Source: an optimization exercise on an open RTL-to-GDS flow (aim: small area, a short achievable clock period and few clock cycles). Production flows keep margins and buffers that such runs may drop.
RTL that was checked went through simulation tests only; none was proved equivalent to the original.
Some runs may be left out. An edit can pass the tests and still lose a function that they never use.
Only the layout flow was run in runs 6 and 7; the RTL was not checked for function there.
With no activity given, the tool overestimates toggling in this design, so its power and IR-drop figures are unreliable.

--- flow/design.v: outline only ---
// module PE: 2948 lines
module PE (
	input clk,
	input rst,
	input PE_en,
	input [13-1:0] i_config,
	input [32-1:0] ifmap,
	input [32-1:0] filter,
	input [32-1:0] ipsum,
	input ifmap_valid,
	input filter_valid,
	input ipsum_valid,
	input opsum_ready,
	output reg [32-1:0] opsum,
	output reg ifmap_ready,
	output reg filter_ready,
	output reg ipsum_ready,
	output reg opsum_valid
);
  // ...
==> flow/run.sh <==
#!/bin/bash
# synth_recipe.tcl (not shown) runs the flow's synth.tcl, then flattens the netlist and writes it again
# the make line also repeats each setting of config.mk as NAME=value (left out here)
make -C /OpenROAD-flow-scripts/flow DESIGN_CONFIG=/design/flow/config.mk WORK_HOME=/design/flow/orfs CLKGATE_MAP_FILE= SYNTH_SCRIPT=/design/flow/synth_recipe.tcl finish
==> flow/config.mk <==
export PLATFORM = sky130hd
export DESIGN_NAME = PE
export DESIGN_NICKNAME = PE
export VERILOG_FILES = /design/flow/design.v
export SDC_FILE = /design/flow/constraint.sdc
export NUM_CORES = 8
export LEC_CHECK = 0
export CAP_MARGIN = 20
export CORE_MARGIN = 2
export CORE_UTILIZATION = 40
export SETUP_SLACK_MARGIN = 5
export SLEW_MARGIN = 20
export TNS_END_PERCENT = 100
==> flow/constraint.sdc <==
create_clock -name core_clock -period 12.0 [get_ports {clk}]
set_input_delay 2.4000 -clock core_clock [delete_from_list [all_inputs] [get_ports {clk}]]
set_output_delay 2.4000 -clock core_clock [all_outputs]
set_load 0.01 [all_outputs]
==> run_1/met2.png <==
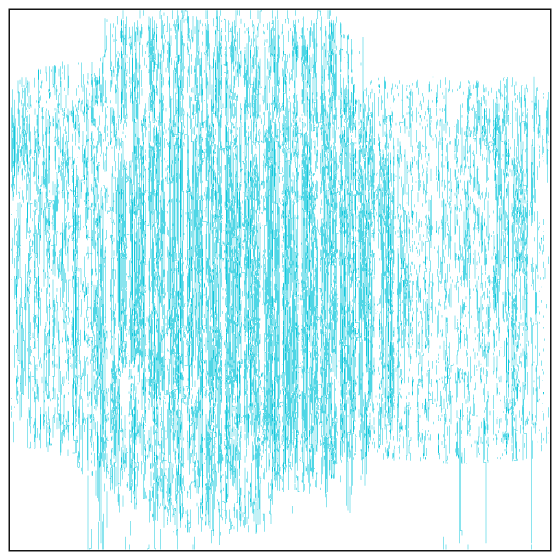
- longest straight run: 130 um
- nets with wire on the layer: 4758
- main direction: vertical
- wire length on this layer: 91.5 mm
- share of all routed wire: 45%

==> run_1/met3.png <==
Bar = 100 um.
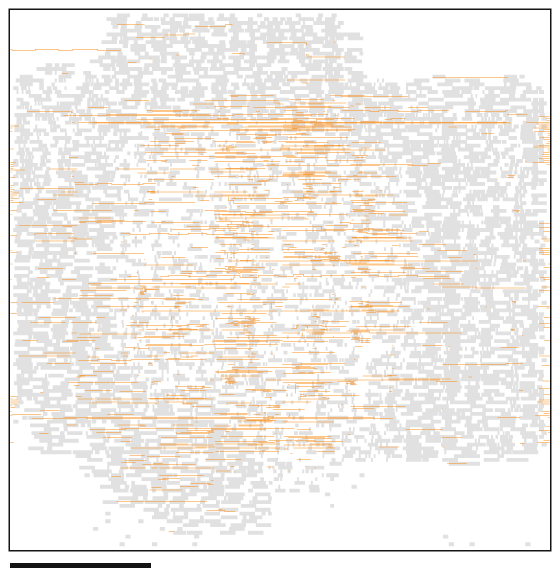
- wire length on this layer: 15800 um
- share of all routed wire: 7.8%
- nets with wire on the layer: 601
- main direction: horizontal
- longest straight run: 305 um
Vias: 35850
Detailed Route WL: 202000 um

==> run_1/met4.png <==
Bar = 100 um.
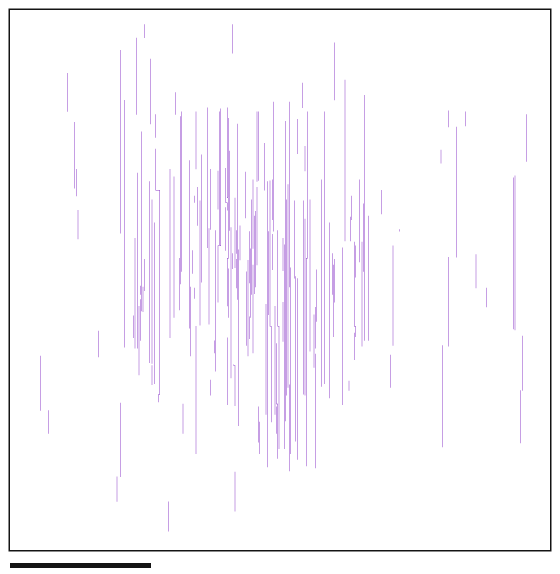
- longest straight run: 213 um
- main direction: vertical
- nets with wire on the layer: 119
- share of all routed wire: 5.2%

==> run_1/final_all.png <==
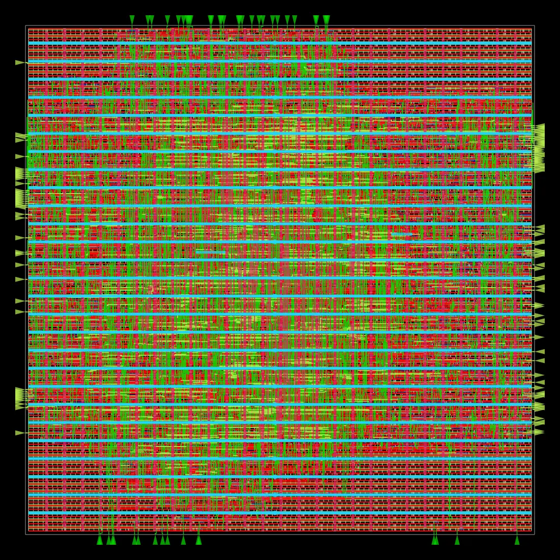
Die W: 383.2 um
die span in y: 383.2 um
Site Rows: 139

==> results by group, run 1 <==
STA
  • TNS Setup: 0 ns
  • Final worst-path cycle share: 0.5157
  • Hold Violations, Final: 0
  • Hold_ws: 0.4217 ns
  • Final min period: 6.188 ns
  • Layout Skew: 0.06133 ns
  • Max_slew headroom: 0.2127
  • Final setup vio count: 0
  • RSZ-0062 raised after global routing: no
  • Max-slew violations: 0

Layout
  • Ratio of cells with drive above 1 in the final layout: 0.1193
  • Post-layout nets: 5532
  • Max FFs per register: 384
  • Count of non-filler cells in the finished layout: 6588
  • Area Growth Syn to Fin: 13.13%

CTS
  • CTS Buffer Depth: 3
  • CTS tree: yes
  • Clock root cell: clkbuf_16
  • Setup bufs post-CTS: 0
  • TritonCTS Buffers: 98
  • Post-CTS Resized: 0
  • Clock sinks: 917
  • Clk slew on worst S/H paths: 0.06 ns
  • H-tree depth: 3
  • CTS hold repair buffers: 0

Critical path
  • Reg2reg setup slack: 6.61 ns
  • Worst path required time: 12.34 ns
  • Crit-path max FO: 68
  • Kind of critical path: in -> reg
  • Worst setup EP type: register
  • Startpoint types: input port
  • WP data arrival: 6.53 ns
  • Reg2Reg Depth: 9

Synthesis
  • Syn_nets: 5329
  • Top_reg_cell synth: edfxtp_1
  • Cells after synthesis: 4398
  • Yosys top cell area share: 0.4469
  • Yosys warning count: 1
  • Sequential fraction of the synthesis area: 0.4734
  • Post-synth ARST share: 0.06652
  • Avg Cell Area, Syn: 13.08 um2
  • Synth area leaders: edfxtp_1 45%, fa_1 26%, inv_1 4.6%
  • Cell taking the most area after synthesis: edfxtp_1
  • EDFF count, synth: 856
  • Most frequent cell after synthesis: edfxtp_1
  • Post-synth top cells: 856 x edfxtp_1, 750 x fa_1, 712 x inv_1, 374 x nand2_1, 336 x nor2_1
  • Netlist cell types: 65
  • Cell area after synthesis: 57520 um2

Place
  • Cell count after placement: 6404
  • Final RePlAce weighted congestion: 1.079
  • PortBufs: 151
  • HPWL Detailed: 166800 um

Worst hold path
  • Hold crit path type: reg -> reg
  • Hold Crit Depth: 0

Die
  • Core area: 143100 um2

GRT
  • Initial antenna violation count: 13
  • Vias in the first global route: 36880
  • Global-route wire length before repair: 280800 um
  • Largest net degree at the start of global routing: 81
  • GR Overflow Total: 0
  • GRT Util Overall: 0.2772

Detailed routing
  • Post-DR wirelength/cell: 30.67 um
  • Residual DRC: 0
  • Drt pass-1 iters: 6
  • Post-route ant nets: 0
  • Vias/cell: 5.442

Job
  • Max Cap Violations: 0

Status
  • Status: no timing/DRC/antenna violations
Testbench counts for the RTL of run 1, summed over its fixed seeds: cycles 9,744.
## run 1: metrics by stage
stage,util,worst slack [ns]
4_1_cts,0.4546,5.833
3_5_place_dp,0.4322,5.071
2_1_floorplan,-,3.706
3_3_place_gp,0.4318,5.104
6_report,0.4546,5.812
5_1_grt,0.4546,5.575
## run 1: cells in the final DEF (no fill, tap or decap), types with 7 or more instances in the layout
| cell | instances |
|---|---|
| a21o_1 | 14 |
| a21oi_1 | 109 |
| a221oi_1 | 17 |
| a221oi_2 | 14 |
| a22o_1 | 32 |
| a22oi_1 | 130 |
| and2_1 | 80 |
| and3_2 | 14 |
| buf_4 | 73 |
| bufinv_16 | 9 |
| clkbuf_1 | 27 |
| clkbuf_16 | 98 |
| clkdlybuf4s50_1 | 151 |
| clkinv_1 | 17 |
| clkinv_2 | 16 |
| dfrtp_1 | 56 |
| edfxtp_1 | 856 |
| fa_1 | 750 |
| ha_1 | 64 |
| inv_1 | 711 |
| mux2_2 | 174 |
| mux2_4 | 57 |
| mux2i_1 | 37 |
| nand2_1 | 374 |
| nand2b_1 | 34 |
| nand3_1 | 176 |
| nor2_1 | 334 |
| nor3_1 | 7 |
| o21ai_0 | 33 |
| or2_2 | 53 |
| xnor2_1 | 31 |
| xor2_1 | 17 |
## run 1: kinds of logic after synthesis
kind of cell	synth area share
AOI/OAI and AO/OA	0.04592
xor gates and xnor gates	0.007461
adders and majority gates	0.2752
buffers and inverters	0.05557
DFF	0.4734
muxes	0.05484
and+or+nand+nor	0.08766
## run 1: worst max-delay path: stages
cell	delay, ns
clkdlybuf4s50_1	0.54
nor2b_4	0.09
o21ai_4	0.13
buf_4	0.72
and3b_1	0.28
o221a_4	0.23
and2_4	0.29
mux2i_4	0.39
and4_2	0.28
buf_4	0.52
or2_4	0.57
## run 1: metal layers
| layer | global-route usage | up-vias | share of wire |
|---|---|---|---|
| met1 | 0.3787 | 18860 | 0.42 |
| met2 | 0.4322 | 1616 | 0.45 |
| li1 | - | 15000 | - |
| met5 | 0 | - | 0.00017 |
| met4 | 0.1266 | 4 | 0.052 |
| met3 | 0.04981 | 363 | 0.078 |
## run 1: final cells by class
type / instances / area [um2]
antenna: 1 / 2.502
clock buffer: 127 / 2581
clock inverter: 56 / 628.1
fill: 13010 / 78060
inverter: 713 / 2676
multi-input combinational: 2644 / 27450
sequential: 917 / 27250
tap: 1903 / 2381
timing repair buffer: 227 / 2113
==> run 2, diff against run 1 <==
==> flow/flow/run.sh (new file) <==
#!/bin/bash
# Standard ORFS layout, with repair_timing asked for more setup margin than the clock needs.
set -euo pipefail
bash standard.sh SETUP_SLACK_MARGIN=8 TNS_END_PERCENT=100 finish > standard.log 2>&1
==> flow/standard.sh (new file) <==
#!/bin/bash
# synth_recipe.tcl (not shown) runs the flow's synth.tcl, then flattens the netlist and writes it again
# the make line also repeats each setting of config.mk as NAME=value (left out here)
make -C /OpenROAD-flow-scripts/flow DESIGN_CONFIG=/design/flow/config.mk WORK_HOME=/design/flow/orfs CLKGATE_MAP_FILE= SYNTH_SCRIPT=/design/flow/synth_recipe.tcl "${@:-finish}"
--- a/flow/config.mk
+++ b/flow/config.mk
@@ -7,7 +7,5 @@
 export LEC_CHECK = 0
 export CAP_MARGIN = 20
 export CORE_MARGIN = 2
-export CORE_UTILIZATION = 40
-export SETUP_SLACK_MARGIN = 5
+export CORE_UTILIZATION = 60
 export SLEW_MARGIN = 20
-export TNS_END_PERCENT = 100
removed: flow/run.sh
==> results by group, run 2 <==
Detailed routing
  • Drt pass-1 iters: 8 (was 6)
  • Vias/cell: 6.448 (was 5.442)
  • Post-DR wirelength/cell: 36.06 um (was 30.67 um)

Worst hold path
  • Hold Crit Depth: 0 (unchanged)
  • Hold crit path type: reg -> reg (unchanged)

Critical path
  • Reg2reg setup slack: 7.60 ns (was 6.61 ns)
  • Worst setup EP type: register (unchanged)
  • Startpoint types: register (was input port)
  • Crit path cell chain: buf_12, buf_12, buf_16, a22oi_1, nand2_1, nand3_1, fa_1, fa_1, inv_1, fa_2, fa_2 (was clkdlybuf4s50_1, nor2b_4, o21ai_4, buf_4, and3b_1, o221a_4, and2_4, mux2i_4, and4_2, buf_4, or2_4)
  • Reg2Reg Depth: 11 (was 9)
  • Worst path required time: 12.41 ns (was 12.34 ns)
  • Worst path slowest cell: fa_1 (was buf_4)
  • Critical path's largest stage delay: 0.67 ns (was 0.72 ns)

GRT
  • Vias in the first global route: 40720 (was 36880)
  • GR Overflow Total: 0 (unchanged)
  • Initial antenna violation count: 16 (was 13)
  • GRT Util Overall: 0.4487 (was 0.2772)
  • Largest net degree at the start of global routing: 154 (was 81)
  • Global-route wire length before repair: 299700 um (was 280800 um)

Synthesis
  • Synth area leaders: edfxtp_1 45%, fa_1 26%, inv_1 4.6% (unchanged)
  • Post-synth top cells: 856 x edfxtp_1, 750 x fa_1, 712 x inv_1, 374 x nand2_1, 336 x nor2_1 (unchanged)
  • Sequential fraction of the synthesis area: 0.4734 (unchanged)
  • Netlist cell types: 65 (unchanged)
  • Top_reg_cell synth: edfxtp_1 (unchanged)
  • Yosys top cell area share: 0.4469 (unchanged)
  • Avg Cell Area, Syn: 13.08 um2 (unchanged)
  • Cells after synthesis: 4398 (unchanged)
  • EDFF count, synth: 856 (unchanged)
  • Cell area after synthesis: 57520 um2 (unchanged)
  • Syn_nets: 5329 (unchanged)
  • Yosys warning count: 1 (unchanged)
  • Most frequent cell after synthesis: edfxtp_1 (unchanged)

Layout
  • Area Growth Syn to Fin: 21.67% (was 13.13%)
  • Commonest non-fill, non-tap cell in the layout: edfxtp_1 (unchanged)
  • Most frequent cells in the layout: 856 x edfxtp_1, 581 x inv_1, 471 x fa_1 (was 856 x edfxtp_1, 750 x fa_1, 711 x inv_1)
  • Max FFs per register: 384 (unchanged)
  • Post-layout nets: 5797 (was 5532)

Place
  • Final RePlAce weighted congestion: 1.120 (was 1.079)

CTS
  • TritonCTS Buffers: 94 (was 98)
  • CTS tree: yes (unchanged)
  • Clk slew on worst S/H paths: 0.06 ns (about the same)
  • Clock root cell: clkbuf_16 (unchanged)
  • Clock sinks: 917 (unchanged)
  • CTS Buffer Depth: 3 (unchanged)
  • CTS hold repair buffers: 0 (unchanged)

Die
  • Site Rows: 113 (was 139)
  • Die span in y: 313.6 um (was 383.2 um)
  • Core area: 95010 um2 (was 143100 um2)
  • Die W: 313.6 um (was 383.2 um)

STA
  • Final setup vio count: 0 (unchanged)
  • RSZ-0062 raised after global routing: yes (was no)
  • Final min period: 4.398 ns (was 6.188 ns)
  • TNS Setup: 0 ns (unchanged)
  • Max_slew headroom: 0.2096 (was 0.2127)
  • Final worst-path cycle share: 0.3665 (was 0.5157)
  • Layout Skew: 0.06792 ns (was 0.06133 ns)
  • Max-slew violations: 0 (unchanged)

Status
  • Status: no timing/DRC/antenna violations (unchanged)
-- run 2: cell types whose count changed in the layout (fill, tap and decap cells not counted), sizes merged, moves of 3 or more --
cell	delta
buf	+247
bufbuf	+3
clkdlybuf4s50	-18
dlygate4sd2	+13
dlymetal6s2s	+4
nand2b	+4
or2	+5
-- run 2: cell type report --
type,instances,area (um2)
diodes,3,7.507
clock buffers,118,2502
clock inverters,56,591.8
fillers,5874,25030
inverters,713,2683
multi-input cells,2657,29650
flip-flops and latches,917,27250
well taps,1265,1583
repair buffers,483,5720
-- run 2: repair_timing --
| action | in CTS | in global routing |
|---|---|---|
| gates cloned | 37 | 8 |
| setup endpoints to repair | 659 | 597 |
| pin swaps | 168 | 206 |
| setup buffers | 167 | 68 |
| resized for setup | 567 | 372 |
-- run 2: kinds of logic (layout without fill, tap and decap cells) --
kind of cell	Yosys count	in the layout	share of synthesized area
fa+ha+maj	815	815	0.2752
xor+xnor	49	49	0.007461
other cells	0	3	0
compound gates	384	384	0.04592
mux	275	275	0.05484
simple gates	1121	1134	0.08766
flops	917	917	0.4734
buf+inv	837	1370	0.05557
-- run 2: worst max-delay path, delay by kind of cell, from the launching register on --
kind	cells	cell delay, ns
AO/OA/AOI/OAI	1	0.30
AND/OR/NAND/NOR	2	0.55
flip-flops	1	0.50
buffers and inverters	4	0.56
adder cells (fa/ha/maj)	4	2.17
-- run 2: per-layer routing --
metal  vias up  part of all wire  track usage
met3       879              0.13       0.1332
li1      15580                 -            -
met5         -           0.00064            0
met1     20380              0.34       0.5655
met2      3199              0.45       0.6935
met4        20             0.080       0.2683
-- run 2: per-stage QoR --
step	hold WS [ns]	util	setup slack, ns	cells
6_report	0.4247	0.7366	7.602	6212
5_1_grt	0.4453	0.7365	7.576	6209
4_1_cts	0.4236	0.7167	7.687	6133
3_5_place_dp	0.4045	0.6415	5.304	5755
3_3_place_gp	0.4054	0.6415	5.457	5755
2_1_floorplan	0.4003	-	3.706	4398
==> run_2/met1.png <==
Bar = 100 um.
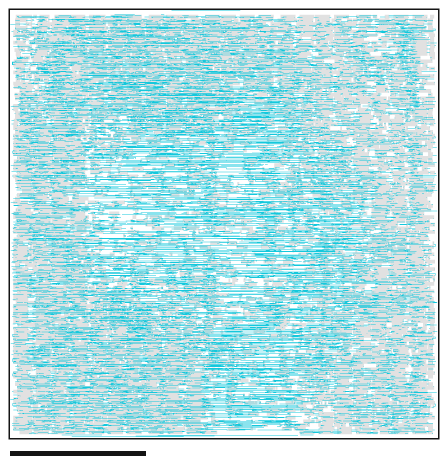
- nets with wire on the layer: 5452
- wire length on this layer: 75.8 mm
- share of all routed wire: 34%
- longest straight run: 107 um
grt met1 use: 0.5655
Vias: 40060
Detailed Route WL: 224000 um

==> run_2/final_ir_drop.png <==
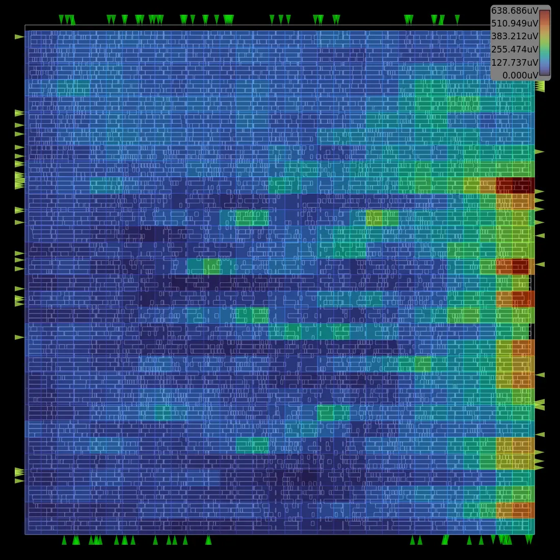

==> run_2/met2.png <==
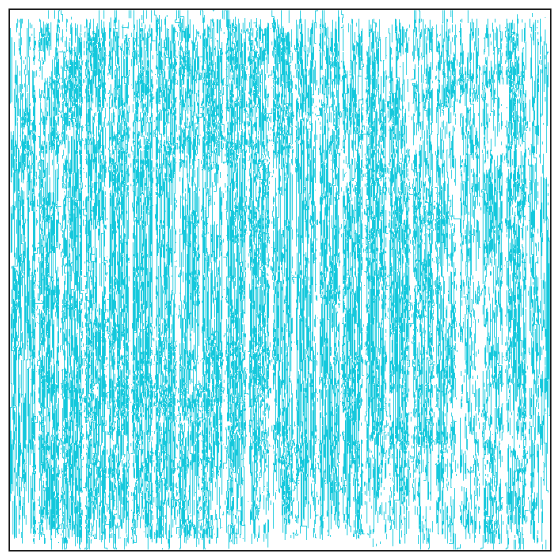
- wire length on this layer: 101 mm
- main direction: vertical
- longest straight run: 136 um
- share of all routed wire: 45%
- nets with wire on the layer: 5254
GRT met2 Usage: 0.6935

==> run 3, diff against run 2 <==
--- a/flow/config.mk
+++ b/flow/config.mk
@@ -7,5 +7,5 @@
 export LEC_CHECK = 0
 export CAP_MARGIN = 20
 export CORE_MARGIN = 2
-export CORE_UTILIZATION = 60
+export CORE_UTILIZATION = 40
 export SLEW_MARGIN = 20
==> results by group, run 3 <==
Place
  • Final RePlAce weighted congestion: 1.035 (was 1.120)
  • Placement-stage worst setup slack: 5.109 ns (was 5.304 ns)
  • PortBufs: 151 (unchanged)

STA
  • Final setup vio count: 0 (unchanged)
  • Final worst-path cycle share: 0.3604 (was 0.3665)
  • Max-slew violations: 0 (unchanged)
  • RSZ-0062 raised after global routing: yes (unchanged)
  • Hold Violations, Final: 0 (unchanged)
  • Layout Skew: 0.05758 ns (was 0.06792 ns)
  • Max_slew headroom: 0.2570 (was 0.2096)

CTS
  • Clk slew on worst S/H paths: 0.07 ns (was 0.06 ns)
  • Clock sinks: 917 (unchanged)
  • H-tree depth: 3 (unchanged)

Synthesis
  • Cell taking the most area after synthesis: edfxtp_1 (unchanged)
  • Cells after synthesis: 4398 (unchanged)
  • Syn_nets: 5329 (unchanged)
  • Yosys warning count: 1 (unchanged)
  • Netlist cell types: 65 (unchanged)
  • Avg Cell Area, Syn: 13.08 um2 (unchanged)
  • Post-synth top cells: 856 x edfxtp_1, 750 x fa_1, 712 x inv_1, 374 x nand2_1, 336 x nor2_1 (unchanged)

Layout
  • Commonest non-fill, non-tap cell in the layout: edfxtp_1 (unchanged)
  • Multi-input logic area: 29780 um2 (was 29650 um2)
  • Area Growth Syn to Fin: 24.42% (was 21.67%)
  • Most frequent cells in the layout: 856 x edfxtp_1, 558 x inv_1, 478 x fa_1 (was 856 x edfxtp_1, 581 x inv_1, 471 x fa_1)
  • Post-layout nets: 5850 (was 5797)
  • Max FFs per register: 384 (unchanged)

GRT
  • Global-route wire length before repair: 301100 um (was 299700 um)
  • GR Overflow Total: 0 (unchanged)
  • Largest net degree at the start of global routing: 79 (was 154)

Status
  • Status: no timing/DRC/antenna violations (unchanged)

Critical path
  • Reg2Reg Depth: 14 (was 11)
  • Worst setup EP type: register (unchanged)
  • Worst path required time: 12.49 ns (was 12.41 ns)
  • Reg2reg setup slack: 7.75 ns (was 7.60 ns)
  • WP data arrival: 4.81 ns (about the same)

Worst hold path
  • Hold Crit Depth: 0 (unchanged)
  • Hold crit path type: reg -> reg (unchanged)
==> run 3: cell counts after synthesis <==
No cell type changed its count.
==> run 3: kinds of logic (layout without fill, tap and decap cells) <==
group,Yosys count,after routing,synth area share
buffers and inverters,837,1425,0.05557
adder cells (fa/ha/maj),815,815,0.2752
multiplexers,275,275,0.05484
AND/OR/NAND/NOR,1121,1133,0.08766
other,0,3,0
XOR/XNOR,49,49,0.007461
AO/OA/AOI/OAI,384,384,0.04592
flip-flops,917,917,0.4734
==> run 3: timing repair <==
item | in CTS | in global routing
buffers inserted | 182 | 87
endpoints found under the hold margin | 0 | 0
pin swaps | 150 | 285
gates resized for setup | 582 | 494
cloned | 33 | 9
endpoints found under the setup margin | 746 | 566
hold buffers | 0 | 0
==> run 3: metal layers <==
layer | wire length, um | GRT usage
met1 | 89590 | 0.4026
met2 | 100300 | 0.4647
met3 | 19510 | 0.06826
met4 | 11620 | 0.1324
met5 | 68 | 0
==> run 3: metrics by stage <==
step | instance area (um2) | instances | hold slack, ns
4_1_cts | 69330 | 6805 | 0.4286
3_3_place_gp | 61870 | 6410 | 0.4055
3_5_place_dp | 61900 | 6411 | 0.4147
6_report | 71570 | 6904 | 0.4249
5_1_grt | 71560 | 6901 | 0.4316
2_1_floorplan | 57830 | 4398 | 0.4003
==> run 3: cell type report <==
type / instances / share of cell area
Sequential cell: 917 / 0.3808
Tap cell: 1903 / 0.03327
Timing Repair Buffer: 533 / 0.08624
Clock buffer: 120 / 0.03615
Multi-Input combinational cell: 2656 / 0.4161
Inverter: 713 / 0.03753
Clock inverter: 59 / 0.009842
Antenna cell: 3 / 0.0001049
==> run 3: worst max-delay path, cell delays in order <==
cell and delay (ns):
buf_8 0.10, nor2b_4 0.15, o21ai_4 0.09, buf_12 0.16, and3b_1 0.18, o221a_4 0.12
and2_4 0.18, mux2i_4 0.21, buf_6 0.12, or3b_4 0.46, buf_12 0.17, clkbuf_16 0.15
mux2_4 0.30
==> run_3/final_all.png <==
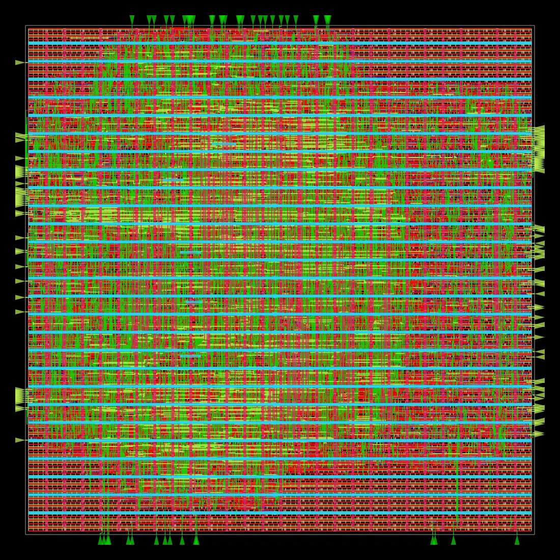
I/O Pins: 152
count of non-filler cells in the finished layout: 6904
Final Util: 0.5000
Detailed Route WL: 221100 um

==> run_3/met4.png <==
Bar = 100 um.
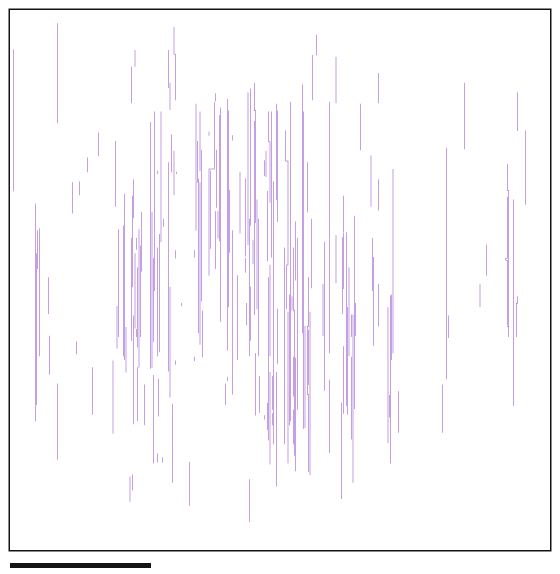
- nets with wire on the layer: 141
- longest straight run: 226 um
- main direction: vertical
- wire length on this layer: 11600 um

==> run_3/met2.png <==
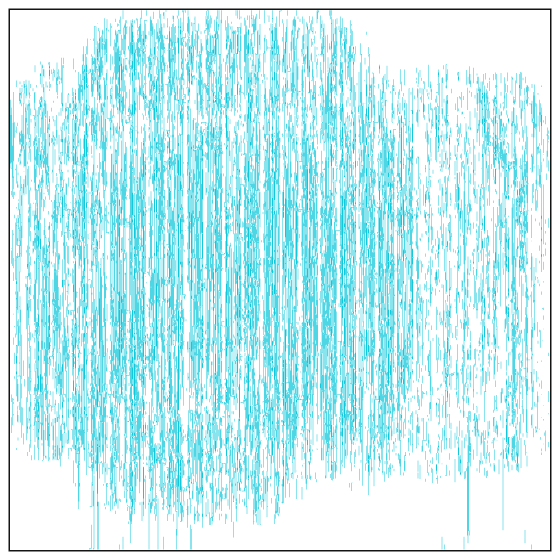
- wire length on this layer: 100 mm
- main direction: vertical
- share of all routed wire: 45%
GRT met2 Usage: 0.4647
Vias: 38040

==> run 4, diff against run 3 <==
==> flow/flow/run.sh (replaced) <==
#!/bin/bash
# Standard ORFS layout, with repair_timing asked for more setup margin than the clock needs.
set -euo pipefail
bash standard.sh SETUP_SLACK_MARGIN=7.5 TNS_END_PERCENT=100 finish > standard.log 2>&1
==> results by group, run 4 <==
GRT
  • GR Overflow Total: 0 (unchanged)
  • Largest net degree at the start of global routing: 152 (was 79)
  • Global-route wire length before repair: 285500 um (was 301100 um)
  • GRT Util Overall: 0.2831 (was 0.2993)
  • Vias in the first global route: 37320 (was 38940)
  • Initial antenna violation count: 11 (was 13)

Die
  • I/O Pins: 152 (unchanged)
  • Core area: 143100 um2 (unchanged)
  • Die W: 383.2 um (unchanged)
  • Die span in y: 383.2 um (unchanged)

Layout
  • Commonest non-fill, non-tap cell in the layout: edfxtp_1 (unchanged)
  • Most frequent cells in the layout: 856 x edfxtp_1, 750 x fa_1, 711 x inv_1 (was 856 x edfxtp_1, 558 x inv_1, 478 x fa_1)
  • Ratio of cells with drive above 1 in the final layout: 0.1347 (was 0.3201)
  • Max FFs per register: 384 (unchanged)
  • Final instance area: 65960 um2 (was 71570 um2)
  • Post-layout nets: 5572 (was 5850)
  • Area Growth Syn to Fin: 14.67% (was 24.42%)

Synthesis
  • Syn_nets: 5329 (unchanged)
  • Cell area after synthesis: 57520 um2 (unchanged)
  • Cells after synthesis: 4398 (unchanged)
  • Yosys top cell area share: 0.4469 (unchanged)
  • Post-synth ARST share: 0.06652 (unchanged)
  • Netlist cell types: 65 (unchanged)
  • Synth area leaders: edfxtp_1 45%, fa_1 26%, inv_1 4.6% (unchanged)
  • Sequential fraction of the synthesis area: 0.4734 (unchanged)
  • Post-synth top cells: 856 x edfxtp_1, 750 x fa_1, 712 x inv_1, 374 x nand2_1, 336 x nor2_1 (unchanged)
  • Most frequent cell after synthesis: edfxtp_1 (unchanged)
  • Top_reg_cell synth: edfxtp_1 (unchanged)
  • Avg Cell Area, Syn: 13.08 um2 (unchanged)
  • Cell taking the most area after synthesis: edfxtp_1 (unchanged)
  • Yosys reg bits: 917 (unchanged)

CTS
  • Clk slew on worst S/H paths: 0.06 ns (was 0.07 ns)
  • CTS Buffer Depth: 3 (unchanged)
  • Clock root cell: clkbuf_16 (unchanged)
  • Clock sinks: 917 (unchanged)
  • Clock Latency Late Sink: 0.76 ns (about the same)
  • H-tree depth: 3 (unchanged)
  • TritonCTS Buffers: 98 (unchanged)
  • CTS tree: yes (unchanged)
  • CTS hold repair buffers: 0 (unchanged)

Detailed routing
  • Residual DRC: 0 (unchanged)
  • Post-DR wirelength/cell: 31.21 um (was 32.02 um)
  • Post-route ant nets: 0 (unchanged)
  • Drt pass-1 iters: 6 (unchanged)
  • Vias/cell: 5.451 (was 5.510)

Place
  • HPWL Detailed: 167400 um (was 169500 um)
  • Final RePlAce weighted congestion: 1.078 (was 1.035)
  • Placed inst area: 61860 um2 (was 61900 um2)
  • PortBufs: 151 (unchanged)

Critical path
  • Kind of critical path: reg -> reg (was in -> reg)
  • Crit-path max FO: 14 (was 5)
  • Worst setup EP type: register (unchanged)
  • Reg2Reg Depth: 9 (was 14)
  • Startpoint types: register (was input port)
  • Reg2reg setup slack: 7.49 ns (was 7.75 ns)
  • WP data arrival: 4.98 ns (was 4.81 ns)
  • Worst path required time: 12.47 ns (was 12.49 ns)

Worst hold path
  • Hold Crit Depth: 0 (unchanged)

STA
  • Final worst-path cycle share: 0.3760 (was 0.3604)
  • Max_slew headroom: 0.2635 (was 0.2570)
  • Final min period: 4.512 ns (was 4.325 ns)
  • Hold Violations, Final: 0 (unchanged)
  • RSZ-0062 raised after global routing: yes (unchanged)
  • Final setup vio count: 0 (unchanged)
  • TNS Setup: 0 ns (unchanged)
  • Max-slew violations: 0 (unchanged)
  • Layout Skew: 0.05445 ns (was 0.05758 ns)

Job
  • Max Cap Violations: 0 (unchanged)

Status
  • Status: no timing/DRC/antenna violations (unchanged)
## run 4: cell count changes in the layout (fill, tap and decap cells not counted), moves of 96 or more
cell   before  now
inv_2     151    2
buf_4     179   83
fa_1      478  750
buf_6     107    1
inv_1     558  711
fa_2      272    0
## run 4: kinds of logic after synthesis
group | after synthesis | share of synthesized area
multiplexers | 275 | 0.05484
buffers and inverters | 837 | 0.05557
AND/OR/NAND/NOR | 1121 | 0.08766
XOR/XNOR | 49 | 0.007461
adder cells (fa/ha/maj) | 815 | 0.2752
AO/OA/AOI/OAI | 384 | 0.04592
flip-flops | 917 | 0.4734
## run 4: metal layers
metal / global-route usage / part of all wire / vias to the layer above
met2: 0.4491 / 0.46 / 1631
met4: 0.1093 / 0.043 / 12
li1: - / - / 15100
met1: 0.3785 / 0.41 / 18970
met5: 0 / 0.00041 / -
met3: 0.06496 / 0.085 / 404
## run 4: final cells by class
type                       count  area [um2]
antenna                        3       7.507
clock buffer                 121        2581
clock inverter                59       706.9
fill                       12960       77170
inverter                     713        2676
multi-input combinational   2653       27730
sequential                   917       27250
tap                         1903        2381
timing repair buffer         258        2626
## run 4: per-stage QoR
stage | worst slack [ns] | std cells | hold WS, ns
after global placement | 5.702 | 6407 | 0.4084
after detailed placement | 5.684 | 6408 | 0.4125
final | 7.488 | 6627 | 0.4213
after CTS | 7.487 | 6620 | 0.4297
after global routing | 7.479 | 6624 | 0.4321
after floorplan | 3.706 | 4398 | 0.4003
## run 4: critical path: stages, from the launching register on
cell	delay (ns)
dfrtp_4	0.62
a22oi_1	0.82
nand2_1	0.39
nand3_1	0.20
fa_1	0.44
fa_1	0.52
inv_1	0.05
fa_1	0.62
inv_1	0.09
fa_1	0.48
## run 4: timing repair
action,4_1_cts,5_1_grt
gates cloned,11,0
endpoints found under the setup margin,518,117
pin swaps,9,2
buffers inserted,21,4
gates resized for setup,59,22
==> run_4/met1.png <==
Bar = 100 um.
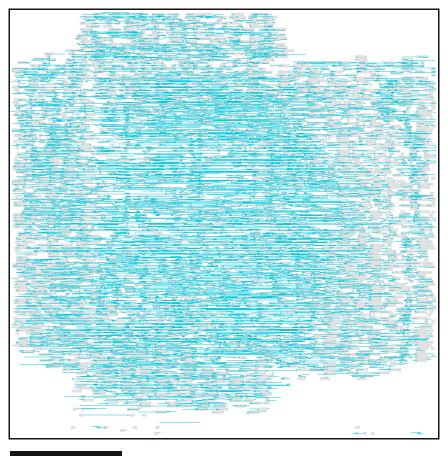
- longest straight run: 122 um
- wire length on this layer: 84.7 mm
- share of all routed wire: 41%
- main direction: horizontal

==> run_4/met2.png <==
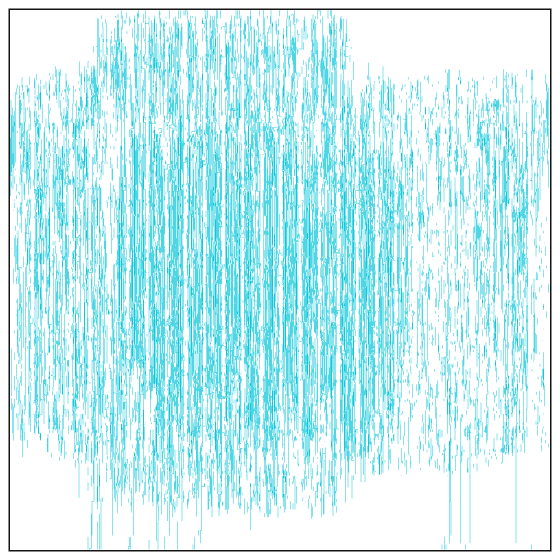
- share of all routed wire: 46%
- longest straight run: 174 um
- nets with wire on the layer: 4784
Vias: 36120
GRT met2 Usage: 0.4491
Detailed Route WL: 206900 um

==> run_4/met4.png <==
Bar = 100 um.
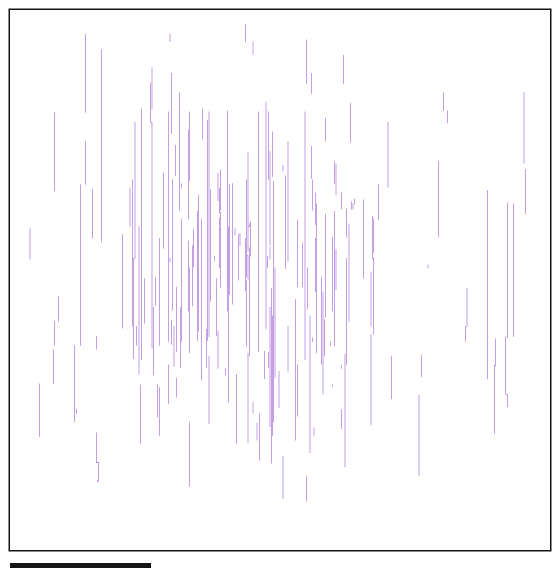
- wire length on this layer: 8920 um
- nets with wire on the layer: 123
- share of all routed wire: 4.3%
- longest straight run: 178 um
- main direction: vertical

==> run 5, diff against run 4 <==
==> flow/flow/run.sh (replaced) <==
#!/bin/bash
# Layout flow: the standard synthesis, then a netlist pass (fapol.py) that
# re-polarises full adders to drop the inverters synthesis leaves between them,
# then the standard ORFS layout with repair_timing asked for extra setup margin.
set -euo pipefail
RES=$PWD/orfs/results/sky130hd/PE/base
LIB=$FLOW_HOME/platforms/sky130hd/lib/sky130_fd_sc_hd__tt_025C_1v80.lib
bash standard.sh synth > synth.log 2>&1
cp $RES/1_2_yosys.v $RES/1_2_yosys.orig.v
python3 flow/fapol.py $LIB $RES/1_2_yosys.orig.v $RES/1_2_yosys.v > fapol.log 2>&1
rm -f $RES/1_synth.odb
bash standard.sh SETUP_SLACK_MARGIN=8 TNS_END_PERCENT=100 finish > standard.log 2>&1
==> flow/flow/fapol.py (new file) <==
#!/usr/bin/env python3
"""Re-polarise full adders (and simple gates) in a mapped sky130hd netlist.

A full adder is self-dual: FA(~a, ~b, ~c) = (~cout, ~sum).  Yosys' extract_fa
leaves inverters between chained fa cells.  This pass chooses, for every fa
cell, whether it computes the true or the complemented function, and for some
simple gates whether to use the cell or its complement (nand2 <-> and2, ...),
so that as few inverters as possible are needed.  It then removes every
inverter and adds back one inverter per signal whose complement is still
read.  Flip-flops, ports and all other cells keep their function and names.

usage: fapol.py LIBERTY IN.v OUT.v [report]
"""
import re, sys, random, math
from collections import defaultdict, Counter

lib, fin, fout = sys.argv[1:4]
rng = random.Random(1)

# ---- liberty: pin directions and areas
txt = open(lib).read()
pindir, AREA = {}, {}
for chunk in re.split(r'\n\s*cell\s*\(', txt)[1:]:
    nm = re.match(r'\s*"?(\w+)"?', chunk).group(1)
    am = re.search(r'area\s*:\s*([\d.]+)', chunk)
    if am:
        AREA[nm] = float(am.group(1))
    d = {}
    for pm in re.finditer(r'\bpin\s*\(\s*"?(\w+)"?\s*\)\s*\{[^{}]*?direction\s*:\s*"?(\w+)"?', chunk, re.S):
        d[pm.group(1)] = pm.group(2)
    pindir[nm] = d
INV = AREA["sky130_fd_sc_hd__inv_1"]

# ---- netlist
src = open(fin).read()
inst_re = re.compile(r'^  (sky130_fd_sc_hd__\w+)\s+(\\\S+ |\S+)\s*\((.*?)\);\n', re.M | re.S)
pin_re = re.compile(r'\.(\w+)\(\s*(\\\S+ |[^()]*?)\s*\)')
insts = []
for m in inst_re.finditer(src):
    pins = [(p, n.strip()) for p, n in pin_re.findall(m.group(3))]
    insts.append(dict(typ=m.group(1), name=m.group(2), pins=pins, span=m.span()))
if re.search(r'^\s*assign\s', src, re.M):
    sys.exit("fapol: netlist has assign statements; not handled")
outports = set()
for m in re.finditer(r'^\s*output\s+(\[(\d+):(\d+)\]\s+)?(\w+);', src, re.M):
    if m.group(1):
        hi, lo = int(m.group(2)), int(m.group(3))
        for b in range(min(hi, lo), max(hi, lo) + 1):
            outports.add(f"{m.group(4)}[{b}]")
    else:
        outports.add(m.group(4))

def is_inv(t): return re.fullmatch(r'sky130_fd_sc_hd__(inv|clkinv)_\d+', t) is not None
def is_fa(t): return re.fullmatch(r'sky130_fd_sc_hd__fa_\d+', t) is not None

driver = {}
for i, ins in enumerate(insts):
    for p, n in ins['pins']:
        if pindir[ins['typ']].get(p) == 'output' and n:
            driver[n] = (i, p)

def root(n):
    par = 0
    for _ in range(1000):
        if n in driver and is_inv(insts[driver[n][0]]['typ']):
            n = dict(insts[driver[n][0]]['pins'])['A']
            par ^= 1
        else:
            return n, par
    sys.exit("fapol: inverter loop")

cons = defaultdict(list)          # root -> [(inst or None, pin/port, parity)]
for i, ins in enumerate(insts):
    if is_inv(ins['typ']):
        continue
    for p, n in ins['pins']:
        if pindir[ins['typ']].get(p) == 'input' and n and not n.startswith("1'"):
            r, par = root(n)
            cons[r].append((i, p, par))
for n in outports:
    r, par = root(n)
    cons[r].append((None, n, par))

fas = [i for i, ins in enumerate(insts) if is_fa(ins['typ'])]
s = {i: 0 for i in fas}
fa_of_root = {}
for i in fas:
    for p, n in insts[i]['pins']:
        if p in ('SUM', 'COUT'):
            fa_of_root[n] = i
fa_inroots = defaultdict(set)
for r, lst in cons.items():
    for ci, p, par in lst:
        if ci is not None and ci in s:
            fa_inroots[ci].add(r)

COMP = {}
for a, b in [("nand2_1", "and2_1"), ("nor2_1", "or2_1"), ("xor2_1", "xnor2_1"),
             ("nand3_1", "and3_1"), ("nor3_1", "or3_1"), ("a21oi_1", "a21o_1"),
             ("o21ai_0", "o21a_1"), ("a22oi_1", "a22o_1"), ("o22ai_1", "o22a_1"),
             ("mux2i_1", "mux2_1"), ("a211oi_1", "a211o_1"), ("o211ai_1", "o211a_1"),
             ("nand4_1", "and4_1"), ("nor4_1", "or4_1"), ("a31oi_1", "a31o_1"),
             ("o31ai_1", "o31a_1")]:
    COMP["sky130_fd_sc_hd__" + a] = "sky130_fd_sc_hd__" + b
    COMP["sky130_fd_sc_hd__" + b] = "sky130_fd_sc_hd__" + a
gates = {}
for i, ins in enumerate(insts):
    if ins['typ'] in COMP:
        outs = [n for p, n in ins['pins'] if pindir[ins['typ']].get(p) == 'output']
        if len(outs) == 1 and outs[0] in cons:
            gates[i] = outs[0]
g_of_root = {n: i for i, n in gates.items()}
gs = {i: 0 for i in gates}

def pol(r):
    if r in fa_of_root: return s[fa_of_root[r]]
    if r in g_of_root: return gs[g_of_root[r]]
    return 0
def need_inv(r):
    pi = pol(r)
    for ci, p, par in cons[r]:
        if par ^ (s[ci] if (ci is not None and ci in s) else 0) != pi:
            return 1
    return 0
def affected(i):
    rs = set(fa_inroots[i])
    for p, n in insts[i]['pins']:
        if p in ('SUM', 'COUT') and n in cons:
            rs.add(n)
    return rs
def gdelta(i):
    t0 = insts[i]['typ']
    return AREA[COMP[t0]] - AREA[t0]

ninv_old = sum(1 for ins in insts if is_inv(ins['typ']))
before = sum(need_inv(r) for r in cons)

# ---- simulated annealing over fa polarities and gate types
moves = [("f", i) for i in fas] + [("g", i) for i in gates]
cur = before * INV
best_cost, best = cur, (dict(s), dict(gs))
T0, T1, N = 4.0, 0.02, 400000
for step in range(N):
    T = T0 * (T1 / T0) ** (step / N)
    kind, i = moves[rng.randrange(len(moves))]
    if kind == "f":
        rs = affected(i)
        c0 = sum(need_inv(r) for r in rs) * INV
        s[i] ^= 1
        d = sum(need_inv(r) for r in rs) * INV - c0
        if d <= 0 or rng.random() < math.exp(-d / T):
            cur += d
        else:
            s[i] ^= 1
    else:
        r = gates[i]
        c0 = need_inv(r) * INV
        gs[i] ^= 1
        d = need_inv(r) * INV + (gdelta(i) if gs[i] else -gdelta(i)) - c0
        if d <= 0 or rng.random() < math.exp(-d / T):
            cur += d
        else:
            gs[i] ^= 1
    if cur < best_cost - 1e-9:
        best_cost, best = cur, (dict(s), dict(gs))
s, gs = best
for i in gates:
    if gs[i]:
        old_t = insts[i]['typ']; new_t = COMP[old_t]
        oo = [p for p, dd in pindir[old_t].items() if dd == 'output']
        no = [p for p, dd in pindir[new_t].items() if dd == 'output']
        assert len(oo) == 1 and len(no) == 1
        insts[i]['pins'] = [((no[0] if p == oo[0] else p), n) for p, n in insts[i]['pins']]
        assert set(p for p, n in insts[i]['pins']) <= set(pindir[new_t]), (old_t, new_t)
        insts[i]['typ'] = new_t
after = sum(need_inv(r) for r in cons)

# ---- rebuild
def fmt(n):
    return n.rstrip() + ' ' if n.startswith('\\') else n
newinv, newwires = {}, []
def phys(r, want):
    if want == pol(r):
        return r
    if r not in newinv:
        k = len(newinv)
        newinv[r] = f"fapol_n{k}"
        newwires.append((f"fapol_inv{k}", r, f"fapol_n{k}"))
    return newinv[r]
newpins = {}
for r, lst in cons.items():
    for ci, p, par in lst:
        req = par ^ (s[ci] if (ci is not None and ci in s) else 0)
        newpins[(ci, p)] = phys(r, req)

out, pos = [], 0
for i, ins in enumerate(insts):
    a, b = ins['span']
    out.append(src[pos:a]); pos = b
    if is_inv(ins['typ']):
        continue
    pins = [(p, newpins.get((i, p), n)) for p, n in ins['pins']]
    body = ",\n".join(f"    .{p}({fmt(n)})" for p, n in pins)
    out.append(f"  {ins['typ']} {ins['name']} (\n{body}\n  );\n")
tail = src[pos:]
extra = []
for n in sorted(outports):
    pn = newpins[(None, n)]
    if pn != n:
        extra.append(f"  sky130_fd_sc_hd__buf_1 fapol_obuf{len(extra)} (\n    .A({fmt(pn)}),\n    .X({n})\n  );\n")
decl = "".join(f"  wire {w};\n" for _, _, w in newwires)
invs = "".join(f"  sky130_fd_sc_hd__inv_1 {nm} (\n    .A({fmt(r)}),\n    .Y({w})\n  );\n" for nm, r, w in newwires)
res = "".join(out)
hdr_end = res.index(');\n') + 3
res = res[:hdr_end] + decl + res[hdr_end:]
tail = tail.replace("endmodule", invs + "".join(extra) + "endmodule", 1)
open(fout, "w").write(res + tail)
print(f"fapol: {len(fas)} fa cells, {sum(s.values())} flipped; {sum(gs.values())} gates swapped; "
      f"inverters {ninv_old} -> {len(newwires)}, port buffers {len(extra)}; area change "
      f"{(len(newwires) - ninv_old) * INV + sum(gdelta(i) * 0 for i in gates):.0f} um2 (inverters only)")
if len(sys.argv) > 4:
    c = Counter()
    for nm, r, w in newwires:
        t = (insts[driver[r][0]]['typ'][18:] + "." + driver[r][1]) if r in driver else "port"
        kinds = Counter(insts[ci]['typ'][18:] if ci is not None else 'port' for ci, p, par in cons[r])
        c[(t, tuple(sorted(kinds)))] += 1
    for k, v in c.most_common(15): print(v, k)
==> results by group, run 5 <==
Status
  • Status: no timing/DRC/antenna violations (unchanged)

Synthesis
  • Cell area after synthesis: 55930 um2 (was 57520 um2)
  • Yosys warning count: 1 (unchanged)
  • Syn_nets: 4806 (was 5329)
  • Cells after synthesis: 3875 (was 4398)
  • Avg Cell Area, Syn: 14.43 um2 (was 13.08 um2)

Detailed routing
  • Initial drt markers: 3891 (was 3694)
  • Vias/cell: 5.665 (was 5.451)
  • Post-DR wirelength/cell: 34.04 um (was 31.21 um)
  • Post-route ant nets: 0 (unchanged)
  • Drt pass-1 iters: 6 (unchanged)
  • Residual DRC: 0 (unchanged)

STA
  • Worst Slack Setup Final: 7.830 ns (was 7.488 ns)
  • TNS Setup: 0 ns (unchanged)
  • Hold_ws: 0.4223 ns (was 0.4213 ns)
  • Max_slew headroom: 0.2261 (was 0.2635)
  • Peak Freq: 0.2398 GHz (was 0.2216 GHz)
  • Layout Skew: 0.05775 ns (was 0.05445 ns)
  • Worst-Margin Slew: 1.161 ns (was 1.105 ns)
  • Max-slew violations: 0 (unchanged)
  • RSZ-0062 raised after global routing: yes (unchanged)
  • Hold Violations, Final: 0 (unchanged)
  • Final worst-path cycle share: 0.3475 (was 0.3760)
  • Final setup vio count: 0 (unchanged)
  • Final min period: 4.170 ns (was 4.512 ns)

Critical path
  • Crit-path max FO: 5 (was 14)
  • Critical path's largest stage delay: 0.48 ns (was 0.82 ns)
  • Crit path cell chain: buf_8, nor2b_4, o21ai_4, buf_12, and3b_1, o221a_4, buf_6, nand4_1, o31ai_4, or3b_4, buf_8, clkbuf_16, mux2_4 (was a22oi_1, nand2_1, nand3_1, fa_1, fa_1, inv_1, fa_1, inv_1, fa_1)
  • Worst setup EP type: register (unchanged)
  • Reg2reg setup slack: 7.83 ns (was 7.49 ns)
  • Worst path slowest cell: or3b_4 (was a22oi_1)
  • Reg2Reg Depth: 12 (was 9)
  • Kind of critical path: in -> reg (was reg -> reg)
  • Startpoint types: input port (was register)
  • WP data arrival: 4.68 ns (was 4.98 ns)
  • Worst path required time: 12.51 ns (was 12.47 ns)
  • Most used cell, CP: buf_8 (was fa_1)

Die
  • Initial Utilization: 0.4018 (was 0.4019)
  • I/O Pins: 152 (unchanged)
  • Die W: 377.9 um (was 383.2 um)
  • Die ar.: 142800 um2 (was 146900 um2)
  • Die span in y: 377.9 um (was 383.2 um)
  • Site Rows: 137 (was 139)
  • Core area: 139200 um2 (was 143100 um2)

GRT
  • Largest net degree at the start of global routing: 82 (was 152)
  • GRT Util Overall: 0.2974 (was 0.2831)
  • Grt met1 use: 0.3991 (was 0.3785)
  • Global-route wire length before repair: 288000 um (was 285500 um)
  • Most used routing layer: met2 (unchanged)
  • GR Overflow Total: 0 (unchanged)
  • Initial antenna violation count: 13 (was 11)
  • Vias in the first global route: 36610 (was 37320)
  • GRT met2 Usage: 0.4689 (was 0.4491)

Place
  • PortBufs: 151 (unchanged)
  • Placed inst area: 60200 um2 (was 61860 um2)
  • HPWL Detailed: 164700 um (was 167400 um)
  • Placement-stage worst setup slack: 5.610 ns (was 5.684 ns)
  • Final RePlAce weighted congestion: 1.084 (was 1.078)

Layout
  • Most frequent cells in the layout: 856 x edfxtp_1, 565 x fa_1, 284 x nor2_1 (was 856 x edfxtp_1, 750 x fa_1, 711 x inv_1)
  • Multi-input logic area: 29440 um2 (was 27730 um2)
  • Area Growth Syn to Fin: 21.33% (was 14.67%)
  • Commonest non-fill, non-tap cell in the layout: edfxtp_1 (unchanged)
  • Max FFs per register: 384 (unchanged)
  • Post-layout nets: 5223 (was 5572)
  • Ratio of cells with drive above 1 in the final layout: 0.2724 (was 0.1347)
  • Number of fill cells in the layout: 12080 (was 12960)
  • FF+latch area: 27250 um2 (unchanged)

CTS
  • CTS hold repair buffers: 0 (unchanged)
  • Clock Latency Late Sink: 0.76 ns (about the same)
  • Clk slew on worst S/H paths: 0.06 ns (about the same)
  • H-tree depth: 3 (unchanged)
  • TritonCTS Buffers: 100 (was 98)
  • Clock root cell: clkbuf_16 (unchanged)
  • Clock sinks: 917 (unchanged)
  • CTS tree: yes (unchanged)
  • CTS Buffer Depth: 3 (unchanged)

Job
  • Max Cap Violations: 0 (unchanged)

Worst hold path
  • Hold crit path type: reg -> reg (unchanged)
  • Hold Crit Depth: 0 (unchanged)
## run 5: critical path, delay by kind of cell
family	cells	cell delay, ns
compound gates	3	0.42
buf+inv	5	0.68
mux	1	0.29
simple gates	4	0.85
## run 5: timing repair
item / 4_1_cts / 5_1_grt
pin swaps: 143 / 161
resized for setup: 400 / 216
setup endpoints to repair: 749 / 490
gates cloned: 29 / 16
buffers inserted: 121 / 46
## run 5: layout make-up
type                       instances  share of cell area
sequential                       917              0.4016
clock buffer                     132             0.03957
clock inverter                    50            0.008224
multi-input combinational       2657              0.4339
antenna                            4           0.0001475
timing repair buffer             426             0.07138
inverter                         190             0.01051
tap                             1876             0.03459
## run 5: routing by layer
layer | routed length (um) | part of all wire
met1 | 86930 | 0.41
met2 | 98600 | 0.46
met3 | 16550 | 0.078
met4 | 10660 | 0.050
met5 | 95 | 0.00045
## run 5: per-stage QoR
step,utilization,instances
2_1_floorplan,-,3875
3_3_place_gp,0.4322,5852
3_5_place_dp,0.4325,5854
4_1_cts,0.4771,6186
5_1_grt,0.4874,6248
6_report,0.4875,6252
==> run_5/final_all.png <==
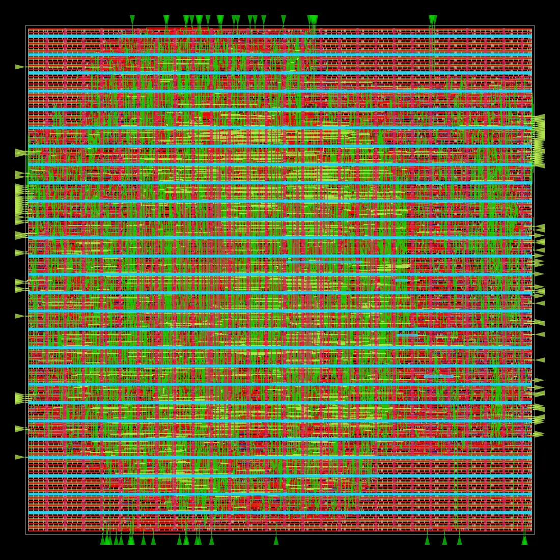
final instance area: 67850 um2
Detailed Route WL: 212800 um

==> run_5/met3.png <==
Bar = 100 um.
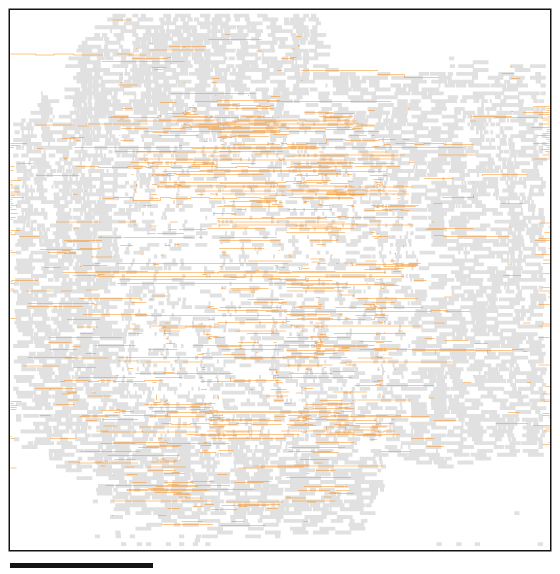
- main direction: horizontal
- share of all routed wire: 7.8%
- wire length on this layer: 16600 um
- nets with wire on the layer: 620
Vias: 35420
GRT met3 Usage: 0.06000

==> run_5/met4.png <==
Bar = 100 um.
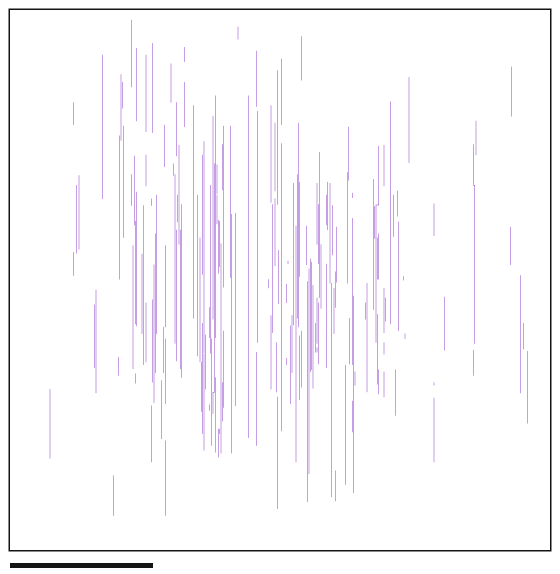
- longest straight run: 239 um
- nets with wire on the layer: 137
- share of all routed wire: 5.0%
- main direction: vertical
- wire length on this layer: 10700 um

==> run 6, diff against run 5 <==
--- a/flow/design.v
+++ b/flow/design.v
@@ -28,52 +28,80 @@
 wire i_fire = ifmap_valid & ifmap_ready;
 wire p_fire = ipsum_valid & ipsum_ready;
 reg vA, lA, vB, lB, olast;
-reg [1:0] np;                       
-wire o_free = !opsum_valid | opsum_ready;
-wire hasp = (np != 2'd0);
-wire c_go = vB & hasp & o_free;            
-wire adv = !vB | (hasp & !opsum_valid) | (vB & hasp & opsum_ready);    
+reg np;                             
+reg sfull, slast;                   
+reg [31:0] sk_o;
+wire o_take = !opsum_valid | opsum_ready;
+wire hasp = np;
+wire c_go = vB & hasp & !sfull;            
+wire adv = !vB | c_go;                     
 wire job_end = opsum_valid & opsum_ready & olast;
-reg [383:0] fmem;
+reg [95:0] stg;                   
+reg stg_full;                     
+reg [1:0] stg_k;                  
+reg [95:0] R0, R1, R2, R3;
+reg [2:0] T0, T1, T2, T3;         
 reg [2:0] kw;      
 reg [1:0] fr;      
 reg fdone;         
+wire e_dw = busy ? cdw : i_config[12];
 wire [1:0] e_rs = busy ? crs : i_config[11:10];
 wire [1:0] e_p = busy ? cp : i_config[8:7];
 wire f_rowlast = (fr == e_rs);
 wire f_last = f_rowlast & (kw[1:0] == e_p);
+wire f_store = f_fire & (!e_dw | (kw == 3'd0));
+wire f_done_one = f_store & f_rowlast;
+wire ins_rule = cdw ? !T1[2] : ((stg_k == 2'd0) | (T0[2] & (T0[1:0] == stg_k - 2'd1)));
+wire ins = stg_full & ins_rule;
 always @(posedge clk) begin
-	for (i = 0; i < 12; i = i + 1)
-		if (f_fire && kw[1:0] == i / 3 && fr == i % 3)
-			fmem[i*32 +: 32] <= filter;
+	if (f_store && fr == 2'd0) stg[31:0] <= filter;
+	if (f_store && fr == 2'd1) stg[63:32] <= filter;
+	if (f_store && fr == 2'd2) stg[95:64] <= filter;
+	R0 <= ins ? stg : R1;
+	R1 <= R2;
+	R2 <= R3;
+	R3 <= R0;
 end
+wire stg_full_next = f_done_one | (stg_full & !(ins & !cdw));
+wire [1:0] stg_k_next = f_done_one ? kw[1:0] : stg_k;
+wire [2:0] T0_next = ins ? {1'b1, stg_k} : T1;
+wire ins_next = stg_full_next & (cdw ? !T2[2] :
+	((stg_k_next == 2'd0) | (T0_next[2] & (T0_next[1:0] == stg_k_next - 2'd1))));
+wire fdone_next = fdone | (f_fire & f_last);
 always @(posedge clk or posedge rst) begin
 	if (rst) begin
 		kw <= 3'd0; fr <= 2'd0; fdone <= 1'b0; filter_ready <= 1'b0;
+		stg_full <= 1'b0; stg_k <= 2'd0;
+		T0 <= 3'd0; T1 <= 3'd0; T2 <= 3'd0; T3 <= 3'd0;
 	end else if (job_end) begin
 		kw <= 3'd0; fr <= 2'd0; fdone <= 1'b0; filter_ready <= 1'b1;
-	end else if (f_fire) begin
-		fr <= f_rowlast ? 2'd0 : fr + 2'd1;
-		if (f_rowlast) kw <= kw + 3'd1;
-		if (f_last) fdone <= 1'b1;
-		filter_ready <= !f_last;
+		stg_full <= 1'b0; stg_k <= 2'd0;
+		T0 <= 3'd0; T1 <= 3'd0; T2 <= 3'd0; T3 <= 3'd0;
 	end else begin
-		filter_ready <= !fdone;
+		if (f_fire) begin
+			fr <= f_rowlast ? 2'd0 : fr + 2'd1;
+			if (f_rowlast) kw <= kw + 3'd1;
+		end
+		fdone <= fdone_next;
+		stg_full <= stg_full_next;
+		stg_k <= stg_k_next;
+		T0 <= T0_next; T1 <= T2; T2 <= T3; T3 <= T0;
+		filter_ready <= !fdone_next & !(stg_full_next & !ins_next & !cdw);
 	end
 end
-reg [31:0] q0, q1, q2, q3, q4;
+reg [31:0] q0, q1, q2, q3;
 reg [2:0] nq;
 reg [4:0] ci;      
 reg [1:0] ki;      
 reg idone;         
-reg [3:0] sk0;     
-reg sk1, sk2, sk3;
 reg [11:0] xen;    
+reg [3:0] dwl;     
+reg [11:0] lm;     
 wire [1:0] nout_m1 = cdw ? cq : cp;
 wire last_in_col = (ki == nout_m1);
 wire last_col = (ci == ccol);
 wire win_ok = (nq > {1'b0, crs}) & (!last_in_col | last_col | !cst | (nq >= 3'd2));
-wire filt_ok = cdw ? (kw != 3'd0) : (kw > {1'b0, ki});
+wire filt_ok = T0[2] & (cdw | (T0[1:0] == ki));
 wire fin_ok = !(last_in_col & last_col) | fdone;
 wire can_issue = busy & !idone & win_ok & filt_ok & fin_ok;
 wire issue = can_issue & adv;
@@ -83,11 +111,23 @@
 always @(posedge clk) begin
 	if (i_fire && nq_pop == 3'd0) q0 <= iword; else if (pop) q0 <= cst ? q2 : q1;
 	if (i_fire && nq_pop == 3'd1) q1 <= iword; else if (pop) q1 <= cst ? q3 : q2;
-	if (i_fire && nq_pop == 3'd2) q2 <= iword; else if (pop) q2 <= cst ? q4 : q3;
-	if (i_fire && nq_pop == 3'd3) q3 <= iword; else if (pop) q3 <= q4;
-	if (i_fire && nq_pop == 3'd4) q4 <= iword;
+	if (i_fire && nq_pop == 3'd2) q2 <= iword; else if (pop && !cst) q2 <= q3;
+	if (i_fire && nq_pop == 3'd3) q3 <= iword;
 end
 wire [2:0] nq_next = nq_pop + {2'b0, i_fire};
+reg [31:0] p0;
+wire np_next = (np & !c_go) | p_fire;
+wire vB_next = adv ? vA : vB;
+wire sfull_next = !o_take & (sfull | c_go);
+wire c_go_next = vB_next & np_next & !sfull_next;
+wire adv_n = !vB_next | c_go_next;
+wire [1:0] ki_n = issue ? (last_in_col ? 2'd0 : ki + 2'd1) : ki;
+wire [4:0] ci_n = (issue & last_in_col & !last_col) ? ci + 5'd1 : ci;
+wire idone_n = idone | (issue & last_in_col & last_col);
+wire lic_n = (ki_n == nout_m1);
+wire lc_n = (ci_n == ccol);
+wire filt_ok_n = T0_next[2] & (cdw | (T0_next[1:0] == ki_n));
+wire pop_n = busy & !job_end & !idone_n & filt_ok_n & adv_n & lic_n & !lc_n;
 always @(posedge clk or posedge rst) begin
 	if (rst) begin
 		nq <= 3'd0; ifmap_ready <= 1'b0;
@@ -95,22 +135,18 @@
 		nq <= 3'd0; ifmap_ready <= 1'b1;
 	end else begin
 		nq <= nq_next;
-		ifmap_ready <= (nq_next != 3'd5);
+		ifmap_ready <= (nq_next != 3'd4) | pop_n;
 	end
 end
-reg [31:0] p0, p1;
-wire [1:0] np_go = np - {1'b0, c_go};
-wire [1:0] np_next = np_go + {1'b0, p_fire};
 always @(posedge clk) begin
-	if (p_fire && np_go == 2'd0) p0 <= ipsum; else if (c_go) p0 <= p1;
-	if (p_fire && np_go == 2'd1) p1 <= ipsum;
+	if (p_fire) p0 <= ipsum;
 end
 always @(posedge clk or posedge rst) begin
 	if (rst) begin
-		np <= 2'd0; ipsum_ready <= 1'b0;
+		np <= 1'b0; ipsum_ready <= 1'b0;
 	end else begin
 		np <= np_next;
-		ipsum_ready <= (np_next != 2'd2);
+		ipsum_ready <= !np_next | c_go_next;
 	end
 end
 always @(posedge clk or posedge rst) begin
@@ -118,29 +154,17 @@
 		busy <= 1'b0;
 		cdw <= 1'b0; crs <= 2'd0; cst <= 1'b0; cp <= 2'd0; ccol <= 5'd0; cq <= 2'd0;
 		ci <= 5'd0; ki <= 2'd0; idone <= 1'b0;
-		sk0 <= 4'd0; sk1 <= 1'b0; sk2 <= 1'b0; sk3 <= 1'b0; xen <= 12'd0;
+		xen <= 12'd0; dwl <= 4'd0; lm <= 12'd0;
 	end else begin
 		if (PE_en && !busy) begin
 			busy <= 1'b1;
 			cdw <= i_config[12]; crs <= i_config[11:10]; cst <= i_config[9];
 			cp <= i_config[8:7]; ccol <= i_config[6:2]; cq <= i_config[1:0];
 		end
-		if (PE_en && !busy) begin
-			sk0 <= i_config[12] ? 4'b0001 : 4'b1111; sk1 <= 1'b0; sk2 <= 1'b0; sk3 <= 1'b0;
-			for (i = 0; i < 12; i = i + 1)
-				xen[i] <= (i / 4 <= i_config[11:10]) & (i_config[12] | (i % 4 <= i_config[1:0]));
-		end
+		xen <= xen_n; dwl <= dwl_n; lm <= xen_n & {3{dwl_n}};
 		if (job_end) begin
 			busy <= 1'b0; ci <= 5'd0; ki <= 2'd0; idone <= 1'b0;
 		end else if (issue) begin
-			if (cdw) begin
-				sk0 <= last_in_col ? 4'b0001 : {sk0[2:0], 1'b0};
-			end else begin
-				sk0 <= {4{last_in_col}};
-				sk1 <= !last_in_col & (ki == 2'd0);
-				sk2 <= !last_in_col & (ki == 2'd1);
-				sk3 <= !last_in_col & (ki == 2'd2);
-			end
 			if (last_in_col) begin
 				ki <= 2'd0;
 				if (last_col) idone <= 1'b1; else ci <= ci + 5'd1;
@@ -153,35 +177,43 @@
 always @(posedge clk or posedge rst) begin
 	if (rst) begin
 		vA <= 1'b0; lA <= 1'b0; vB <= 1'b0; lB <= 1'b0;
-		opsum_valid <= 1'b0; olast <= 1'b0;
+		opsum_valid <= 1'b0; olast <= 1'b0; sfull <= 1'b0; slast <= 1'b0;
 	end else begin
 		if (adv) begin
 			vA <= can_issue; lA <= last_in_col & last_col;
 			vB <= vA; lB <= lA;
 		end
-		opsum_valid <= c_go | (opsum_valid & !opsum_ready);
-		if (c_go) olast <= lB;
+		if (o_take) begin
+			opsum_valid <= sfull | c_go;
+			olast <= sfull ? slast : lB;
+			sfull <= 1'b0;
+		end else if (c_go) begin
+			sfull <= 1'b1;
+			slast <= lB;
+		end
+	end
+end
+reg [11:0] xen_n;
+reg [3:0] dwl_n;
+always @(*) begin
+	xen_n = xen;
+	dwl_n = dwl;
+	if (PE_en && !busy) begin
+		for (i = 0; i < 12; i = i + 1)
+			xen_n[i] = (i / 4 <= i_config[11:10]) & (i_config[12] | (i % 4 <= i_config[1:0]));
+		dwl_n = i_config[12] ? 4'b0001 : 4'b1111;
+	end else if (issue & cdw) begin
+		dwl_n = last_in_col ? 4'b0001 : {dwl[2:0], 1'b0};
 	end
 end
 wire [7:0] fs00, fs01, fs02, fs03, fs10, fs11, fs12, fs13, fs20, fs21, fs22, fs23;
 wire [7:0] xs00, xs01, xs02, xs03, xs10, xs11, xs12, xs13, xs20, xs21, xs22, xs23;
-function [7:0] fsel(input [1:0] r, input [1:0] ch);
-	begin
-		fsel = ({8{sk0[ch]}} & fmem[(0*3 + r)*32 + ch*8 +: 8])
-		     | ({8{sk1}} & fmem[(1*3 + r)*32 + ch*8 +: 8])
-		     | ({8{sk2}} & fmem[(2*3 + r)*32 + ch*8 +: 8])
-		     | ({8{sk3}} & fmem[(3*3 + r)*32 + ch*8 +: 8]);
-	end
-endfunction
-assign fs00 = fsel(2'd0, 2'd0); assign fs01 = fsel(2'd0, 2'd1); assign fs02 = fsel(2'd0, 2'd2); assign fs03 = fsel(2'd0, 2'd3);
-assign fs10 = fsel(2'd1, 2'd0); assign fs11 = fsel(2'd1, 2'd1); assign fs12 = fsel(2'd1, 2'd2); assign fs13 = fsel(2'd1, 2'd3);
-assign fs20 = fsel(2'd2, 2'd0); assign fs21 = fsel(2'd2, 2'd1); assign fs22 = fsel(2'd2, 2'd2); assign fs23 = fsel(2'd2, 2'd3);
-wire [31:0] xm0 = q0 & {{8{xen[3]}}, {8{xen[2]}}, {8{xen[1]}}, {8{xen[0]}}};
-wire [31:0] xm1 = q1 & {{8{xen[7]}}, {8{xen[6]}}, {8{xen[5]}}, {8{xen[4]}}};
-wire [31:0] xm2 = q2 & {{8{xen[11]}}, {8{xen[10]}}, {8{xen[9]}}, {8{xen[8]}}};
-assign {xs03, xs02, xs01, xs00} = xm0;
-assign {xs13, xs12, xs11, xs10} = xm1;
-assign {xs23, xs22, xs21, xs20} = xm2;
+assign {fs03, fs02, fs01, fs00} = R0[31:0];
+assign {fs13, fs12, fs11, fs10} = R0[63:32];
+assign {fs23, fs22, fs21, fs20} = R0[95:64];
+assign {xs03, xs02, xs01, xs00} = q0 & {{8{lm[3]}}, {8{lm[2]}}, {8{lm[1]}}, {8{lm[0]}}};
+assign {xs13, xs12, xs11, xs10} = q1 & {{8{lm[7]}}, {8{lm[6]}}, {8{lm[5]}}, {8{lm[4]}}};
+assign {xs23, xs22, xs21, xs20} = q2 & {{8{lm[11]}}, {8{lm[10]}}, {8{lm[9]}}, {8{lm[8]}}};
 reg ca_0_0;
 reg ca_0_1;
 reg ca_1_0;
@@ -2943,6 +2975,7 @@
 		cb_17_2 <= t_2224;
 		cb_18_0 <= t_2226;
 	end
-	if (c_go) opsum <= result;
+	if (o_take) opsum <= sfull ? sk_o : result;
+	if (!o_take && c_go) sk_o <= result;
 end
 endmodule
--- a/flow/flow/run.sh
+++ b/flow/flow/run.sh
@@ -9,4 +9,4 @@
 cp $RES/1_2_yosys.v $RES/1_2_yosys.orig.v
 python3 flow/fapol.py $LIB $RES/1_2_yosys.orig.v $RES/1_2_yosys.v > fapol.log 2>&1
 rm -f $RES/1_synth.odb
-bash standard.sh SETUP_SLACK_MARGIN=8 TNS_END_PERCENT=100 finish > standard.log 2>&1
+bash standard.sh SETUP_SLACK_MARGIN=8.4 TNS_END_PERCENT=100 'BUFFER_PORTS_ARGS=-buffer_cell sky130_fd_sc_hd__buf_2' finish > standard.log 2>&1
--- a/flow/config.mk
+++ b/flow/config.mk
@@ -8,4 +8,6 @@
 export CAP_MARGIN = 20
 export CORE_MARGIN = 2
 export CORE_UTILIZATION = 40
+export CTS_CLUSTER_DIAMETER = 80
+export CTS_CLUSTER_SIZE = 30
 export SLEW_MARGIN = 20
==> results by group, run 6 <==
Critical path
  • Kind of critical path: in -> reg (unchanged)
  • Reg2reg setup slack: 8.32 ns (was 7.83 ns)
  • Family with the most delay on the worst path: simple AND/OR/NAND/NOR gates (unchanged)
  • Startpoint types: input port (unchanged)
  • WP data arrival: 4.31 ns (was 4.68 ns)
  • Worst setup EP type: register (unchanged)
  • Crit path cell chain: buf_2, mux2i_4, xnor2_2, nor2_2, nand2_2, inv_4, mux2i_2, ha_1, xor2_1, or3_1, a31oi_1 (was buf_8, nor2b_4, o21ai_4, buf_12, and3b_1, o221a_4, buf_6, nand4_1, o31ai_4, or3b_4, buf_8, clkbuf_16, mux2_4)
  • Cell depth of the worst setup path: 11 (was 13)
  • Reg2Reg Depth: 11 (was 12)
  • Critical path's largest stage delay: 0.31 ns (was 0.48 ns)
  • Worst path required time: 12.62 ns (was 12.51 ns)
  • Worst path slowest cell: or3_1 (was or3b_4)
  • Crit-path max FO: 4 (was 5)
  • Worst Path Buf+Inv: 2 (was 5)

Worst hold path
  • Hold crit path type: reg -> reg (unchanged)
  • Hold Crit Depth: 0 (unchanged)

Die
  • Die ar.: 136700 um2 (was 142800 um2)
  • Core area: 133100 um2 (was 139200 um2)
  • I/O Pins: 152 (unchanged)
  • Die W: 369.7 um (was 377.9 um)
  • Site Rows: 134 (was 137)
  • Die span in y: 369.7 um (was 377.9 um)
  • Initial Utilization: 0.4018 (about the same)

Detailed routing
  • Initial drt markers: 3421 (was 3891)
  • Vias/cell: 5.579 (was 5.665)
  • Drt pass-1 iters: 6 (unchanged)
  • Post-route ant nets: 0 (unchanged)
  • Residual DRC: 0 (unchanged)
  • Post-DR wirelength/cell: 28.59 um (was 34.04 um)

STA
  • RSZ-0062 raised after global routing: yes (unchanged)
  • Hold Violations, Final: 0 (unchanged)
  • TNS Setup: 0 ns (unchanged)
  • Final setup vio count: 0 (unchanged)
  • Peak Freq: 0.2706 GHz (was 0.2398 GHz)
  • Layout Skew: 0.03344 ns (was 0.05775 ns)
  • Worst-Margin Slew: 0.9946 ns (was 1.161 ns)
  • Hold_ws: 0.3105 ns (was 0.4223 ns)
  • Final min period: 3.695 ns (was 4.170 ns)
  • Final worst-path cycle share: 0.3079 (was 0.3475)
  • Max_slew headroom: 0.3356 (was 0.2261)
  • Max-slew violations: 0 (unchanged)

Synthesis
  • Avg Cell Area, Syn: 14.64 um2 (was 14.43 um2)
  • Yosys warning count: 1 (unchanged)
  • Syn_nets: 4579 (was 4806)
  • Cell area after synthesis: 53490 um2 (was 55930 um2)
  • Cells after synthesis: 3654 (was 3875)

Place
  • Final RePlAce weighted congestion: 0.9993 (was 1.084)
  • Cell count after placement: 5444 (was 5854)
  • HPWL Detailed: 124800 um (was 164700 um)
  • PortBufs: 151 (unchanged)

Layout
  • Post-layout nets: 4703 (was 5223)
  • Count of non-filler cells in the finished layout: 5592 (was 6252)
  • Ratio of cells with drive above 1 in the final layout: 0.1793 (was 0.2724)
  • Area Growth Syn to Fin: 10.55% (was 21.33%)
  • Most frequent cells in the layout: 745 x fa_1, 536 x edfxtp_1, 509 x and3_1 (was 856 x edfxtp_1, 565 x fa_1, 284 x nor2_1)
  • Commonest non-fill, non-tap cell in the layout: fa_1 (was edfxtp_1)

GRT
  • GRT Util Overall: 0.2332 (was 0.2974)
  • Largest net degree at the start of global routing: 96 (was 82)
  • Initial antenna violation count: 23 (was 13)
  • GR Overflow Total: 0 (unchanged)
  • Vias in the first global route: 32170 (was 36610)
  • Global-route wire length before repair: 227700 um (was 288000 um)

CTS
  • H-tree depth: 2 (was 3)
  • TritonCTS Buffers: 51 (was 100)
  • CTS tree: yes (unchanged)
  • Clk slew on worst S/H paths: 0.11 ns (was 0.06 ns)
  • CTS Buffer Depth: 3 (unchanged)
  • Clock root cell: clkbuf_16 (unchanged)
  • Clock Latency Late Sink: 0.70 ns (was 0.76 ns)
  • Clock sinks: 1006 (was 917)

Job
  • Max Cap Violations: 0 (unchanged)

Status
  • Status: no timing/DRC/antenna violations (unchanged)
==> run 6: changes by cell type in the layout (fill, tap and decap cells not counted), moves of 80 or more <==
cell | before | now
a22oi_2 | 84 | 0
and3_1 | 87 | 509
buf_2 | 0 | 151
buf_4 | 161 | 53
clkdlybuf4s50_1 | 114 | 0
dfxtp_1 | 0 | 370
edfxtp_1 | 856 | 536
fa_1 | 565 | 745
fa_2 | 185 | 5
inv_1 | 172 | 92
nand2_1 | 266 | 157
nand3_1 | 91 | 188
nor2_1 | 284 | 47
==> run 6: area by class of cell <==
cell class              instances  area (um2)
well taps                    1768        2212
repair buffers                228        1519
inverters                      95       362.8
fillers                     12010       73990
clock buffers                  63        1353
clock inverters                32       466.7
flip-flops and latches       1006       25960
multi-input cells            2396       27250
diodes                          4       10.01
==> run 6: layer usage <==
layer	global-route usage	vias to the layer above	share of wire	routed length, um
met2	0.3596	1483	0.45	71390
met5	0	-	0.00024	39
li1	-	12990	-	-
met3	0.05274	334	0.094	15000
met1	0.3296	16380	0.43	68040
met4	0.06957	6	0.034	5403
==> run 6: per-stage QoR <==
stage | cell area, um2 | setup slack [ns] | utilization
2_1_floorplan | 53610 | 7.475 | -
3_3_place_gp | 56220 | 7.405 | 0.4223
3_5_place_dp | 56220 | 7.372 | 0.4223
4_1_cts | 58650 | 8.253 | 0.4405
5_1_grt | 59130 | 8.152 | 0.4442
6_report | 59130 | 8.305 | 0.4442
==> run 6: what timing repair did <==
item,4_1_cts,5_1_grt
pin swaps,23,37
gates cloned,3,0
resized for setup,72,94
endpoints found under the setup margin,369,336
hold buffers,0,0
setup buffers,29,17
==> run_6/met1.png <==
Bar = 100 um.
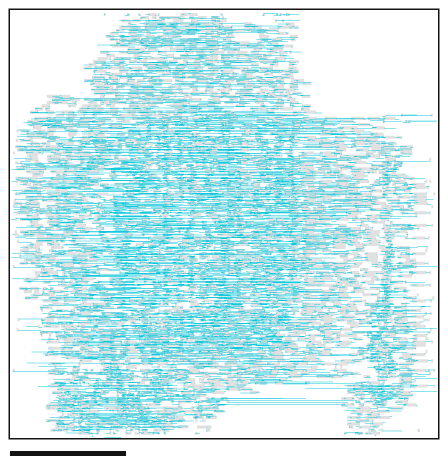
- share of all routed wire: 43%
- wire length on this layer: 68.0 mm
- longest straight run: 134 um
- main direction: horizontal
- nets with wire on the layer: 4300

==> run_6/met4.png <==
Bar = 100 um.
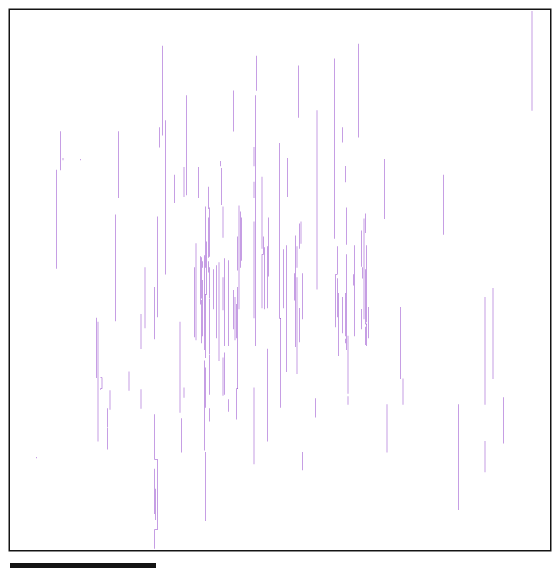
- wire length on this layer: 5400 um
- main direction: vertical
Vias: 31200
Detailed Route WL: 159900 um

==> run_6/met3.png <==
Bar = 100 um.
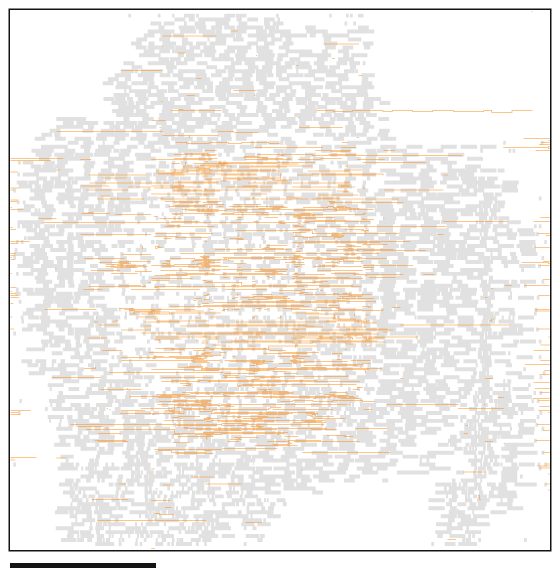
- wire length on this layer: 15000 um
- main direction: horizontal
- longest straight run: 174 um

==> run 7, diff against run 6 <==
--- a/flow/design.v
+++ b/flow/design.v
@@ -36,11 +36,9 @@
 wire c_go = vB & hasp & !sfull;            
 wire adv = !vB | c_go;                     
 wire job_end = opsum_valid & opsum_ready & olast;
-reg [95:0] stg;                   
-reg stg_full;                     
-reg [1:0] stg_k;                  
 reg [95:0] R0, R1, R2, R3;
 reg [2:0] T0, T1, T2, T3;         
+reg [3:0] M;                      
 reg [2:0] kw;      
 reg [1:0] fr;      
 reg fdone;         
@@ -49,44 +47,52 @@
 wire [1:0] e_p = busy ? cp : i_config[8:7];
 wire f_rowlast = (fr == e_rs);
 wire f_last = f_rowlast & (kw[1:0] == e_p);
-wire f_store = f_fire & (!e_dw | (kw == 3'd0));
+wire f_keep = !e_dw | (kw == 3'd0);         
+wire f_store = f_fire & f_keep;
 wire f_done_one = f_store & f_rowlast;
-wire ins_rule = cdw ? !T1[2] : ((stg_k == 2'd0) | (T0[2] & (T0[1:0] == stg_k - 2'd1)));
-wire ins = stg_full & ins_rule;
+wire hold = cdw & T0[2];
+wire [2:0] tagc = {1'b1, kw[1:0]};
 always @(posedge clk) begin
-	if (f_store && fr == 2'd0) stg[31:0] <= filter;
-	if (f_store && fr == 2'd1) stg[63:32] <= filter;
-	if (f_store && fr == 2'd2) stg[95:64] <= filter;
-	R0 <= ins ? stg : R1;
+	R0[31:0] <= (f_store && fr == 2'd0) ? filter : (hold ? R0[31:0] : R1[31:0]);
+	R0[95:32] <= hold ? R0[95:32] : R1[95:32];
 	R1 <= R2;
-	R2 <= R3;
-	R3 <= R0;
-end
-wire stg_full_next = f_done_one | (stg_full & !(ins & !cdw));
-wire [1:0] stg_k_next = f_done_one ? kw[1:0] : stg_k;
-wire [2:0] T0_next = ins ? {1'b1, stg_k} : T1;
-wire ins_next = stg_full_next & (cdw ? !T2[2] :
-	((stg_k_next == 2'd0) | (T0_next[2] & (T0_next[1:0] == stg_k_next - 2'd1))));
+	R2[63:0] <= R3[63:0];
+	R2[95:64] <= (f_store && fr == 2'd2) ? filter : R3[95:64];
+	R3[31:0] <= R0[31:0];
+	R3[63:32] <= (f_store && fr == 2'd1) ? filter : R0[63:32];
+	R3[95:64] <= R0[95:64];
+end
+wire idle_n = (!busy & !PE_en) | job_end;
+wire [3:0] rotM = {M[0], M[3], M[2], M[1]};
+wire [3:0] M_n0 = idle_n ? 4'b0010 : rotM;
+wire [3:0] M_n1 = (f_keep & f_rowlast) ? M : rotM;
+wire [1:0] fr_n1 = f_rowlast ? 2'd0 : fr + 2'd1;
+wire [2:0] kw_n1 = kw + {2'b0, f_rowlast};
+wire pos_n0 = (fr == 2'd0 & M_n0[1]) | (fr == 2'd1 & M_n0[0]) | (fr == 2'd2 & M_n0[3]);
+wire pos_n1 = (fr_n1 == 2'd0 & M_n1[1]) | (fr_n1 == 2'd1 & M_n1[0]) | (fr_n1 == 2'd2 & M_n1[3]);
+wire rdy_n0 = !fdone & ((e_dw & (kw != 3'd0)) | pos_n0);
+wire rdy_n1 = !(fdone | f_last) & ((e_dw & (kw_n1 != 3'd0)) | pos_n1);
 wire fdone_next = fdone | (f_fire & f_last);
+wire [2:0] T0_next = hold ? T0 : T1;       
 always @(posedge clk or posedge rst) begin
 	if (rst) begin
-		kw <= 3'd0; fr <= 2'd0; fdone <= 1'b0; filter_ready <= 1'b0;
-		stg_full <= 1'b0; stg_k <= 2'd0;
+		kw <= 3'd0; fr <= 2'd0; fdone <= 1'b0; filter_ready <= 1'b0; M <= 4'b0010;
 		T0 <= 3'd0; T1 <= 3'd0; T2 <= 3'd0; T3 <= 3'd0;
 	end else if (job_end) begin
-		kw <= 3'd0; fr <= 2'd0; fdone <= 1'b0; filter_ready <= 1'b1;
-		stg_full <= 1'b0; stg_k <= 2'd0;
+		kw <= 3'd0; fr <= 2'd0; fdone <= 1'b0; filter_ready <= 1'b1; M <= 4'b0010;
 		T0 <= 3'd0; T1 <= 3'd0; T2 <= 3'd0; T3 <= 3'd0;
 	end else begin
 		if (f_fire) begin
-			fr <= f_rowlast ? 2'd0 : fr + 2'd1;
-			if (f_rowlast) kw <= kw + 3'd1;
+			fr <= fr_n1;
+			kw <= kw_n1;
 		end
 		fdone <= fdone_next;
-		stg_full <= stg_full_next;
-		stg_k <= stg_k_next;
-		T0 <= T0_next; T1 <= T2; T2 <= T3; T3 <= T0;
-		filter_ready <= !fdone_next & !(stg_full_next & !ins_next & !cdw);
+		M <= f_fire ? M_n1 : M_n0;
+		T0 <= (f_done_one && e_rs == 2'd0) ? tagc : T0_next;
+		T1 <= T2;
+		T2 <= (f_done_one && e_rs == 2'd2) ? tagc : T3;
+		T3 <= (f_done_one && e_rs == 2'd1) ? tagc : T0;
+		filter_ready <= f_fire ? rdy_n1 : rdy_n0;
 	end
 end
 reg [31:0] q0, q1, q2, q3;
@@ -149,19 +155,19 @@
 		ipsum_ready <= !np_next | c_go_next;
 	end
 end
+always @(posedge clk) begin
+	if (PE_en && !busy) begin
+		cdw <= i_config[12]; crs <= i_config[11:10]; cst <= i_config[9];
+		cp <= i_config[8:7]; ccol <= i_config[6:2]; cq <= i_config[1:0];
+	end
+	xen <= xen_n; dwl <= dwl_n; lm <= xen_n & {3{dwl_n}};
+end
 always @(posedge clk or posedge rst) begin
 	if (rst) begin
 		busy <= 1'b0;
-		cdw <= 1'b0; crs <= 2'd0; cst <= 1'b0; cp <= 2'd0; ccol <= 5'd0; cq <= 2'd0;
 		ci <= 5'd0; ki <= 2'd0; idone <= 1'b0;
-		xen <= 12'd0; dwl <= 4'd0; lm <= 12'd0;
 	end else begin
-		if (PE_en && !busy) begin
-			busy <= 1'b1;
-			cdw <= i_config[12]; crs <= i_config[11:10]; cst <= i_config[9];
-			cp <= i_config[8:7]; ccol <= i_config[6:2]; cq <= i_config[1:0];
-		end
-		xen <= xen_n; dwl <= dwl_n; lm <= xen_n & {3{dwl_n}};
+		if (PE_en && !busy) busy <= 1'b1;
 		if (job_end) begin
 			busy <= 1'b0; ci <= 5'd0; ki <= 2'd0; idone <= 1'b0;
 		end else if (issue) begin
==> results by group, run 7 <==
Status
  • Status: no timing/DRC/antenna violations (unchanged)

STA
  • Final worst-path cycle share: 0.3134 (was 0.3079)
  • Max-slew violations: 0 (unchanged)
  • Worst-Margin Slew: 1.091 ns (was 0.9946 ns)
  • Final min period: 3.761 ns (was 3.695 ns)
  • Final setup vio count: 0 (unchanged)
  • RSZ-0062 raised after global routing: yes (unchanged)
  • Hold_ws: 0.3129 ns (was 0.3105 ns)
  • Hold Violations, Final: 0 (unchanged)
  • Peak Freq: 0.2659 GHz (was 0.2706 GHz)
  • Layout Skew: 0.04545 ns (was 0.03344 ns)
  • TNS Setup: 0 ns (unchanged)
  • Max_slew headroom: 0.2726 (was 0.3356)

CTS
  • TritonCTS Buffers: 50 (was 51)
  • Clock root cell: clkbuf_16 (unchanged)
  • Clk slew on worst S/H paths: 0.11 ns (about the same)
  • Clock Latency Late Sink: 0.69 ns (was 0.70 ns)
  • Clock sinks: 911 (was 1006)
  • H-tree depth: 2 (unchanged)
  • CTS Buffer Depth: 3 (unchanged)
  • CTS tree: yes (unchanged)

Critical path
  • Worst setup EP type: register (unchanged)
  • Most used cell, CP: fa_1
  • Critical path's largest stage delay: 0.57 ns (was 0.31 ns)
  • Worst path required time: 12.43 ns (was 12.62 ns)
  • Kind of critical path: reg -> reg (was in -> reg)
  • Crit path cell chain: fa_1, fa_1, ha_4, or3_1, o211ai_1, nand3_2, a221oi_4, buf_4, o21ai_4, a31oi_1, xnor2_1, mux2_4 (was buf_2, mux2i_4, xnor2_2, nor2_2, nand2_2, inv_4, mux2i_2, ha_1, xor2_1, or3_1, a31oi_1)
  • Reg2reg setup slack: 8.24 ns (was 8.32 ns)
  • Crit-path max FO: 3 (was 4)
  • Worst path slowest cell: fa_1 (was or3_1)
  • WP data arrival: 4.19 ns (was 4.31 ns)
  • Cell depth of the worst setup path: 12 (was 11)
  • Startpoint types: register (was input port)
  • Worst Path Buf+Inv: 1 (was 2)
  • Family with the most delay on the worst path: adder cells (was simple AND/OR/NAND/NOR gates)
  • Reg2Reg Depth: 12 (was 11)

GRT
  • Largest net degree at the start of global routing: 194 (was 96)
  • GRT Util Overall: 0.2419 (was 0.2332)
  • Global-route wire length before repair: 226200 um (was 227700 um)
  • Vias in the first global route: 31460 (was 32170)
  • Initial antenna violation count: 22 (was 23)
  • GR Overflow Total: 0 (unchanged)

Detailed routing
  • Post-route ant nets: 0 (unchanged)
  • Drt pass-1 iters: 5 (was 6)
  • Initial drt markers: 3266 (was 3421)
  • Post-DR wirelength/cell: 29.29 um (was 28.59 um)
  • Residual DRC: 0 (unchanged)
  • Vias/cell: 5.644 (was 5.579)

Synthesis
  • Syn_nets: 4551 (was 4579)
  • Cell area after synthesis: 51380 um2 (was 53490 um2)
  • Cells after synthesis: 3628 (was 3654)
  • Avg Cell Area, Syn: 14.16 um2 (was 14.64 um2)
  • Yosys warning count: 1 (unchanged)

Die
  • Initial Utilization: 0.4029 (was 0.4018)
  • Site Rows: 131 (was 134)
  • Core area: 127500 um2 (was 133100 um2)
  • I/O Pins: 152 (unchanged)

Place
  • Cell count after placement: 5291 (was 5444)
  • Final RePlAce weighted congestion: 1.002 (was 0.9993)
  • HPWL Detailed: 125900 um (was 124800 um)
  • PortBufs: 151 (unchanged)
  • Placed inst area: 53830 um2 (was 56220 um2)

Layout
  • Most frequent cells in the layout: 746 x fa_1, 549 x edfxtp_1, 519 x and3_1 (was 745 x fa_1, 536 x edfxtp_1, 509 x and3_1)
  • Ratio of cells with drive above 1 in the final layout: 0.1595 (was 0.1793)
  • Area Growth Syn to Fin: 11.48% (was 10.55%)
  • Commonest non-fill, non-tap cell in the layout: fa_1 (unchanged)
  • Post-layout nets: 4681 (was 4703)

Worst hold path
  • Hold Crit Depth: 0 (unchanged)
  • Hold crit path type: reg -> reg (unchanged)

Job
  • Max Cap Violations: 0 (unchanged)
-- run 7: cell type report --
type | count | area (um2)
Inverter | 93 | 386.6
Clock inverter | 32 | 548.0
Fill cell | 11370 | 70240
Clock buffer | 62 | 1369
Antenna cell | 3 | 7.507
Tap cell | 1662 | 2079
Multi-Input combinational cell | 2463 | 27160
Timing Repair Buffer | 239 | 1758
Sequential cell | 911 | 23970
-- run 7: what timing repair did --
| item | CTS | global route |
|---|---|---|
| resized for setup | 83 | 111 |
| endpoints found under the setup margin | 421 | 258 |
| hold buffers | 0 | 0 |
| pin swaps | 37 | 50 |
| cloned | 5 | 4 |
| buffers inserted | 37 | 31 |
-- run 7: worst reg2reg max path: cells and delay by family (launching register included) --
| family | cells | cell delay, ns |
|---|---|---|
| xor+xnor | 1 | 0.13 |
| fa+ha+maj | 3 | 1.25 |
| simple gates | 2 | 0.51 |
| compound gates | 4 | 0.78 |
| buf+inv | 1 | 0.19 |
| flops | 1 | 0.41 |
| mux | 1 | 0.26 |
-- run 7: routing by layer --
layer,track usage,wire [um],vias up
met3,0.07052,17010,290
met4,0.06859,5049,10
met1,0.3427,68080,16180
li1,-,-,12910
met5,0,63,-
met2,0.3619,69880,1449
-- run 7: per-stage QoR --
stage	worst slack, ns	utilization
6_report	8.239	0.4491
5_1_grt	8.136	0.4491
4_1_cts	8.179	0.4432
3_5_place_dp	7.391	0.4221
3_3_place_gp	7.457	0.4221
2_1_floorplan	7.643	-
==> run_7/met2.png <==
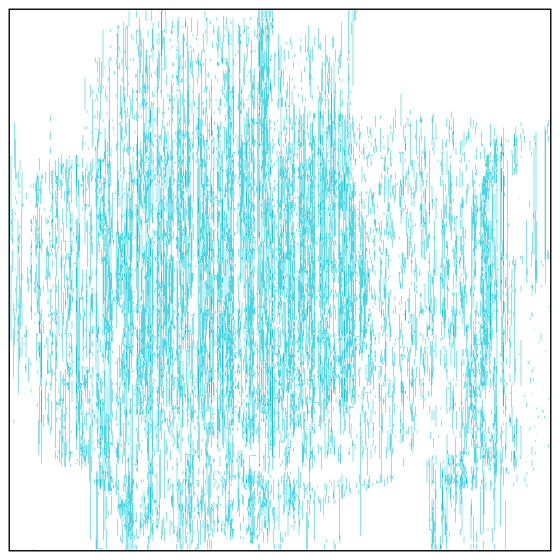
- wire length on this layer: 69.9 mm
- main direction: vertical
- nets with wire on the layer: 4062
- longest straight run: 135 um
- share of all routed wire: 44%
Vias: 30850
Detailed Route WL: 160100 um

==> run_7/final_all.png <==
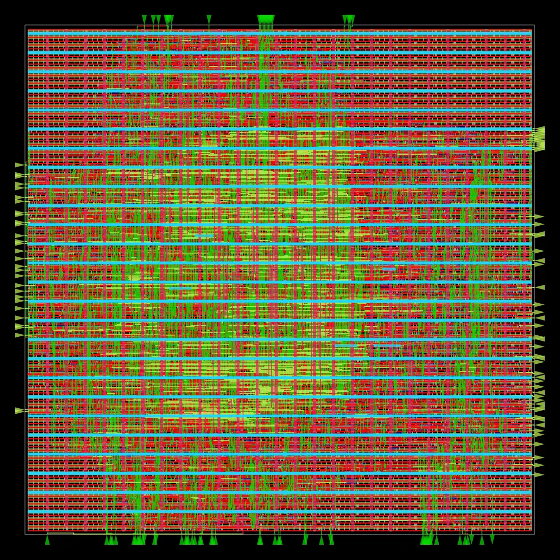
final instance area: 57270 um2
Die ar.: 131300 um2
Die W: 362.4 um
count of non-filler cells in the finished layout: 5465

==> run_7/met3.png <==
Bar = 100 um.
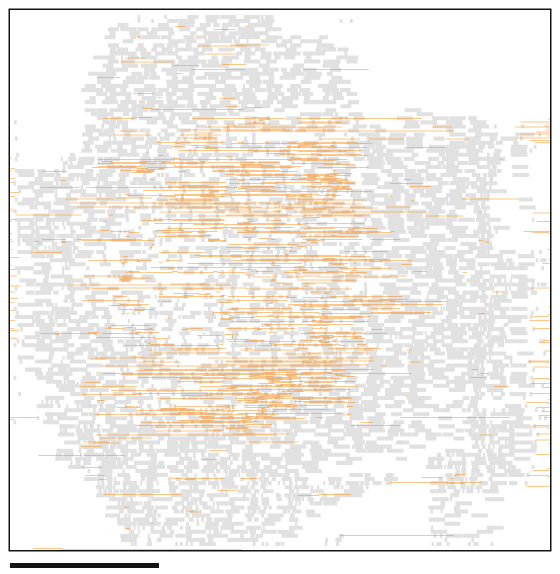
- wire length on this layer: 17000 um
- share of all routed wire: 11%

==> run 8, diff against run 7 <==
--- a/flow/design.v
+++ b/flow/design.v
@@ -389,53 +389,38 @@
 reg cb_1_0;
 reg cb_2_0;
 reg cb_2_1;
-reg cb_2_2;
 reg cb_3_0;
 reg cb_3_1;
-reg cb_3_2;
 reg cb_4_0;
 reg cb_4_1;
-reg cb_4_2;
 reg cb_5_0;
 reg cb_5_1;
-reg cb_5_2;
 reg cb_6_0;
 reg cb_6_1;
-reg cb_6_2;
 reg cb_7_0;
 reg cb_7_1;
-reg cb_7_2;
 reg cb_8_0;
 reg cb_8_1;
-reg cb_8_2;
 reg cb_9_0;
 reg cb_9_1;
-reg cb_9_2;
 reg cb_10_0;
 reg cb_10_1;
-reg cb_10_2;
 reg cb_11_0;
 reg cb_11_1;
-reg cb_11_2;
 reg cb_12_0;
 reg cb_12_1;
-reg cb_12_2;
 reg cb_13_0;
 reg cb_13_1;
-reg cb_13_2;
 reg cb_14_0;
 reg cb_14_1;
-reg cb_14_2;
 reg cb_15_0;
 reg cb_15_1;
-reg cb_15_2;
 reg cb_16_0;
 reg cb_16_1;
-reg cb_16_2;
 reg cb_17_0;
 reg cb_17_1;
-reg cb_17_2;
 reg cb_18_0;
+reg cb_18_1;
 wire t_1 = fs00[0] & xs00[0];
 wire t_2 = fs00[0] & xs00[1];
 wire t_3 = fs00[0] & xs00[2];
@@ -2662,77 +2647,77 @@
 wire t_2224 = (t_2142 & t_2193) | (t_2142 & t_2190) | (t_2193 & t_2190);
 wire t_2225 = ca_17_0 ^ 1'b1;
 wire t_2226 = ca_17_0 & 1'b1;
+wire t_2227 = ca_2_2 ^ ca_2_3;
+wire t_2228 = ca_2_2 & ca_2_3;
+wire t_2229 = t_2143 ^ t_2197 ^ t_2196;
+wire t_2230 = (t_2143 & t_2197) | (t_2143 & t_2196) | (t_2197 & t_2196);
+wire t_2231 = t_2144 ^ t_2199 ^ t_2198;
+wire t_2232 = (t_2144 & t_2199) | (t_2144 & t_2198) | (t_2199 & t_2198);
+wire t_2233 = t_2148 ^ t_2201 ^ t_2200;
+wire t_2234 = (t_2148 & t_2201) | (t_2148 & t_2200) | (t_2201 & t_2200);
+wire t_2235 = t_2152 ^ t_2203 ^ t_2202;
+wire t_2236 = (t_2152 & t_2203) | (t_2152 & t_2202) | (t_2203 & t_2202);
+wire t_2237 = t_2156 ^ t_2205 ^ t_2204;
+wire t_2238 = (t_2156 & t_2205) | (t_2156 & t_2204) | (t_2205 & t_2204);
+wire t_2239 = t_2160 ^ t_2207 ^ t_2206;
+wire t_2240 = (t_2160 & t_2207) | (t_2160 & t_2206) | (t_2207 & t_2206);
+wire t_2241 = t_2164 ^ t_2209 ^ t_2208;
+wire t_2242 = (t_2164 & t_2209) | (t_2164 & t_2208) | (t_2209 & t_2208);
+wire t_2243 = t_2168 ^ t_2211 ^ t_2210;
+wire t_2244 = (t_2168 & t_2211) | (t_2168 & t_2210) | (t_2211 & t_2210);
+wire t_2245 = t_2172 ^ t_2213 ^ t_2212;
+wire t_2246 = (t_2172 & t_2213) | (t_2172 & t_2212) | (t_2213 & t_2212);
+wire t_2247 = t_2176 ^ t_2215 ^ t_2214;
+wire t_2248 = (t_2176 & t_2215) | (t_2176 & t_2214) | (t_2215 & t_2214);
+wire t_2249 = t_2180 ^ t_2217 ^ t_2216;
+wire t_2250 = (t_2180 & t_2217) | (t_2180 & t_2216) | (t_2217 & t_2216);
+wire t_2251 = t_2184 ^ t_2219 ^ t_2218;
+wire t_2252 = (t_2184 & t_2219) | (t_2184 & t_2218) | (t_2219 & t_2218);
+wire t_2253 = t_2188 ^ t_2221 ^ t_2220;
+wire t_2254 = (t_2188 & t_2221) | (t_2188 & t_2220) | (t_2221 & t_2220);
+wire t_2255 = t_2192 ^ t_2223 ^ t_2222;
+wire t_2256 = (t_2192 & t_2223) | (t_2192 & t_2222) | (t_2223 & t_2222);
+wire t_2257 = t_2194 ^ t_2225 ^ t_2224;
+wire t_2258 = (t_2194 & t_2225) | (t_2194 & t_2224) | (t_2225 & t_2224);
 wire [31:0] sum_a, sum_b;
-wire t_2227 = cb_2_0 ^ cb_2_1;
-wire t_2228 = cb_2_0 & cb_2_1;
-wire t_2229 = cb_3_0 ^ cb_3_1 ^ cb_3_2;
-wire t_2230 = (cb_3_0 & cb_3_1) | (cb_3_0 & cb_3_2) | (cb_3_1 & cb_3_2);
-wire t_2231 = cb_4_0 ^ cb_4_1 ^ cb_4_2;
-wire t_2232 = (cb_4_0 & cb_4_1) | (cb_4_0 & cb_4_2) | (cb_4_1 & cb_4_2);
-wire t_2233 = cb_5_0 ^ cb_5_1 ^ cb_5_2;
-wire t_2234 = (cb_5_0 & cb_5_1) | (cb_5_0 & cb_5_2) | (cb_5_1 & cb_5_2);
-wire t_2235 = cb_6_0 ^ cb_6_1 ^ cb_6_2;
-wire t_2236 = (cb_6_0 & cb_6_1) | (cb_6_0 & cb_6_2) | (cb_6_1 & cb_6_2);
-wire t_2237 = cb_7_0 ^ cb_7_1 ^ cb_7_2;
-wire t_2238 = (cb_7_0 & cb_7_1) | (cb_7_0 & cb_7_2) | (cb_7_1 & cb_7_2);
-wire t_2239 = cb_8_0 ^ cb_8_1 ^ cb_8_2;
-wire t_2240 = (cb_8_0 & cb_8_1) | (cb_8_0 & cb_8_2) | (cb_8_1 & cb_8_2);
-wire t_2241 = cb_9_0 ^ cb_9_1 ^ cb_9_2;
-wire t_2242 = (cb_9_0 & cb_9_1) | (cb_9_0 & cb_9_2) | (cb_9_1 & cb_9_2);
-wire t_2243 = cb_10_0 ^ cb_10_1 ^ cb_10_2;
-wire t_2244 = (cb_10_0 & cb_10_1) | (cb_10_0 & cb_10_2) | (cb_10_1 & cb_10_2);
-wire t_2245 = cb_11_0 ^ cb_11_1 ^ cb_11_2;
-wire t_2246 = (cb_11_0 & cb_11_1) | (cb_11_0 & cb_11_2) | (cb_11_1 & cb_11_2);
-wire t_2247 = cb_12_0 ^ cb_12_1 ^ cb_12_2;
-wire t_2248 = (cb_12_0 & cb_12_1) | (cb_12_0 & cb_12_2) | (cb_12_1 & cb_12_2);
-wire t_2249 = cb_13_0 ^ cb_13_1 ^ cb_13_2;
-wire t_2250 = (cb_13_0 & cb_13_1) | (cb_13_0 & cb_13_2) | (cb_13_1 & cb_13_2);
-wire t_2251 = cb_14_0 ^ cb_14_1 ^ cb_14_2;
-wire t_2252 = (cb_14_0 & cb_14_1) | (cb_14_0 & cb_14_2) | (cb_14_1 & cb_14_2);
-wire t_2253 = cb_15_0 ^ cb_15_1 ^ cb_15_2;
-wire t_2254 = (cb_15_0 & cb_15_1) | (cb_15_0 & cb_15_2) | (cb_15_1 & cb_15_2);
-wire t_2255 = cb_16_0 ^ cb_16_1 ^ cb_16_2;
-wire t_2256 = (cb_16_0 & cb_16_1) | (cb_16_0 & cb_16_2) | (cb_16_1 & cb_16_2);
-wire t_2257 = cb_17_0 ^ cb_17_1 ^ cb_17_2;
-wire t_2258 = (cb_17_0 & cb_17_1) | (cb_17_0 & cb_17_2) | (cb_17_1 & cb_17_2);
 wire t_2259 = cb_0_0 ^ cb_0_1;
 wire t_2260 = cb_0_0 & cb_0_1;
 wire t_2261 = cb_1_0 ^ p0[1];
 wire t_2262 = cb_1_0 & p0[1];
-wire t_2263 = cb_2_2 ^ p0[2] ^ t_2227;
-wire t_2264 = (cb_2_2 & p0[2]) | (cb_2_2 & t_2227) | (p0[2] & t_2227);
-wire t_2265 = p0[3] ^ t_2229 ^ t_2228;
-wire t_2266 = (p0[3] & t_2229) | (p0[3] & t_2228) | (t_2229 & t_2228);
-wire t_2267 = p0[4] ^ t_2231 ^ t_2230;
-wire t_2268 = (p0[4] & t_2231) | (p0[4] & t_2230) | (t_2231 & t_2230);
-wire t_2269 = p0[5] ^ t_2233 ^ t_2232;
-wire t_2270 = (p0[5] & t_2233) | (p0[5] & t_2232) | (t_2233 & t_2232);
-wire t_2271 = p0[6] ^ t_2235 ^ t_2234;
-wire t_2272 = (p0[6] & t_2235) | (p0[6] & t_2234) | (t_2235 & t_2234);
-wire t_2273 = p0[7] ^ t_2237 ^ t_2236;
-wire t_2274 = (p0[7] & t_2237) | (p0[7] & t_2236) | (t_2237 & t_2236);
-wire t_2275 = p0[8] ^ t_2239 ^ t_2238;
-wire t_2276 = (p0[8] & t_2239) | (p0[8] & t_2238) | (t_2239 & t_2238);
-wire t_2277 = p0[9] ^ t_2241 ^ t_2240;
-wire t_2278 = (p0[9] & t_2241) | (p0[9] & t_2240) | (t_2241 & t_2240);
-wire t_2279 = p0[10] ^ t_2243 ^ t_2242;
-wire t_2280 = (p0[10] & t_2243) | (p0[10] & t_2242) | (t_2243 & t_2242);
-wire t_2281 = p0[11] ^ t_2245 ^ t_2244;
-wire t_2282 = (p0[11] & t_2245) | (p0[11] & t_2244) | (t_2245 & t_2244);
-wire t_2283 = p0[12] ^ t_2247 ^ t_2246;
-wire t_2284 = (p0[12] & t_2247) | (p0[12] & t_2246) | (t_2247 & t_2246);
-wire t_2285 = p0[13] ^ t_2249 ^ t_2248;
-wire t_2286 = (p0[13] & t_2249) | (p0[13] & t_2248) | (t_2249 & t_2248);
-wire t_2287 = p0[14] ^ t_2251 ^ t_2250;
-wire t_2288 = (p0[14] & t_2251) | (p0[14] & t_2250) | (t_2251 & t_2250);
-wire t_2289 = p0[15] ^ t_2253 ^ t_2252;
-wire t_2290 = (p0[15] & t_2253) | (p0[15] & t_2252) | (t_2253 & t_2252);
-wire t_2291 = p0[16] ^ t_2255 ^ t_2254;
-wire t_2292 = (p0[16] & t_2255) | (p0[16] & t_2254) | (t_2255 & t_2254);
-wire t_2293 = p0[17] ^ t_2257 ^ t_2256;
-wire t_2294 = (p0[17] & t_2257) | (p0[17] & t_2256) | (t_2257 & t_2256);
-wire t_2295 = cb_18_0 ^ p0[18] ^ t_2258;
-wire t_2296 = (cb_18_0 & p0[18]) | (cb_18_0 & t_2258) | (p0[18] & t_2258);
+wire t_2263 = cb_2_0 ^ cb_2_1 ^ p0[2];
+wire t_2264 = (cb_2_0 & cb_2_1) | (cb_2_0 & p0[2]) | (cb_2_1 & p0[2]);
+wire t_2265 = cb_3_0 ^ cb_3_1 ^ p0[3];
+wire t_2266 = (cb_3_0 & cb_3_1) | (cb_3_0 & p0[3]) | (cb_3_1 & p0[3]);
+wire t_2267 = cb_4_0 ^ cb_4_1 ^ p0[4];
+wire t_2268 = (cb_4_0 & cb_4_1) | (cb_4_0 & p0[4]) | (cb_4_1 & p0[4]);
+wire t_2269 = cb_5_0 ^ cb_5_1 ^ p0[5];
+wire t_2270 = (cb_5_0 & cb_5_1) | (cb_5_0 & p0[5]) | (cb_5_1 & p0[5]);
+wire t_2271 = cb_6_0 ^ cb_6_1 ^ p0[6];
+wire t_2272 = (cb_6_0 & cb_6_1) | (cb_6_0 & p0[6]) | (cb_6_1 & p0[6]);
+wire t_2273 = cb_7_0 ^ cb_7_1 ^ p0[7];
+wire t_2274 = (cb_7_0 & cb_7_1) | (cb_7_0 & p0[7]) | (cb_7_1 & p0[7]);
+wire t_2275 = cb_8_0 ^ cb_8_1 ^ p0[8];
+wire t_2276 = (cb_8_0 & cb_8_1) | (cb_8_0 & p0[8]) | (cb_8_1 & p0[8]);
+wire t_2277 = cb_9_0 ^ cb_9_1 ^ p0[9];
+wire t_2278 = (cb_9_0 & cb_9_1) | (cb_9_0 & p0[9]) | (cb_9_1 & p0[9]);
+wire t_2279 = cb_10_0 ^ cb_10_1 ^ p0[10];
+wire t_2280 = (cb_10_0 & cb_10_1) | (cb_10_0 & p0[10]) | (cb_10_1 & p0[10]);
+wire t_2281 = cb_11_0 ^ cb_11_1 ^ p0[11];
+wire t_2282 = (cb_11_0 & cb_11_1) | (cb_11_0 & p0[11]) | (cb_11_1 & p0[11]);
+wire t_2283 = cb_12_0 ^ cb_12_1 ^ p0[12];
+wire t_2284 = (cb_12_0 & cb_12_1) | (cb_12_0 & p0[12]) | (cb_12_1 & p0[12]);
+wire t_2285 = cb_13_0 ^ cb_13_1 ^ p0[13];
+wire t_2286 = (cb_13_0 & cb_13_1) | (cb_13_0 & p0[13]) | (cb_13_1 & p0[13]);
+wire t_2287 = cb_14_0 ^ cb_14_1 ^ p0[14];
+wire t_2288 = (cb_14_0 & cb_14_1) | (cb_14_0 & p0[14]) | (cb_14_1 & p0[14]);
+wire t_2289 = cb_15_0 ^ cb_15_1 ^ p0[15];
+wire t_2290 = (cb_15_0 & cb_15_1) | (cb_15_0 & p0[15]) | (cb_15_1 & p0[15]);
+wire t_2291 = cb_16_0 ^ cb_16_1 ^ p0[16];
+wire t_2292 = (cb_16_0 & cb_16_1) | (cb_16_0 & p0[16]) | (cb_16_1 & p0[16]);
+wire t_2293 = cb_17_0 ^ cb_17_1 ^ p0[17];
+wire t_2294 = (cb_17_0 & cb_17_1) | (cb_17_0 & p0[17]) | (cb_17_1 & p0[17]);
+wire t_2295 = cb_18_0 ^ cb_18_1 ^ p0[18];
+wire t_2296 = (cb_18_0 & cb_18_1) | (cb_18_0 & p0[18]) | (cb_18_1 & p0[18]);
 wire t_2297 = p0[19] ^ 1'b1;
 wire t_2298 = p0[19] & 1'b1;
 wire t_2299 = p0[20] ^ 1'b1;
@@ -2931,55 +2916,40 @@
 		cb_0_0 <= ca_0_0;
 		cb_0_1 <= ca_0_1;
 		cb_1_0 <= ca_1_0;
-		cb_2_0 <= ca_2_2;
-		cb_2_1 <= ca_2_3;
-		cb_2_2 <= t_2195;
-		cb_3_0 <= t_2143;
-		cb_3_1 <= t_2197;
-		cb_3_2 <= t_2196;
-		cb_4_0 <= t_2144;
-		cb_4_1 <= t_2199;
-		cb_4_2 <= t_2198;
-		cb_5_0 <= t_2148;
-		cb_5_1 <= t_2201;
-		cb_5_2 <= t_2200;
-		cb_6_0 <= t_2152;
-		cb_6_1 <= t_2203;
-		cb_6_2 <= t_2202;
-		cb_7_0 <= t_2156;
-		cb_7_1 <= t_2205;
-		cb_7_2 <= t_2204;
-		cb_8_0 <= t_2160;
-		cb_8_1 <= t_2207;
-		cb_8_2 <= t_2206;
-		cb_9_0 <= t_2164;
-		cb_9_1 <= t_2209;
-		cb_9_2 <= t_2208;
-		cb_10_0 <= t_2168;
-		cb_10_1 <= t_2211;
-		cb_10_2 <= t_2210;
-		cb_11_0 <= t_2172;
-		cb_11_1 <= t_2213;
-		cb_11_2 <= t_2212;
-		cb_12_0 <= t_2176;
-		cb_12_1 <= t_2215;
-		cb_12_2 <= t_2214;
-		cb_13_0 <= t_2180;
-		cb_13_1 <= t_2217;
-		cb_13_2 <= t_2216;
-		cb_14_0 <= t_2184;
-		cb_14_1 <= t_2219;
-		cb_14_2 <= t_2218;
-		cb_15_0 <= t_2188;
-		cb_15_1 <= t_2221;
-		cb_15_2 <= t_2220;
-		cb_16_0 <= t_2192;
-		cb_16_1 <= t_2223;
-		cb_16_2 <= t_2222;
-		cb_17_0 <= t_2194;
-		cb_17_1 <= t_2225;
-		cb_17_2 <= t_2224;
+		cb_2_0 <= t_2195;
+		cb_2_1 <= t_2227;
+		cb_3_0 <= t_2229;
+		cb_3_1 <= t_2228;
+		cb_4_0 <= t_2231;
+		cb_4_1 <= t_2230;
+		cb_5_0 <= t_2233;
+		cb_5_1 <= t_2232;
+		cb_6_0 <= t_2235;
+		cb_6_1 <= t_2234;
+		cb_7_0 <= t_2237;
+		cb_7_1 <= t_2236;
+		cb_8_0 <= t_2239;
+		cb_8_1 <= t_2238;
+		cb_9_0 <= t_2241;
+		cb_9_1 <= t_2240;
+		cb_10_0 <= t_2243;
+		cb_10_1 <= t_2242;
+		cb_11_0 <= t_2245;
+		cb_11_1 <= t_2244;
+		cb_12_0 <= t_2247;
+		cb_12_1 <= t_2246;
+		cb_13_0 <= t_2249;
+		cb_13_1 <= t_2248;
+		cb_14_0 <= t_2251;
+		cb_14_1 <= t_2250;
+		cb_15_0 <= t_2253;
+		cb_15_1 <= t_2252;
+		cb_16_0 <= t_2255;
+		cb_16_1 <= t_2254;
+		cb_17_0 <= t_2257;
+		cb_17_1 <= t_2256;
 		cb_18_0 <= t_2226;
+		cb_18_1 <= t_2258;
 	end
 	if (o_take) opsum <= sfull ? sk_o : result;
 	if (!o_take && c_go) sk_o <= result;
==> results by group, run 8 <==
Layout
  • Multi-input logic area: 26820 um2 (was 27160 um2)
  • Ratio of cells with drive above 1 in the final layout: 0.1702 (was 0.1595)
  • Number of fill cells in the layout: 11370 (about the same)
  • Final instance area: 56090 um2 (was 57270 um2)
  • Area Growth Syn to Fin: 10.14% (was 11.48%)
  • FF+latch area: 23520 um2 (was 23970 um2)

STA
  • TNS Setup: 0 ns (unchanged)
  • Worst Slack Setup Final: 8.314 ns (was 8.239 ns)
  • Final min period: 3.686 ns (was 3.761 ns)
  • Max-slew violations: 0 (unchanged)
  • Hold Violations, Final: 0 (unchanged)
  • Peak Freq: 0.2713 GHz (was 0.2659 GHz)
  • Final worst-path cycle share: 0.3071 (was 0.3134)
  • Worst-Margin Slew: 1.128 ns (was 1.091 ns)

GRT
  • Initial antenna violation count: 20 (was 22)
  • GR Overflow Total: 0 (unchanged)
  • Vias in the first global route: 31390 (was 31460)
  • GRT Util Overall: 0.2434 (was 0.2419)
  • Largest net degree at the start of global routing: 198 (was 194)

Critical path
  • Worst path slowest cell: fa_2 (was fa_1)
  • Most used cell, CP: fa_2 (was fa_1)
  • Worst path required time: 12.43 ns (about the same)
  • Critical path's largest stage delay: 0.60 ns (was 0.57 ns)
  • Crit-path max FO: 1 (was 3)
  • Reg2Reg Depth: 6 (was 12)
  • Crit path cell chain: fa_2, fa_2, fa_2, fa_2, fa_2, fa_1 (was fa_1, fa_1, ha_4, or3_1, o211ai_1, nand3_2, a221oi_4, buf_4, o21ai_4, a31oi_1, xnor2_1, mux2_4)
  • Startpoint types: register (unchanged)
  • WP data arrival: 4.12 ns (was 4.19 ns)
  • Worst setup EP type: register (unchanged)

Synthesis
  • Cells after synthesis: 3560 (was 3628)
  • Yosys warning count: 1 (unchanged)

Detailed routing
  • Vias: 30510 (was 30850)
  • Post-route ant nets: 0 (unchanged)
  • Detailed Route WL: 158200 um (was 160100 um)
  • Drt pass-1 iters: 6 (was 5)
  • Post-DR wirelength/cell: 29.54 um (was 29.29 um)
  • Initial drt markers: 3408 (was 3266)
  • Vias/cell: 5.699 (was 5.644)

Die
  • Core area: 126100 um2 (was 127500 um2)
  • I/O Pins: 152 (unchanged)
  • Site Rows: 130 (was 131)
  • Initial Utilization: 0.4040 (was 0.4029)
  • Die ar.: 130200 um2 (was 131300 um2)

Job
  • Max Cap Violations: 0 (unchanged)

CTS
  • Clk slew on worst S/H paths: 0.11 ns (about the same)
  • TritonCTS Buffers: 48 (was 50)
  • CTS Buffer Depth: 3 (unchanged)
  • Clock root cell: clkbuf_16 (unchanged)
  • Clock Latency Late Sink: 0.68 ns (was 0.69 ns)
  • CTS tree: yes (unchanged)

Place
  • Placement-stage worst setup slack: 7.387 ns (was 7.391 ns)
  • Final RePlAce weighted congestion: 0.9986 (was 1.002)
  • HPWL Detailed: 124900 um (was 125900 um)

Worst hold path
  • Hold crit path type: reg -> reg (unchanged)
  • Hold Crit Depth: 0 (unchanged)

Status
  • Status: no timing/DRC/antenna violations (unchanged)
Testbench counts for the RTL of run 8, summed over its fixed seeds: cycles 10,064.
-- run 8: area by class of cell --
class | instances | share of cell area
multi-input combinational | 2389 | 0.4782
sequential | 896 | 0.4194
tap | 1650 | 0.03681
timing repair buffer | 206 | 0.02583
clock buffer | 58 | 0.02284
clock inverter | 31 | 0.008544
inverter | 121 | 0.008232
antenna | 3 | 0.0001338
-- run 8: layer usage --
layer,GRT usage,share of wire,vias up
met3,0.08028,0.12,286
li1,-,-,12620
met5,0,0.00017,-
met1,0.3442,0.42,16000
met4,0.07499,0.031,4
met2,0.3549,0.42,1597
-- run 8: through the flow --
| step | util | hold slack [ns] | cells |
|---|---|---|---|
| 6_report | 0.4449 | 0.3192 | 5354 |
| 5_1_grt | 0.4449 | 0.3156 | 5351 |
| 4_1_cts | 0.4424 | 0.3163 | 5339 |
| 3_5_place_dp | 0.4249 | 0.3121 | 5225 |
| 3_3_place_gp | 0.4247 | 0.3097 | 5224 |
| 2_1_floorplan | - | 0.3096 | 3560 |
-- run 8: timing repair --
action | CTS | global route
pin swaps | 30 | 23
buffers inserted | 20 | 12
gates resized for setup | 55 | 56
setup endpoints to repair | 404 | 108
cloned | 5 | 0
-- run 8: worst max-delay path: cells and delay by family, from the launching register on --
family / cells / cell delay, ns
flops: 1 / 0.42
fa+ha+maj: 6 / 3.02
==> run_8/final_ir_drop.png <==
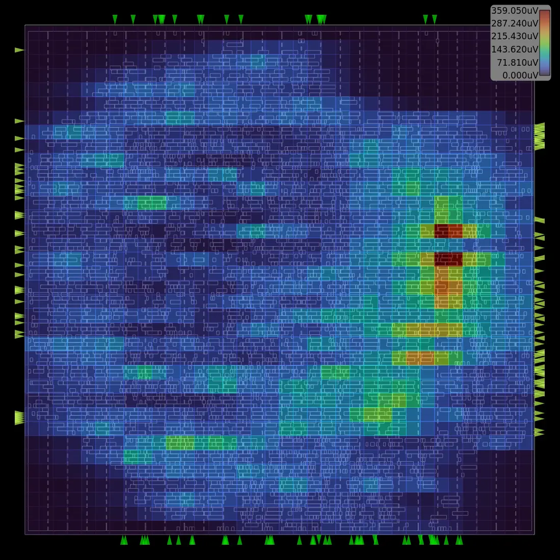

==> run_8/met4.png <==
Bar = 100 um.
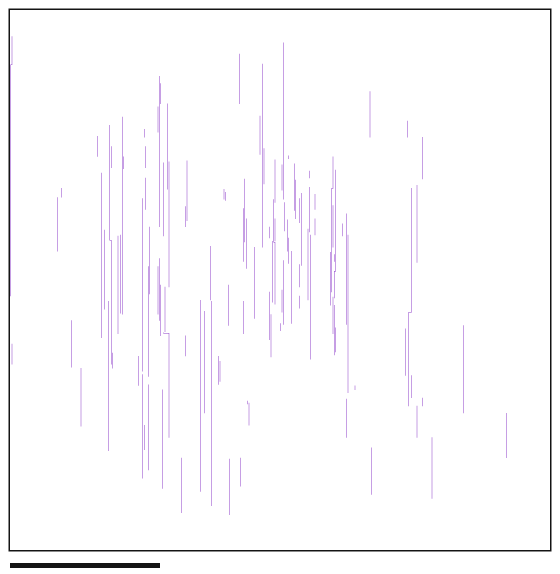
- nets with wire on the layer: 80
- main direction: vertical
- wire length on this layer: 4940 um

==> run_8/met1.png <==
Bar = 100 um.
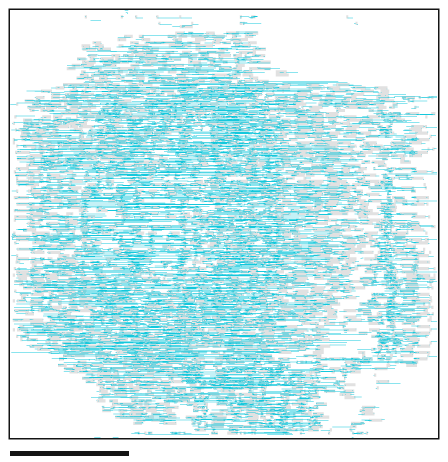
- main direction: horizontal
- longest straight run: 116 um
- nets with wire on the layer: 4163
- share of all routed wire: 42%


==> notes/layouts.md <==
Pictures saved along the way, in no particular order.

Finished layout with every layer on.
shot_01.png
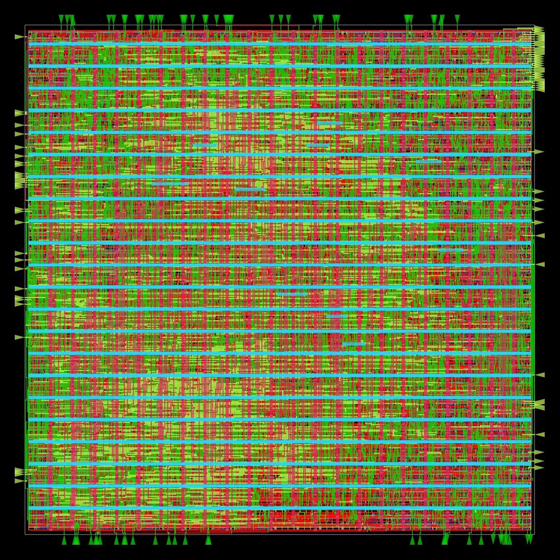
shot_02.png
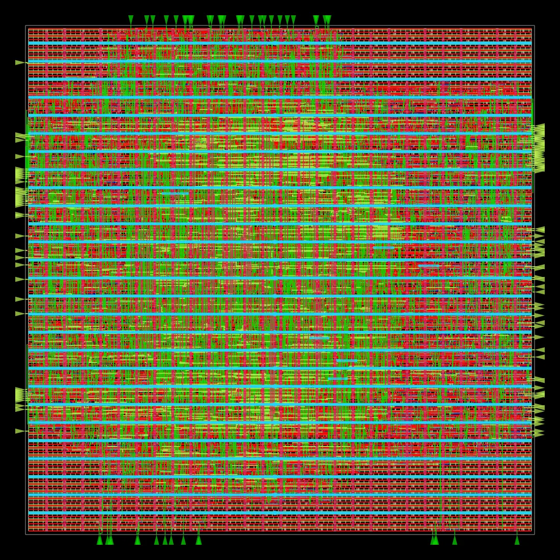
shot_03.png
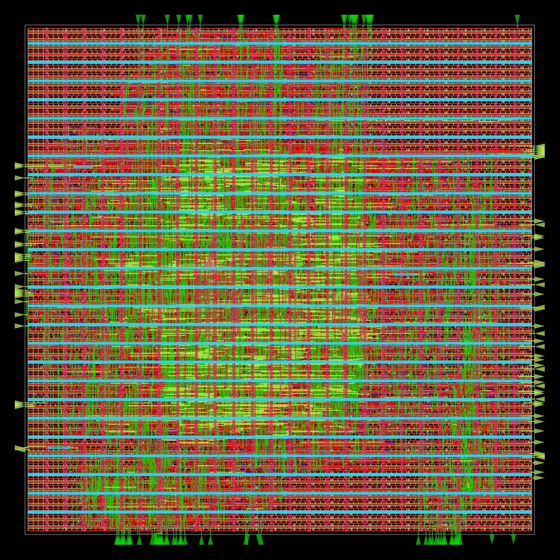
shot_04.png
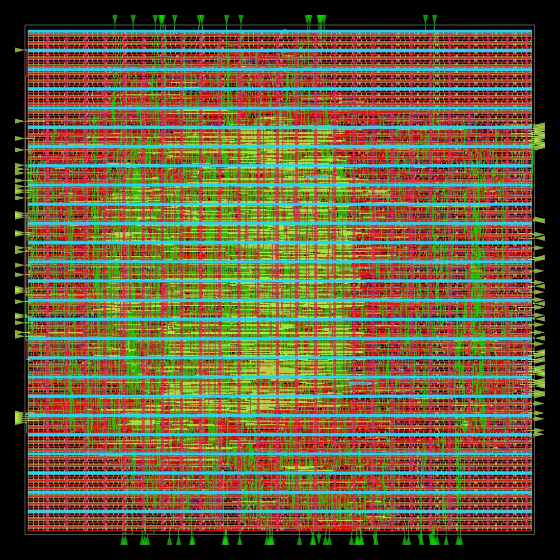
run 2: shot_01.png
run 8: shot_04.png
run 4: shot_02.png
run 6: shot_03.png


==> screenshots <==
IR drop map.
picture 1
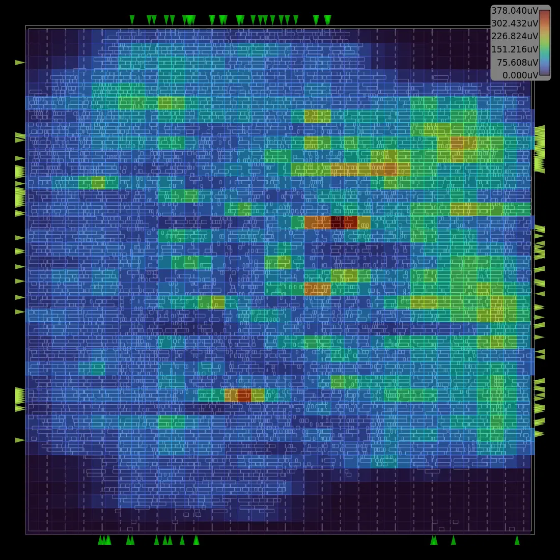
picture 2
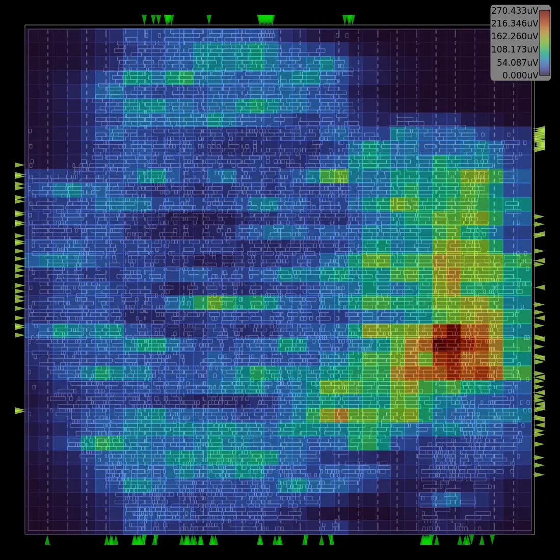
run 7: picture 2
run 3: picture 1

==> port drivers added, routing unchanged <==
Ports are ideal in the flow. The routed layouts listed here were re-timed in OpenROAD.
Step 1: set_driving_cell puts a clkbuf_16 on clk and a buf_2 on each other input, an assumption about the parent block.
Step 2 times the ports against the registers' clock, not the clock port: input delays grow and output delays shrink by t, the midpoint of the rising clock arrivals with the driver on.
Slacks: ideal ports / drivers / drivers and shift; pairs: ideal ports / drivers.
| run | shift t [ns] | setup WS [ns] | hold WS [ns] |
|---|---|---|---|
| run 1 | 0.791 | 5.812 / 5.853 / 5.061 | 0.422 / 0.422 / 0.422 |
| run 2 | 0.780 | 7.602 / 7.602 / 6.859 | 0.425 / 0.425 / 0.425 |
| run 3 | 0.812 | 7.675 / 7.715 / 6.902 | 0.425 / 0.425 / 0.425 |
| run 4 | 0.816 | 7.488 / 7.488 / 6.746 | 0.421 / 0.421 / 0.421 |
| run 5 | 0.821 | 7.830 / 7.831 / 7.027 | 0.422 / 0.422 / 0.422 |
| run 6 | 0.764 | 8.305 / 8.227 / 7.602 | 0.311 / 0.311 / 0.311 |
| run 7 | 0.736 | 8.239 / 8.239 / 7.829 | 0.313 / 0.313 / 0.313 |
| run 8 | 0.738 | 8.314 / 8.285 / 7.760 | 0.319 / 0.319 / 0.319 |
After both steps setup and hold are still met in every run listed. The setup slack of run 5, which loses most, moves by +0.001 ns with the drivers and by -0.803 ns with both steps.
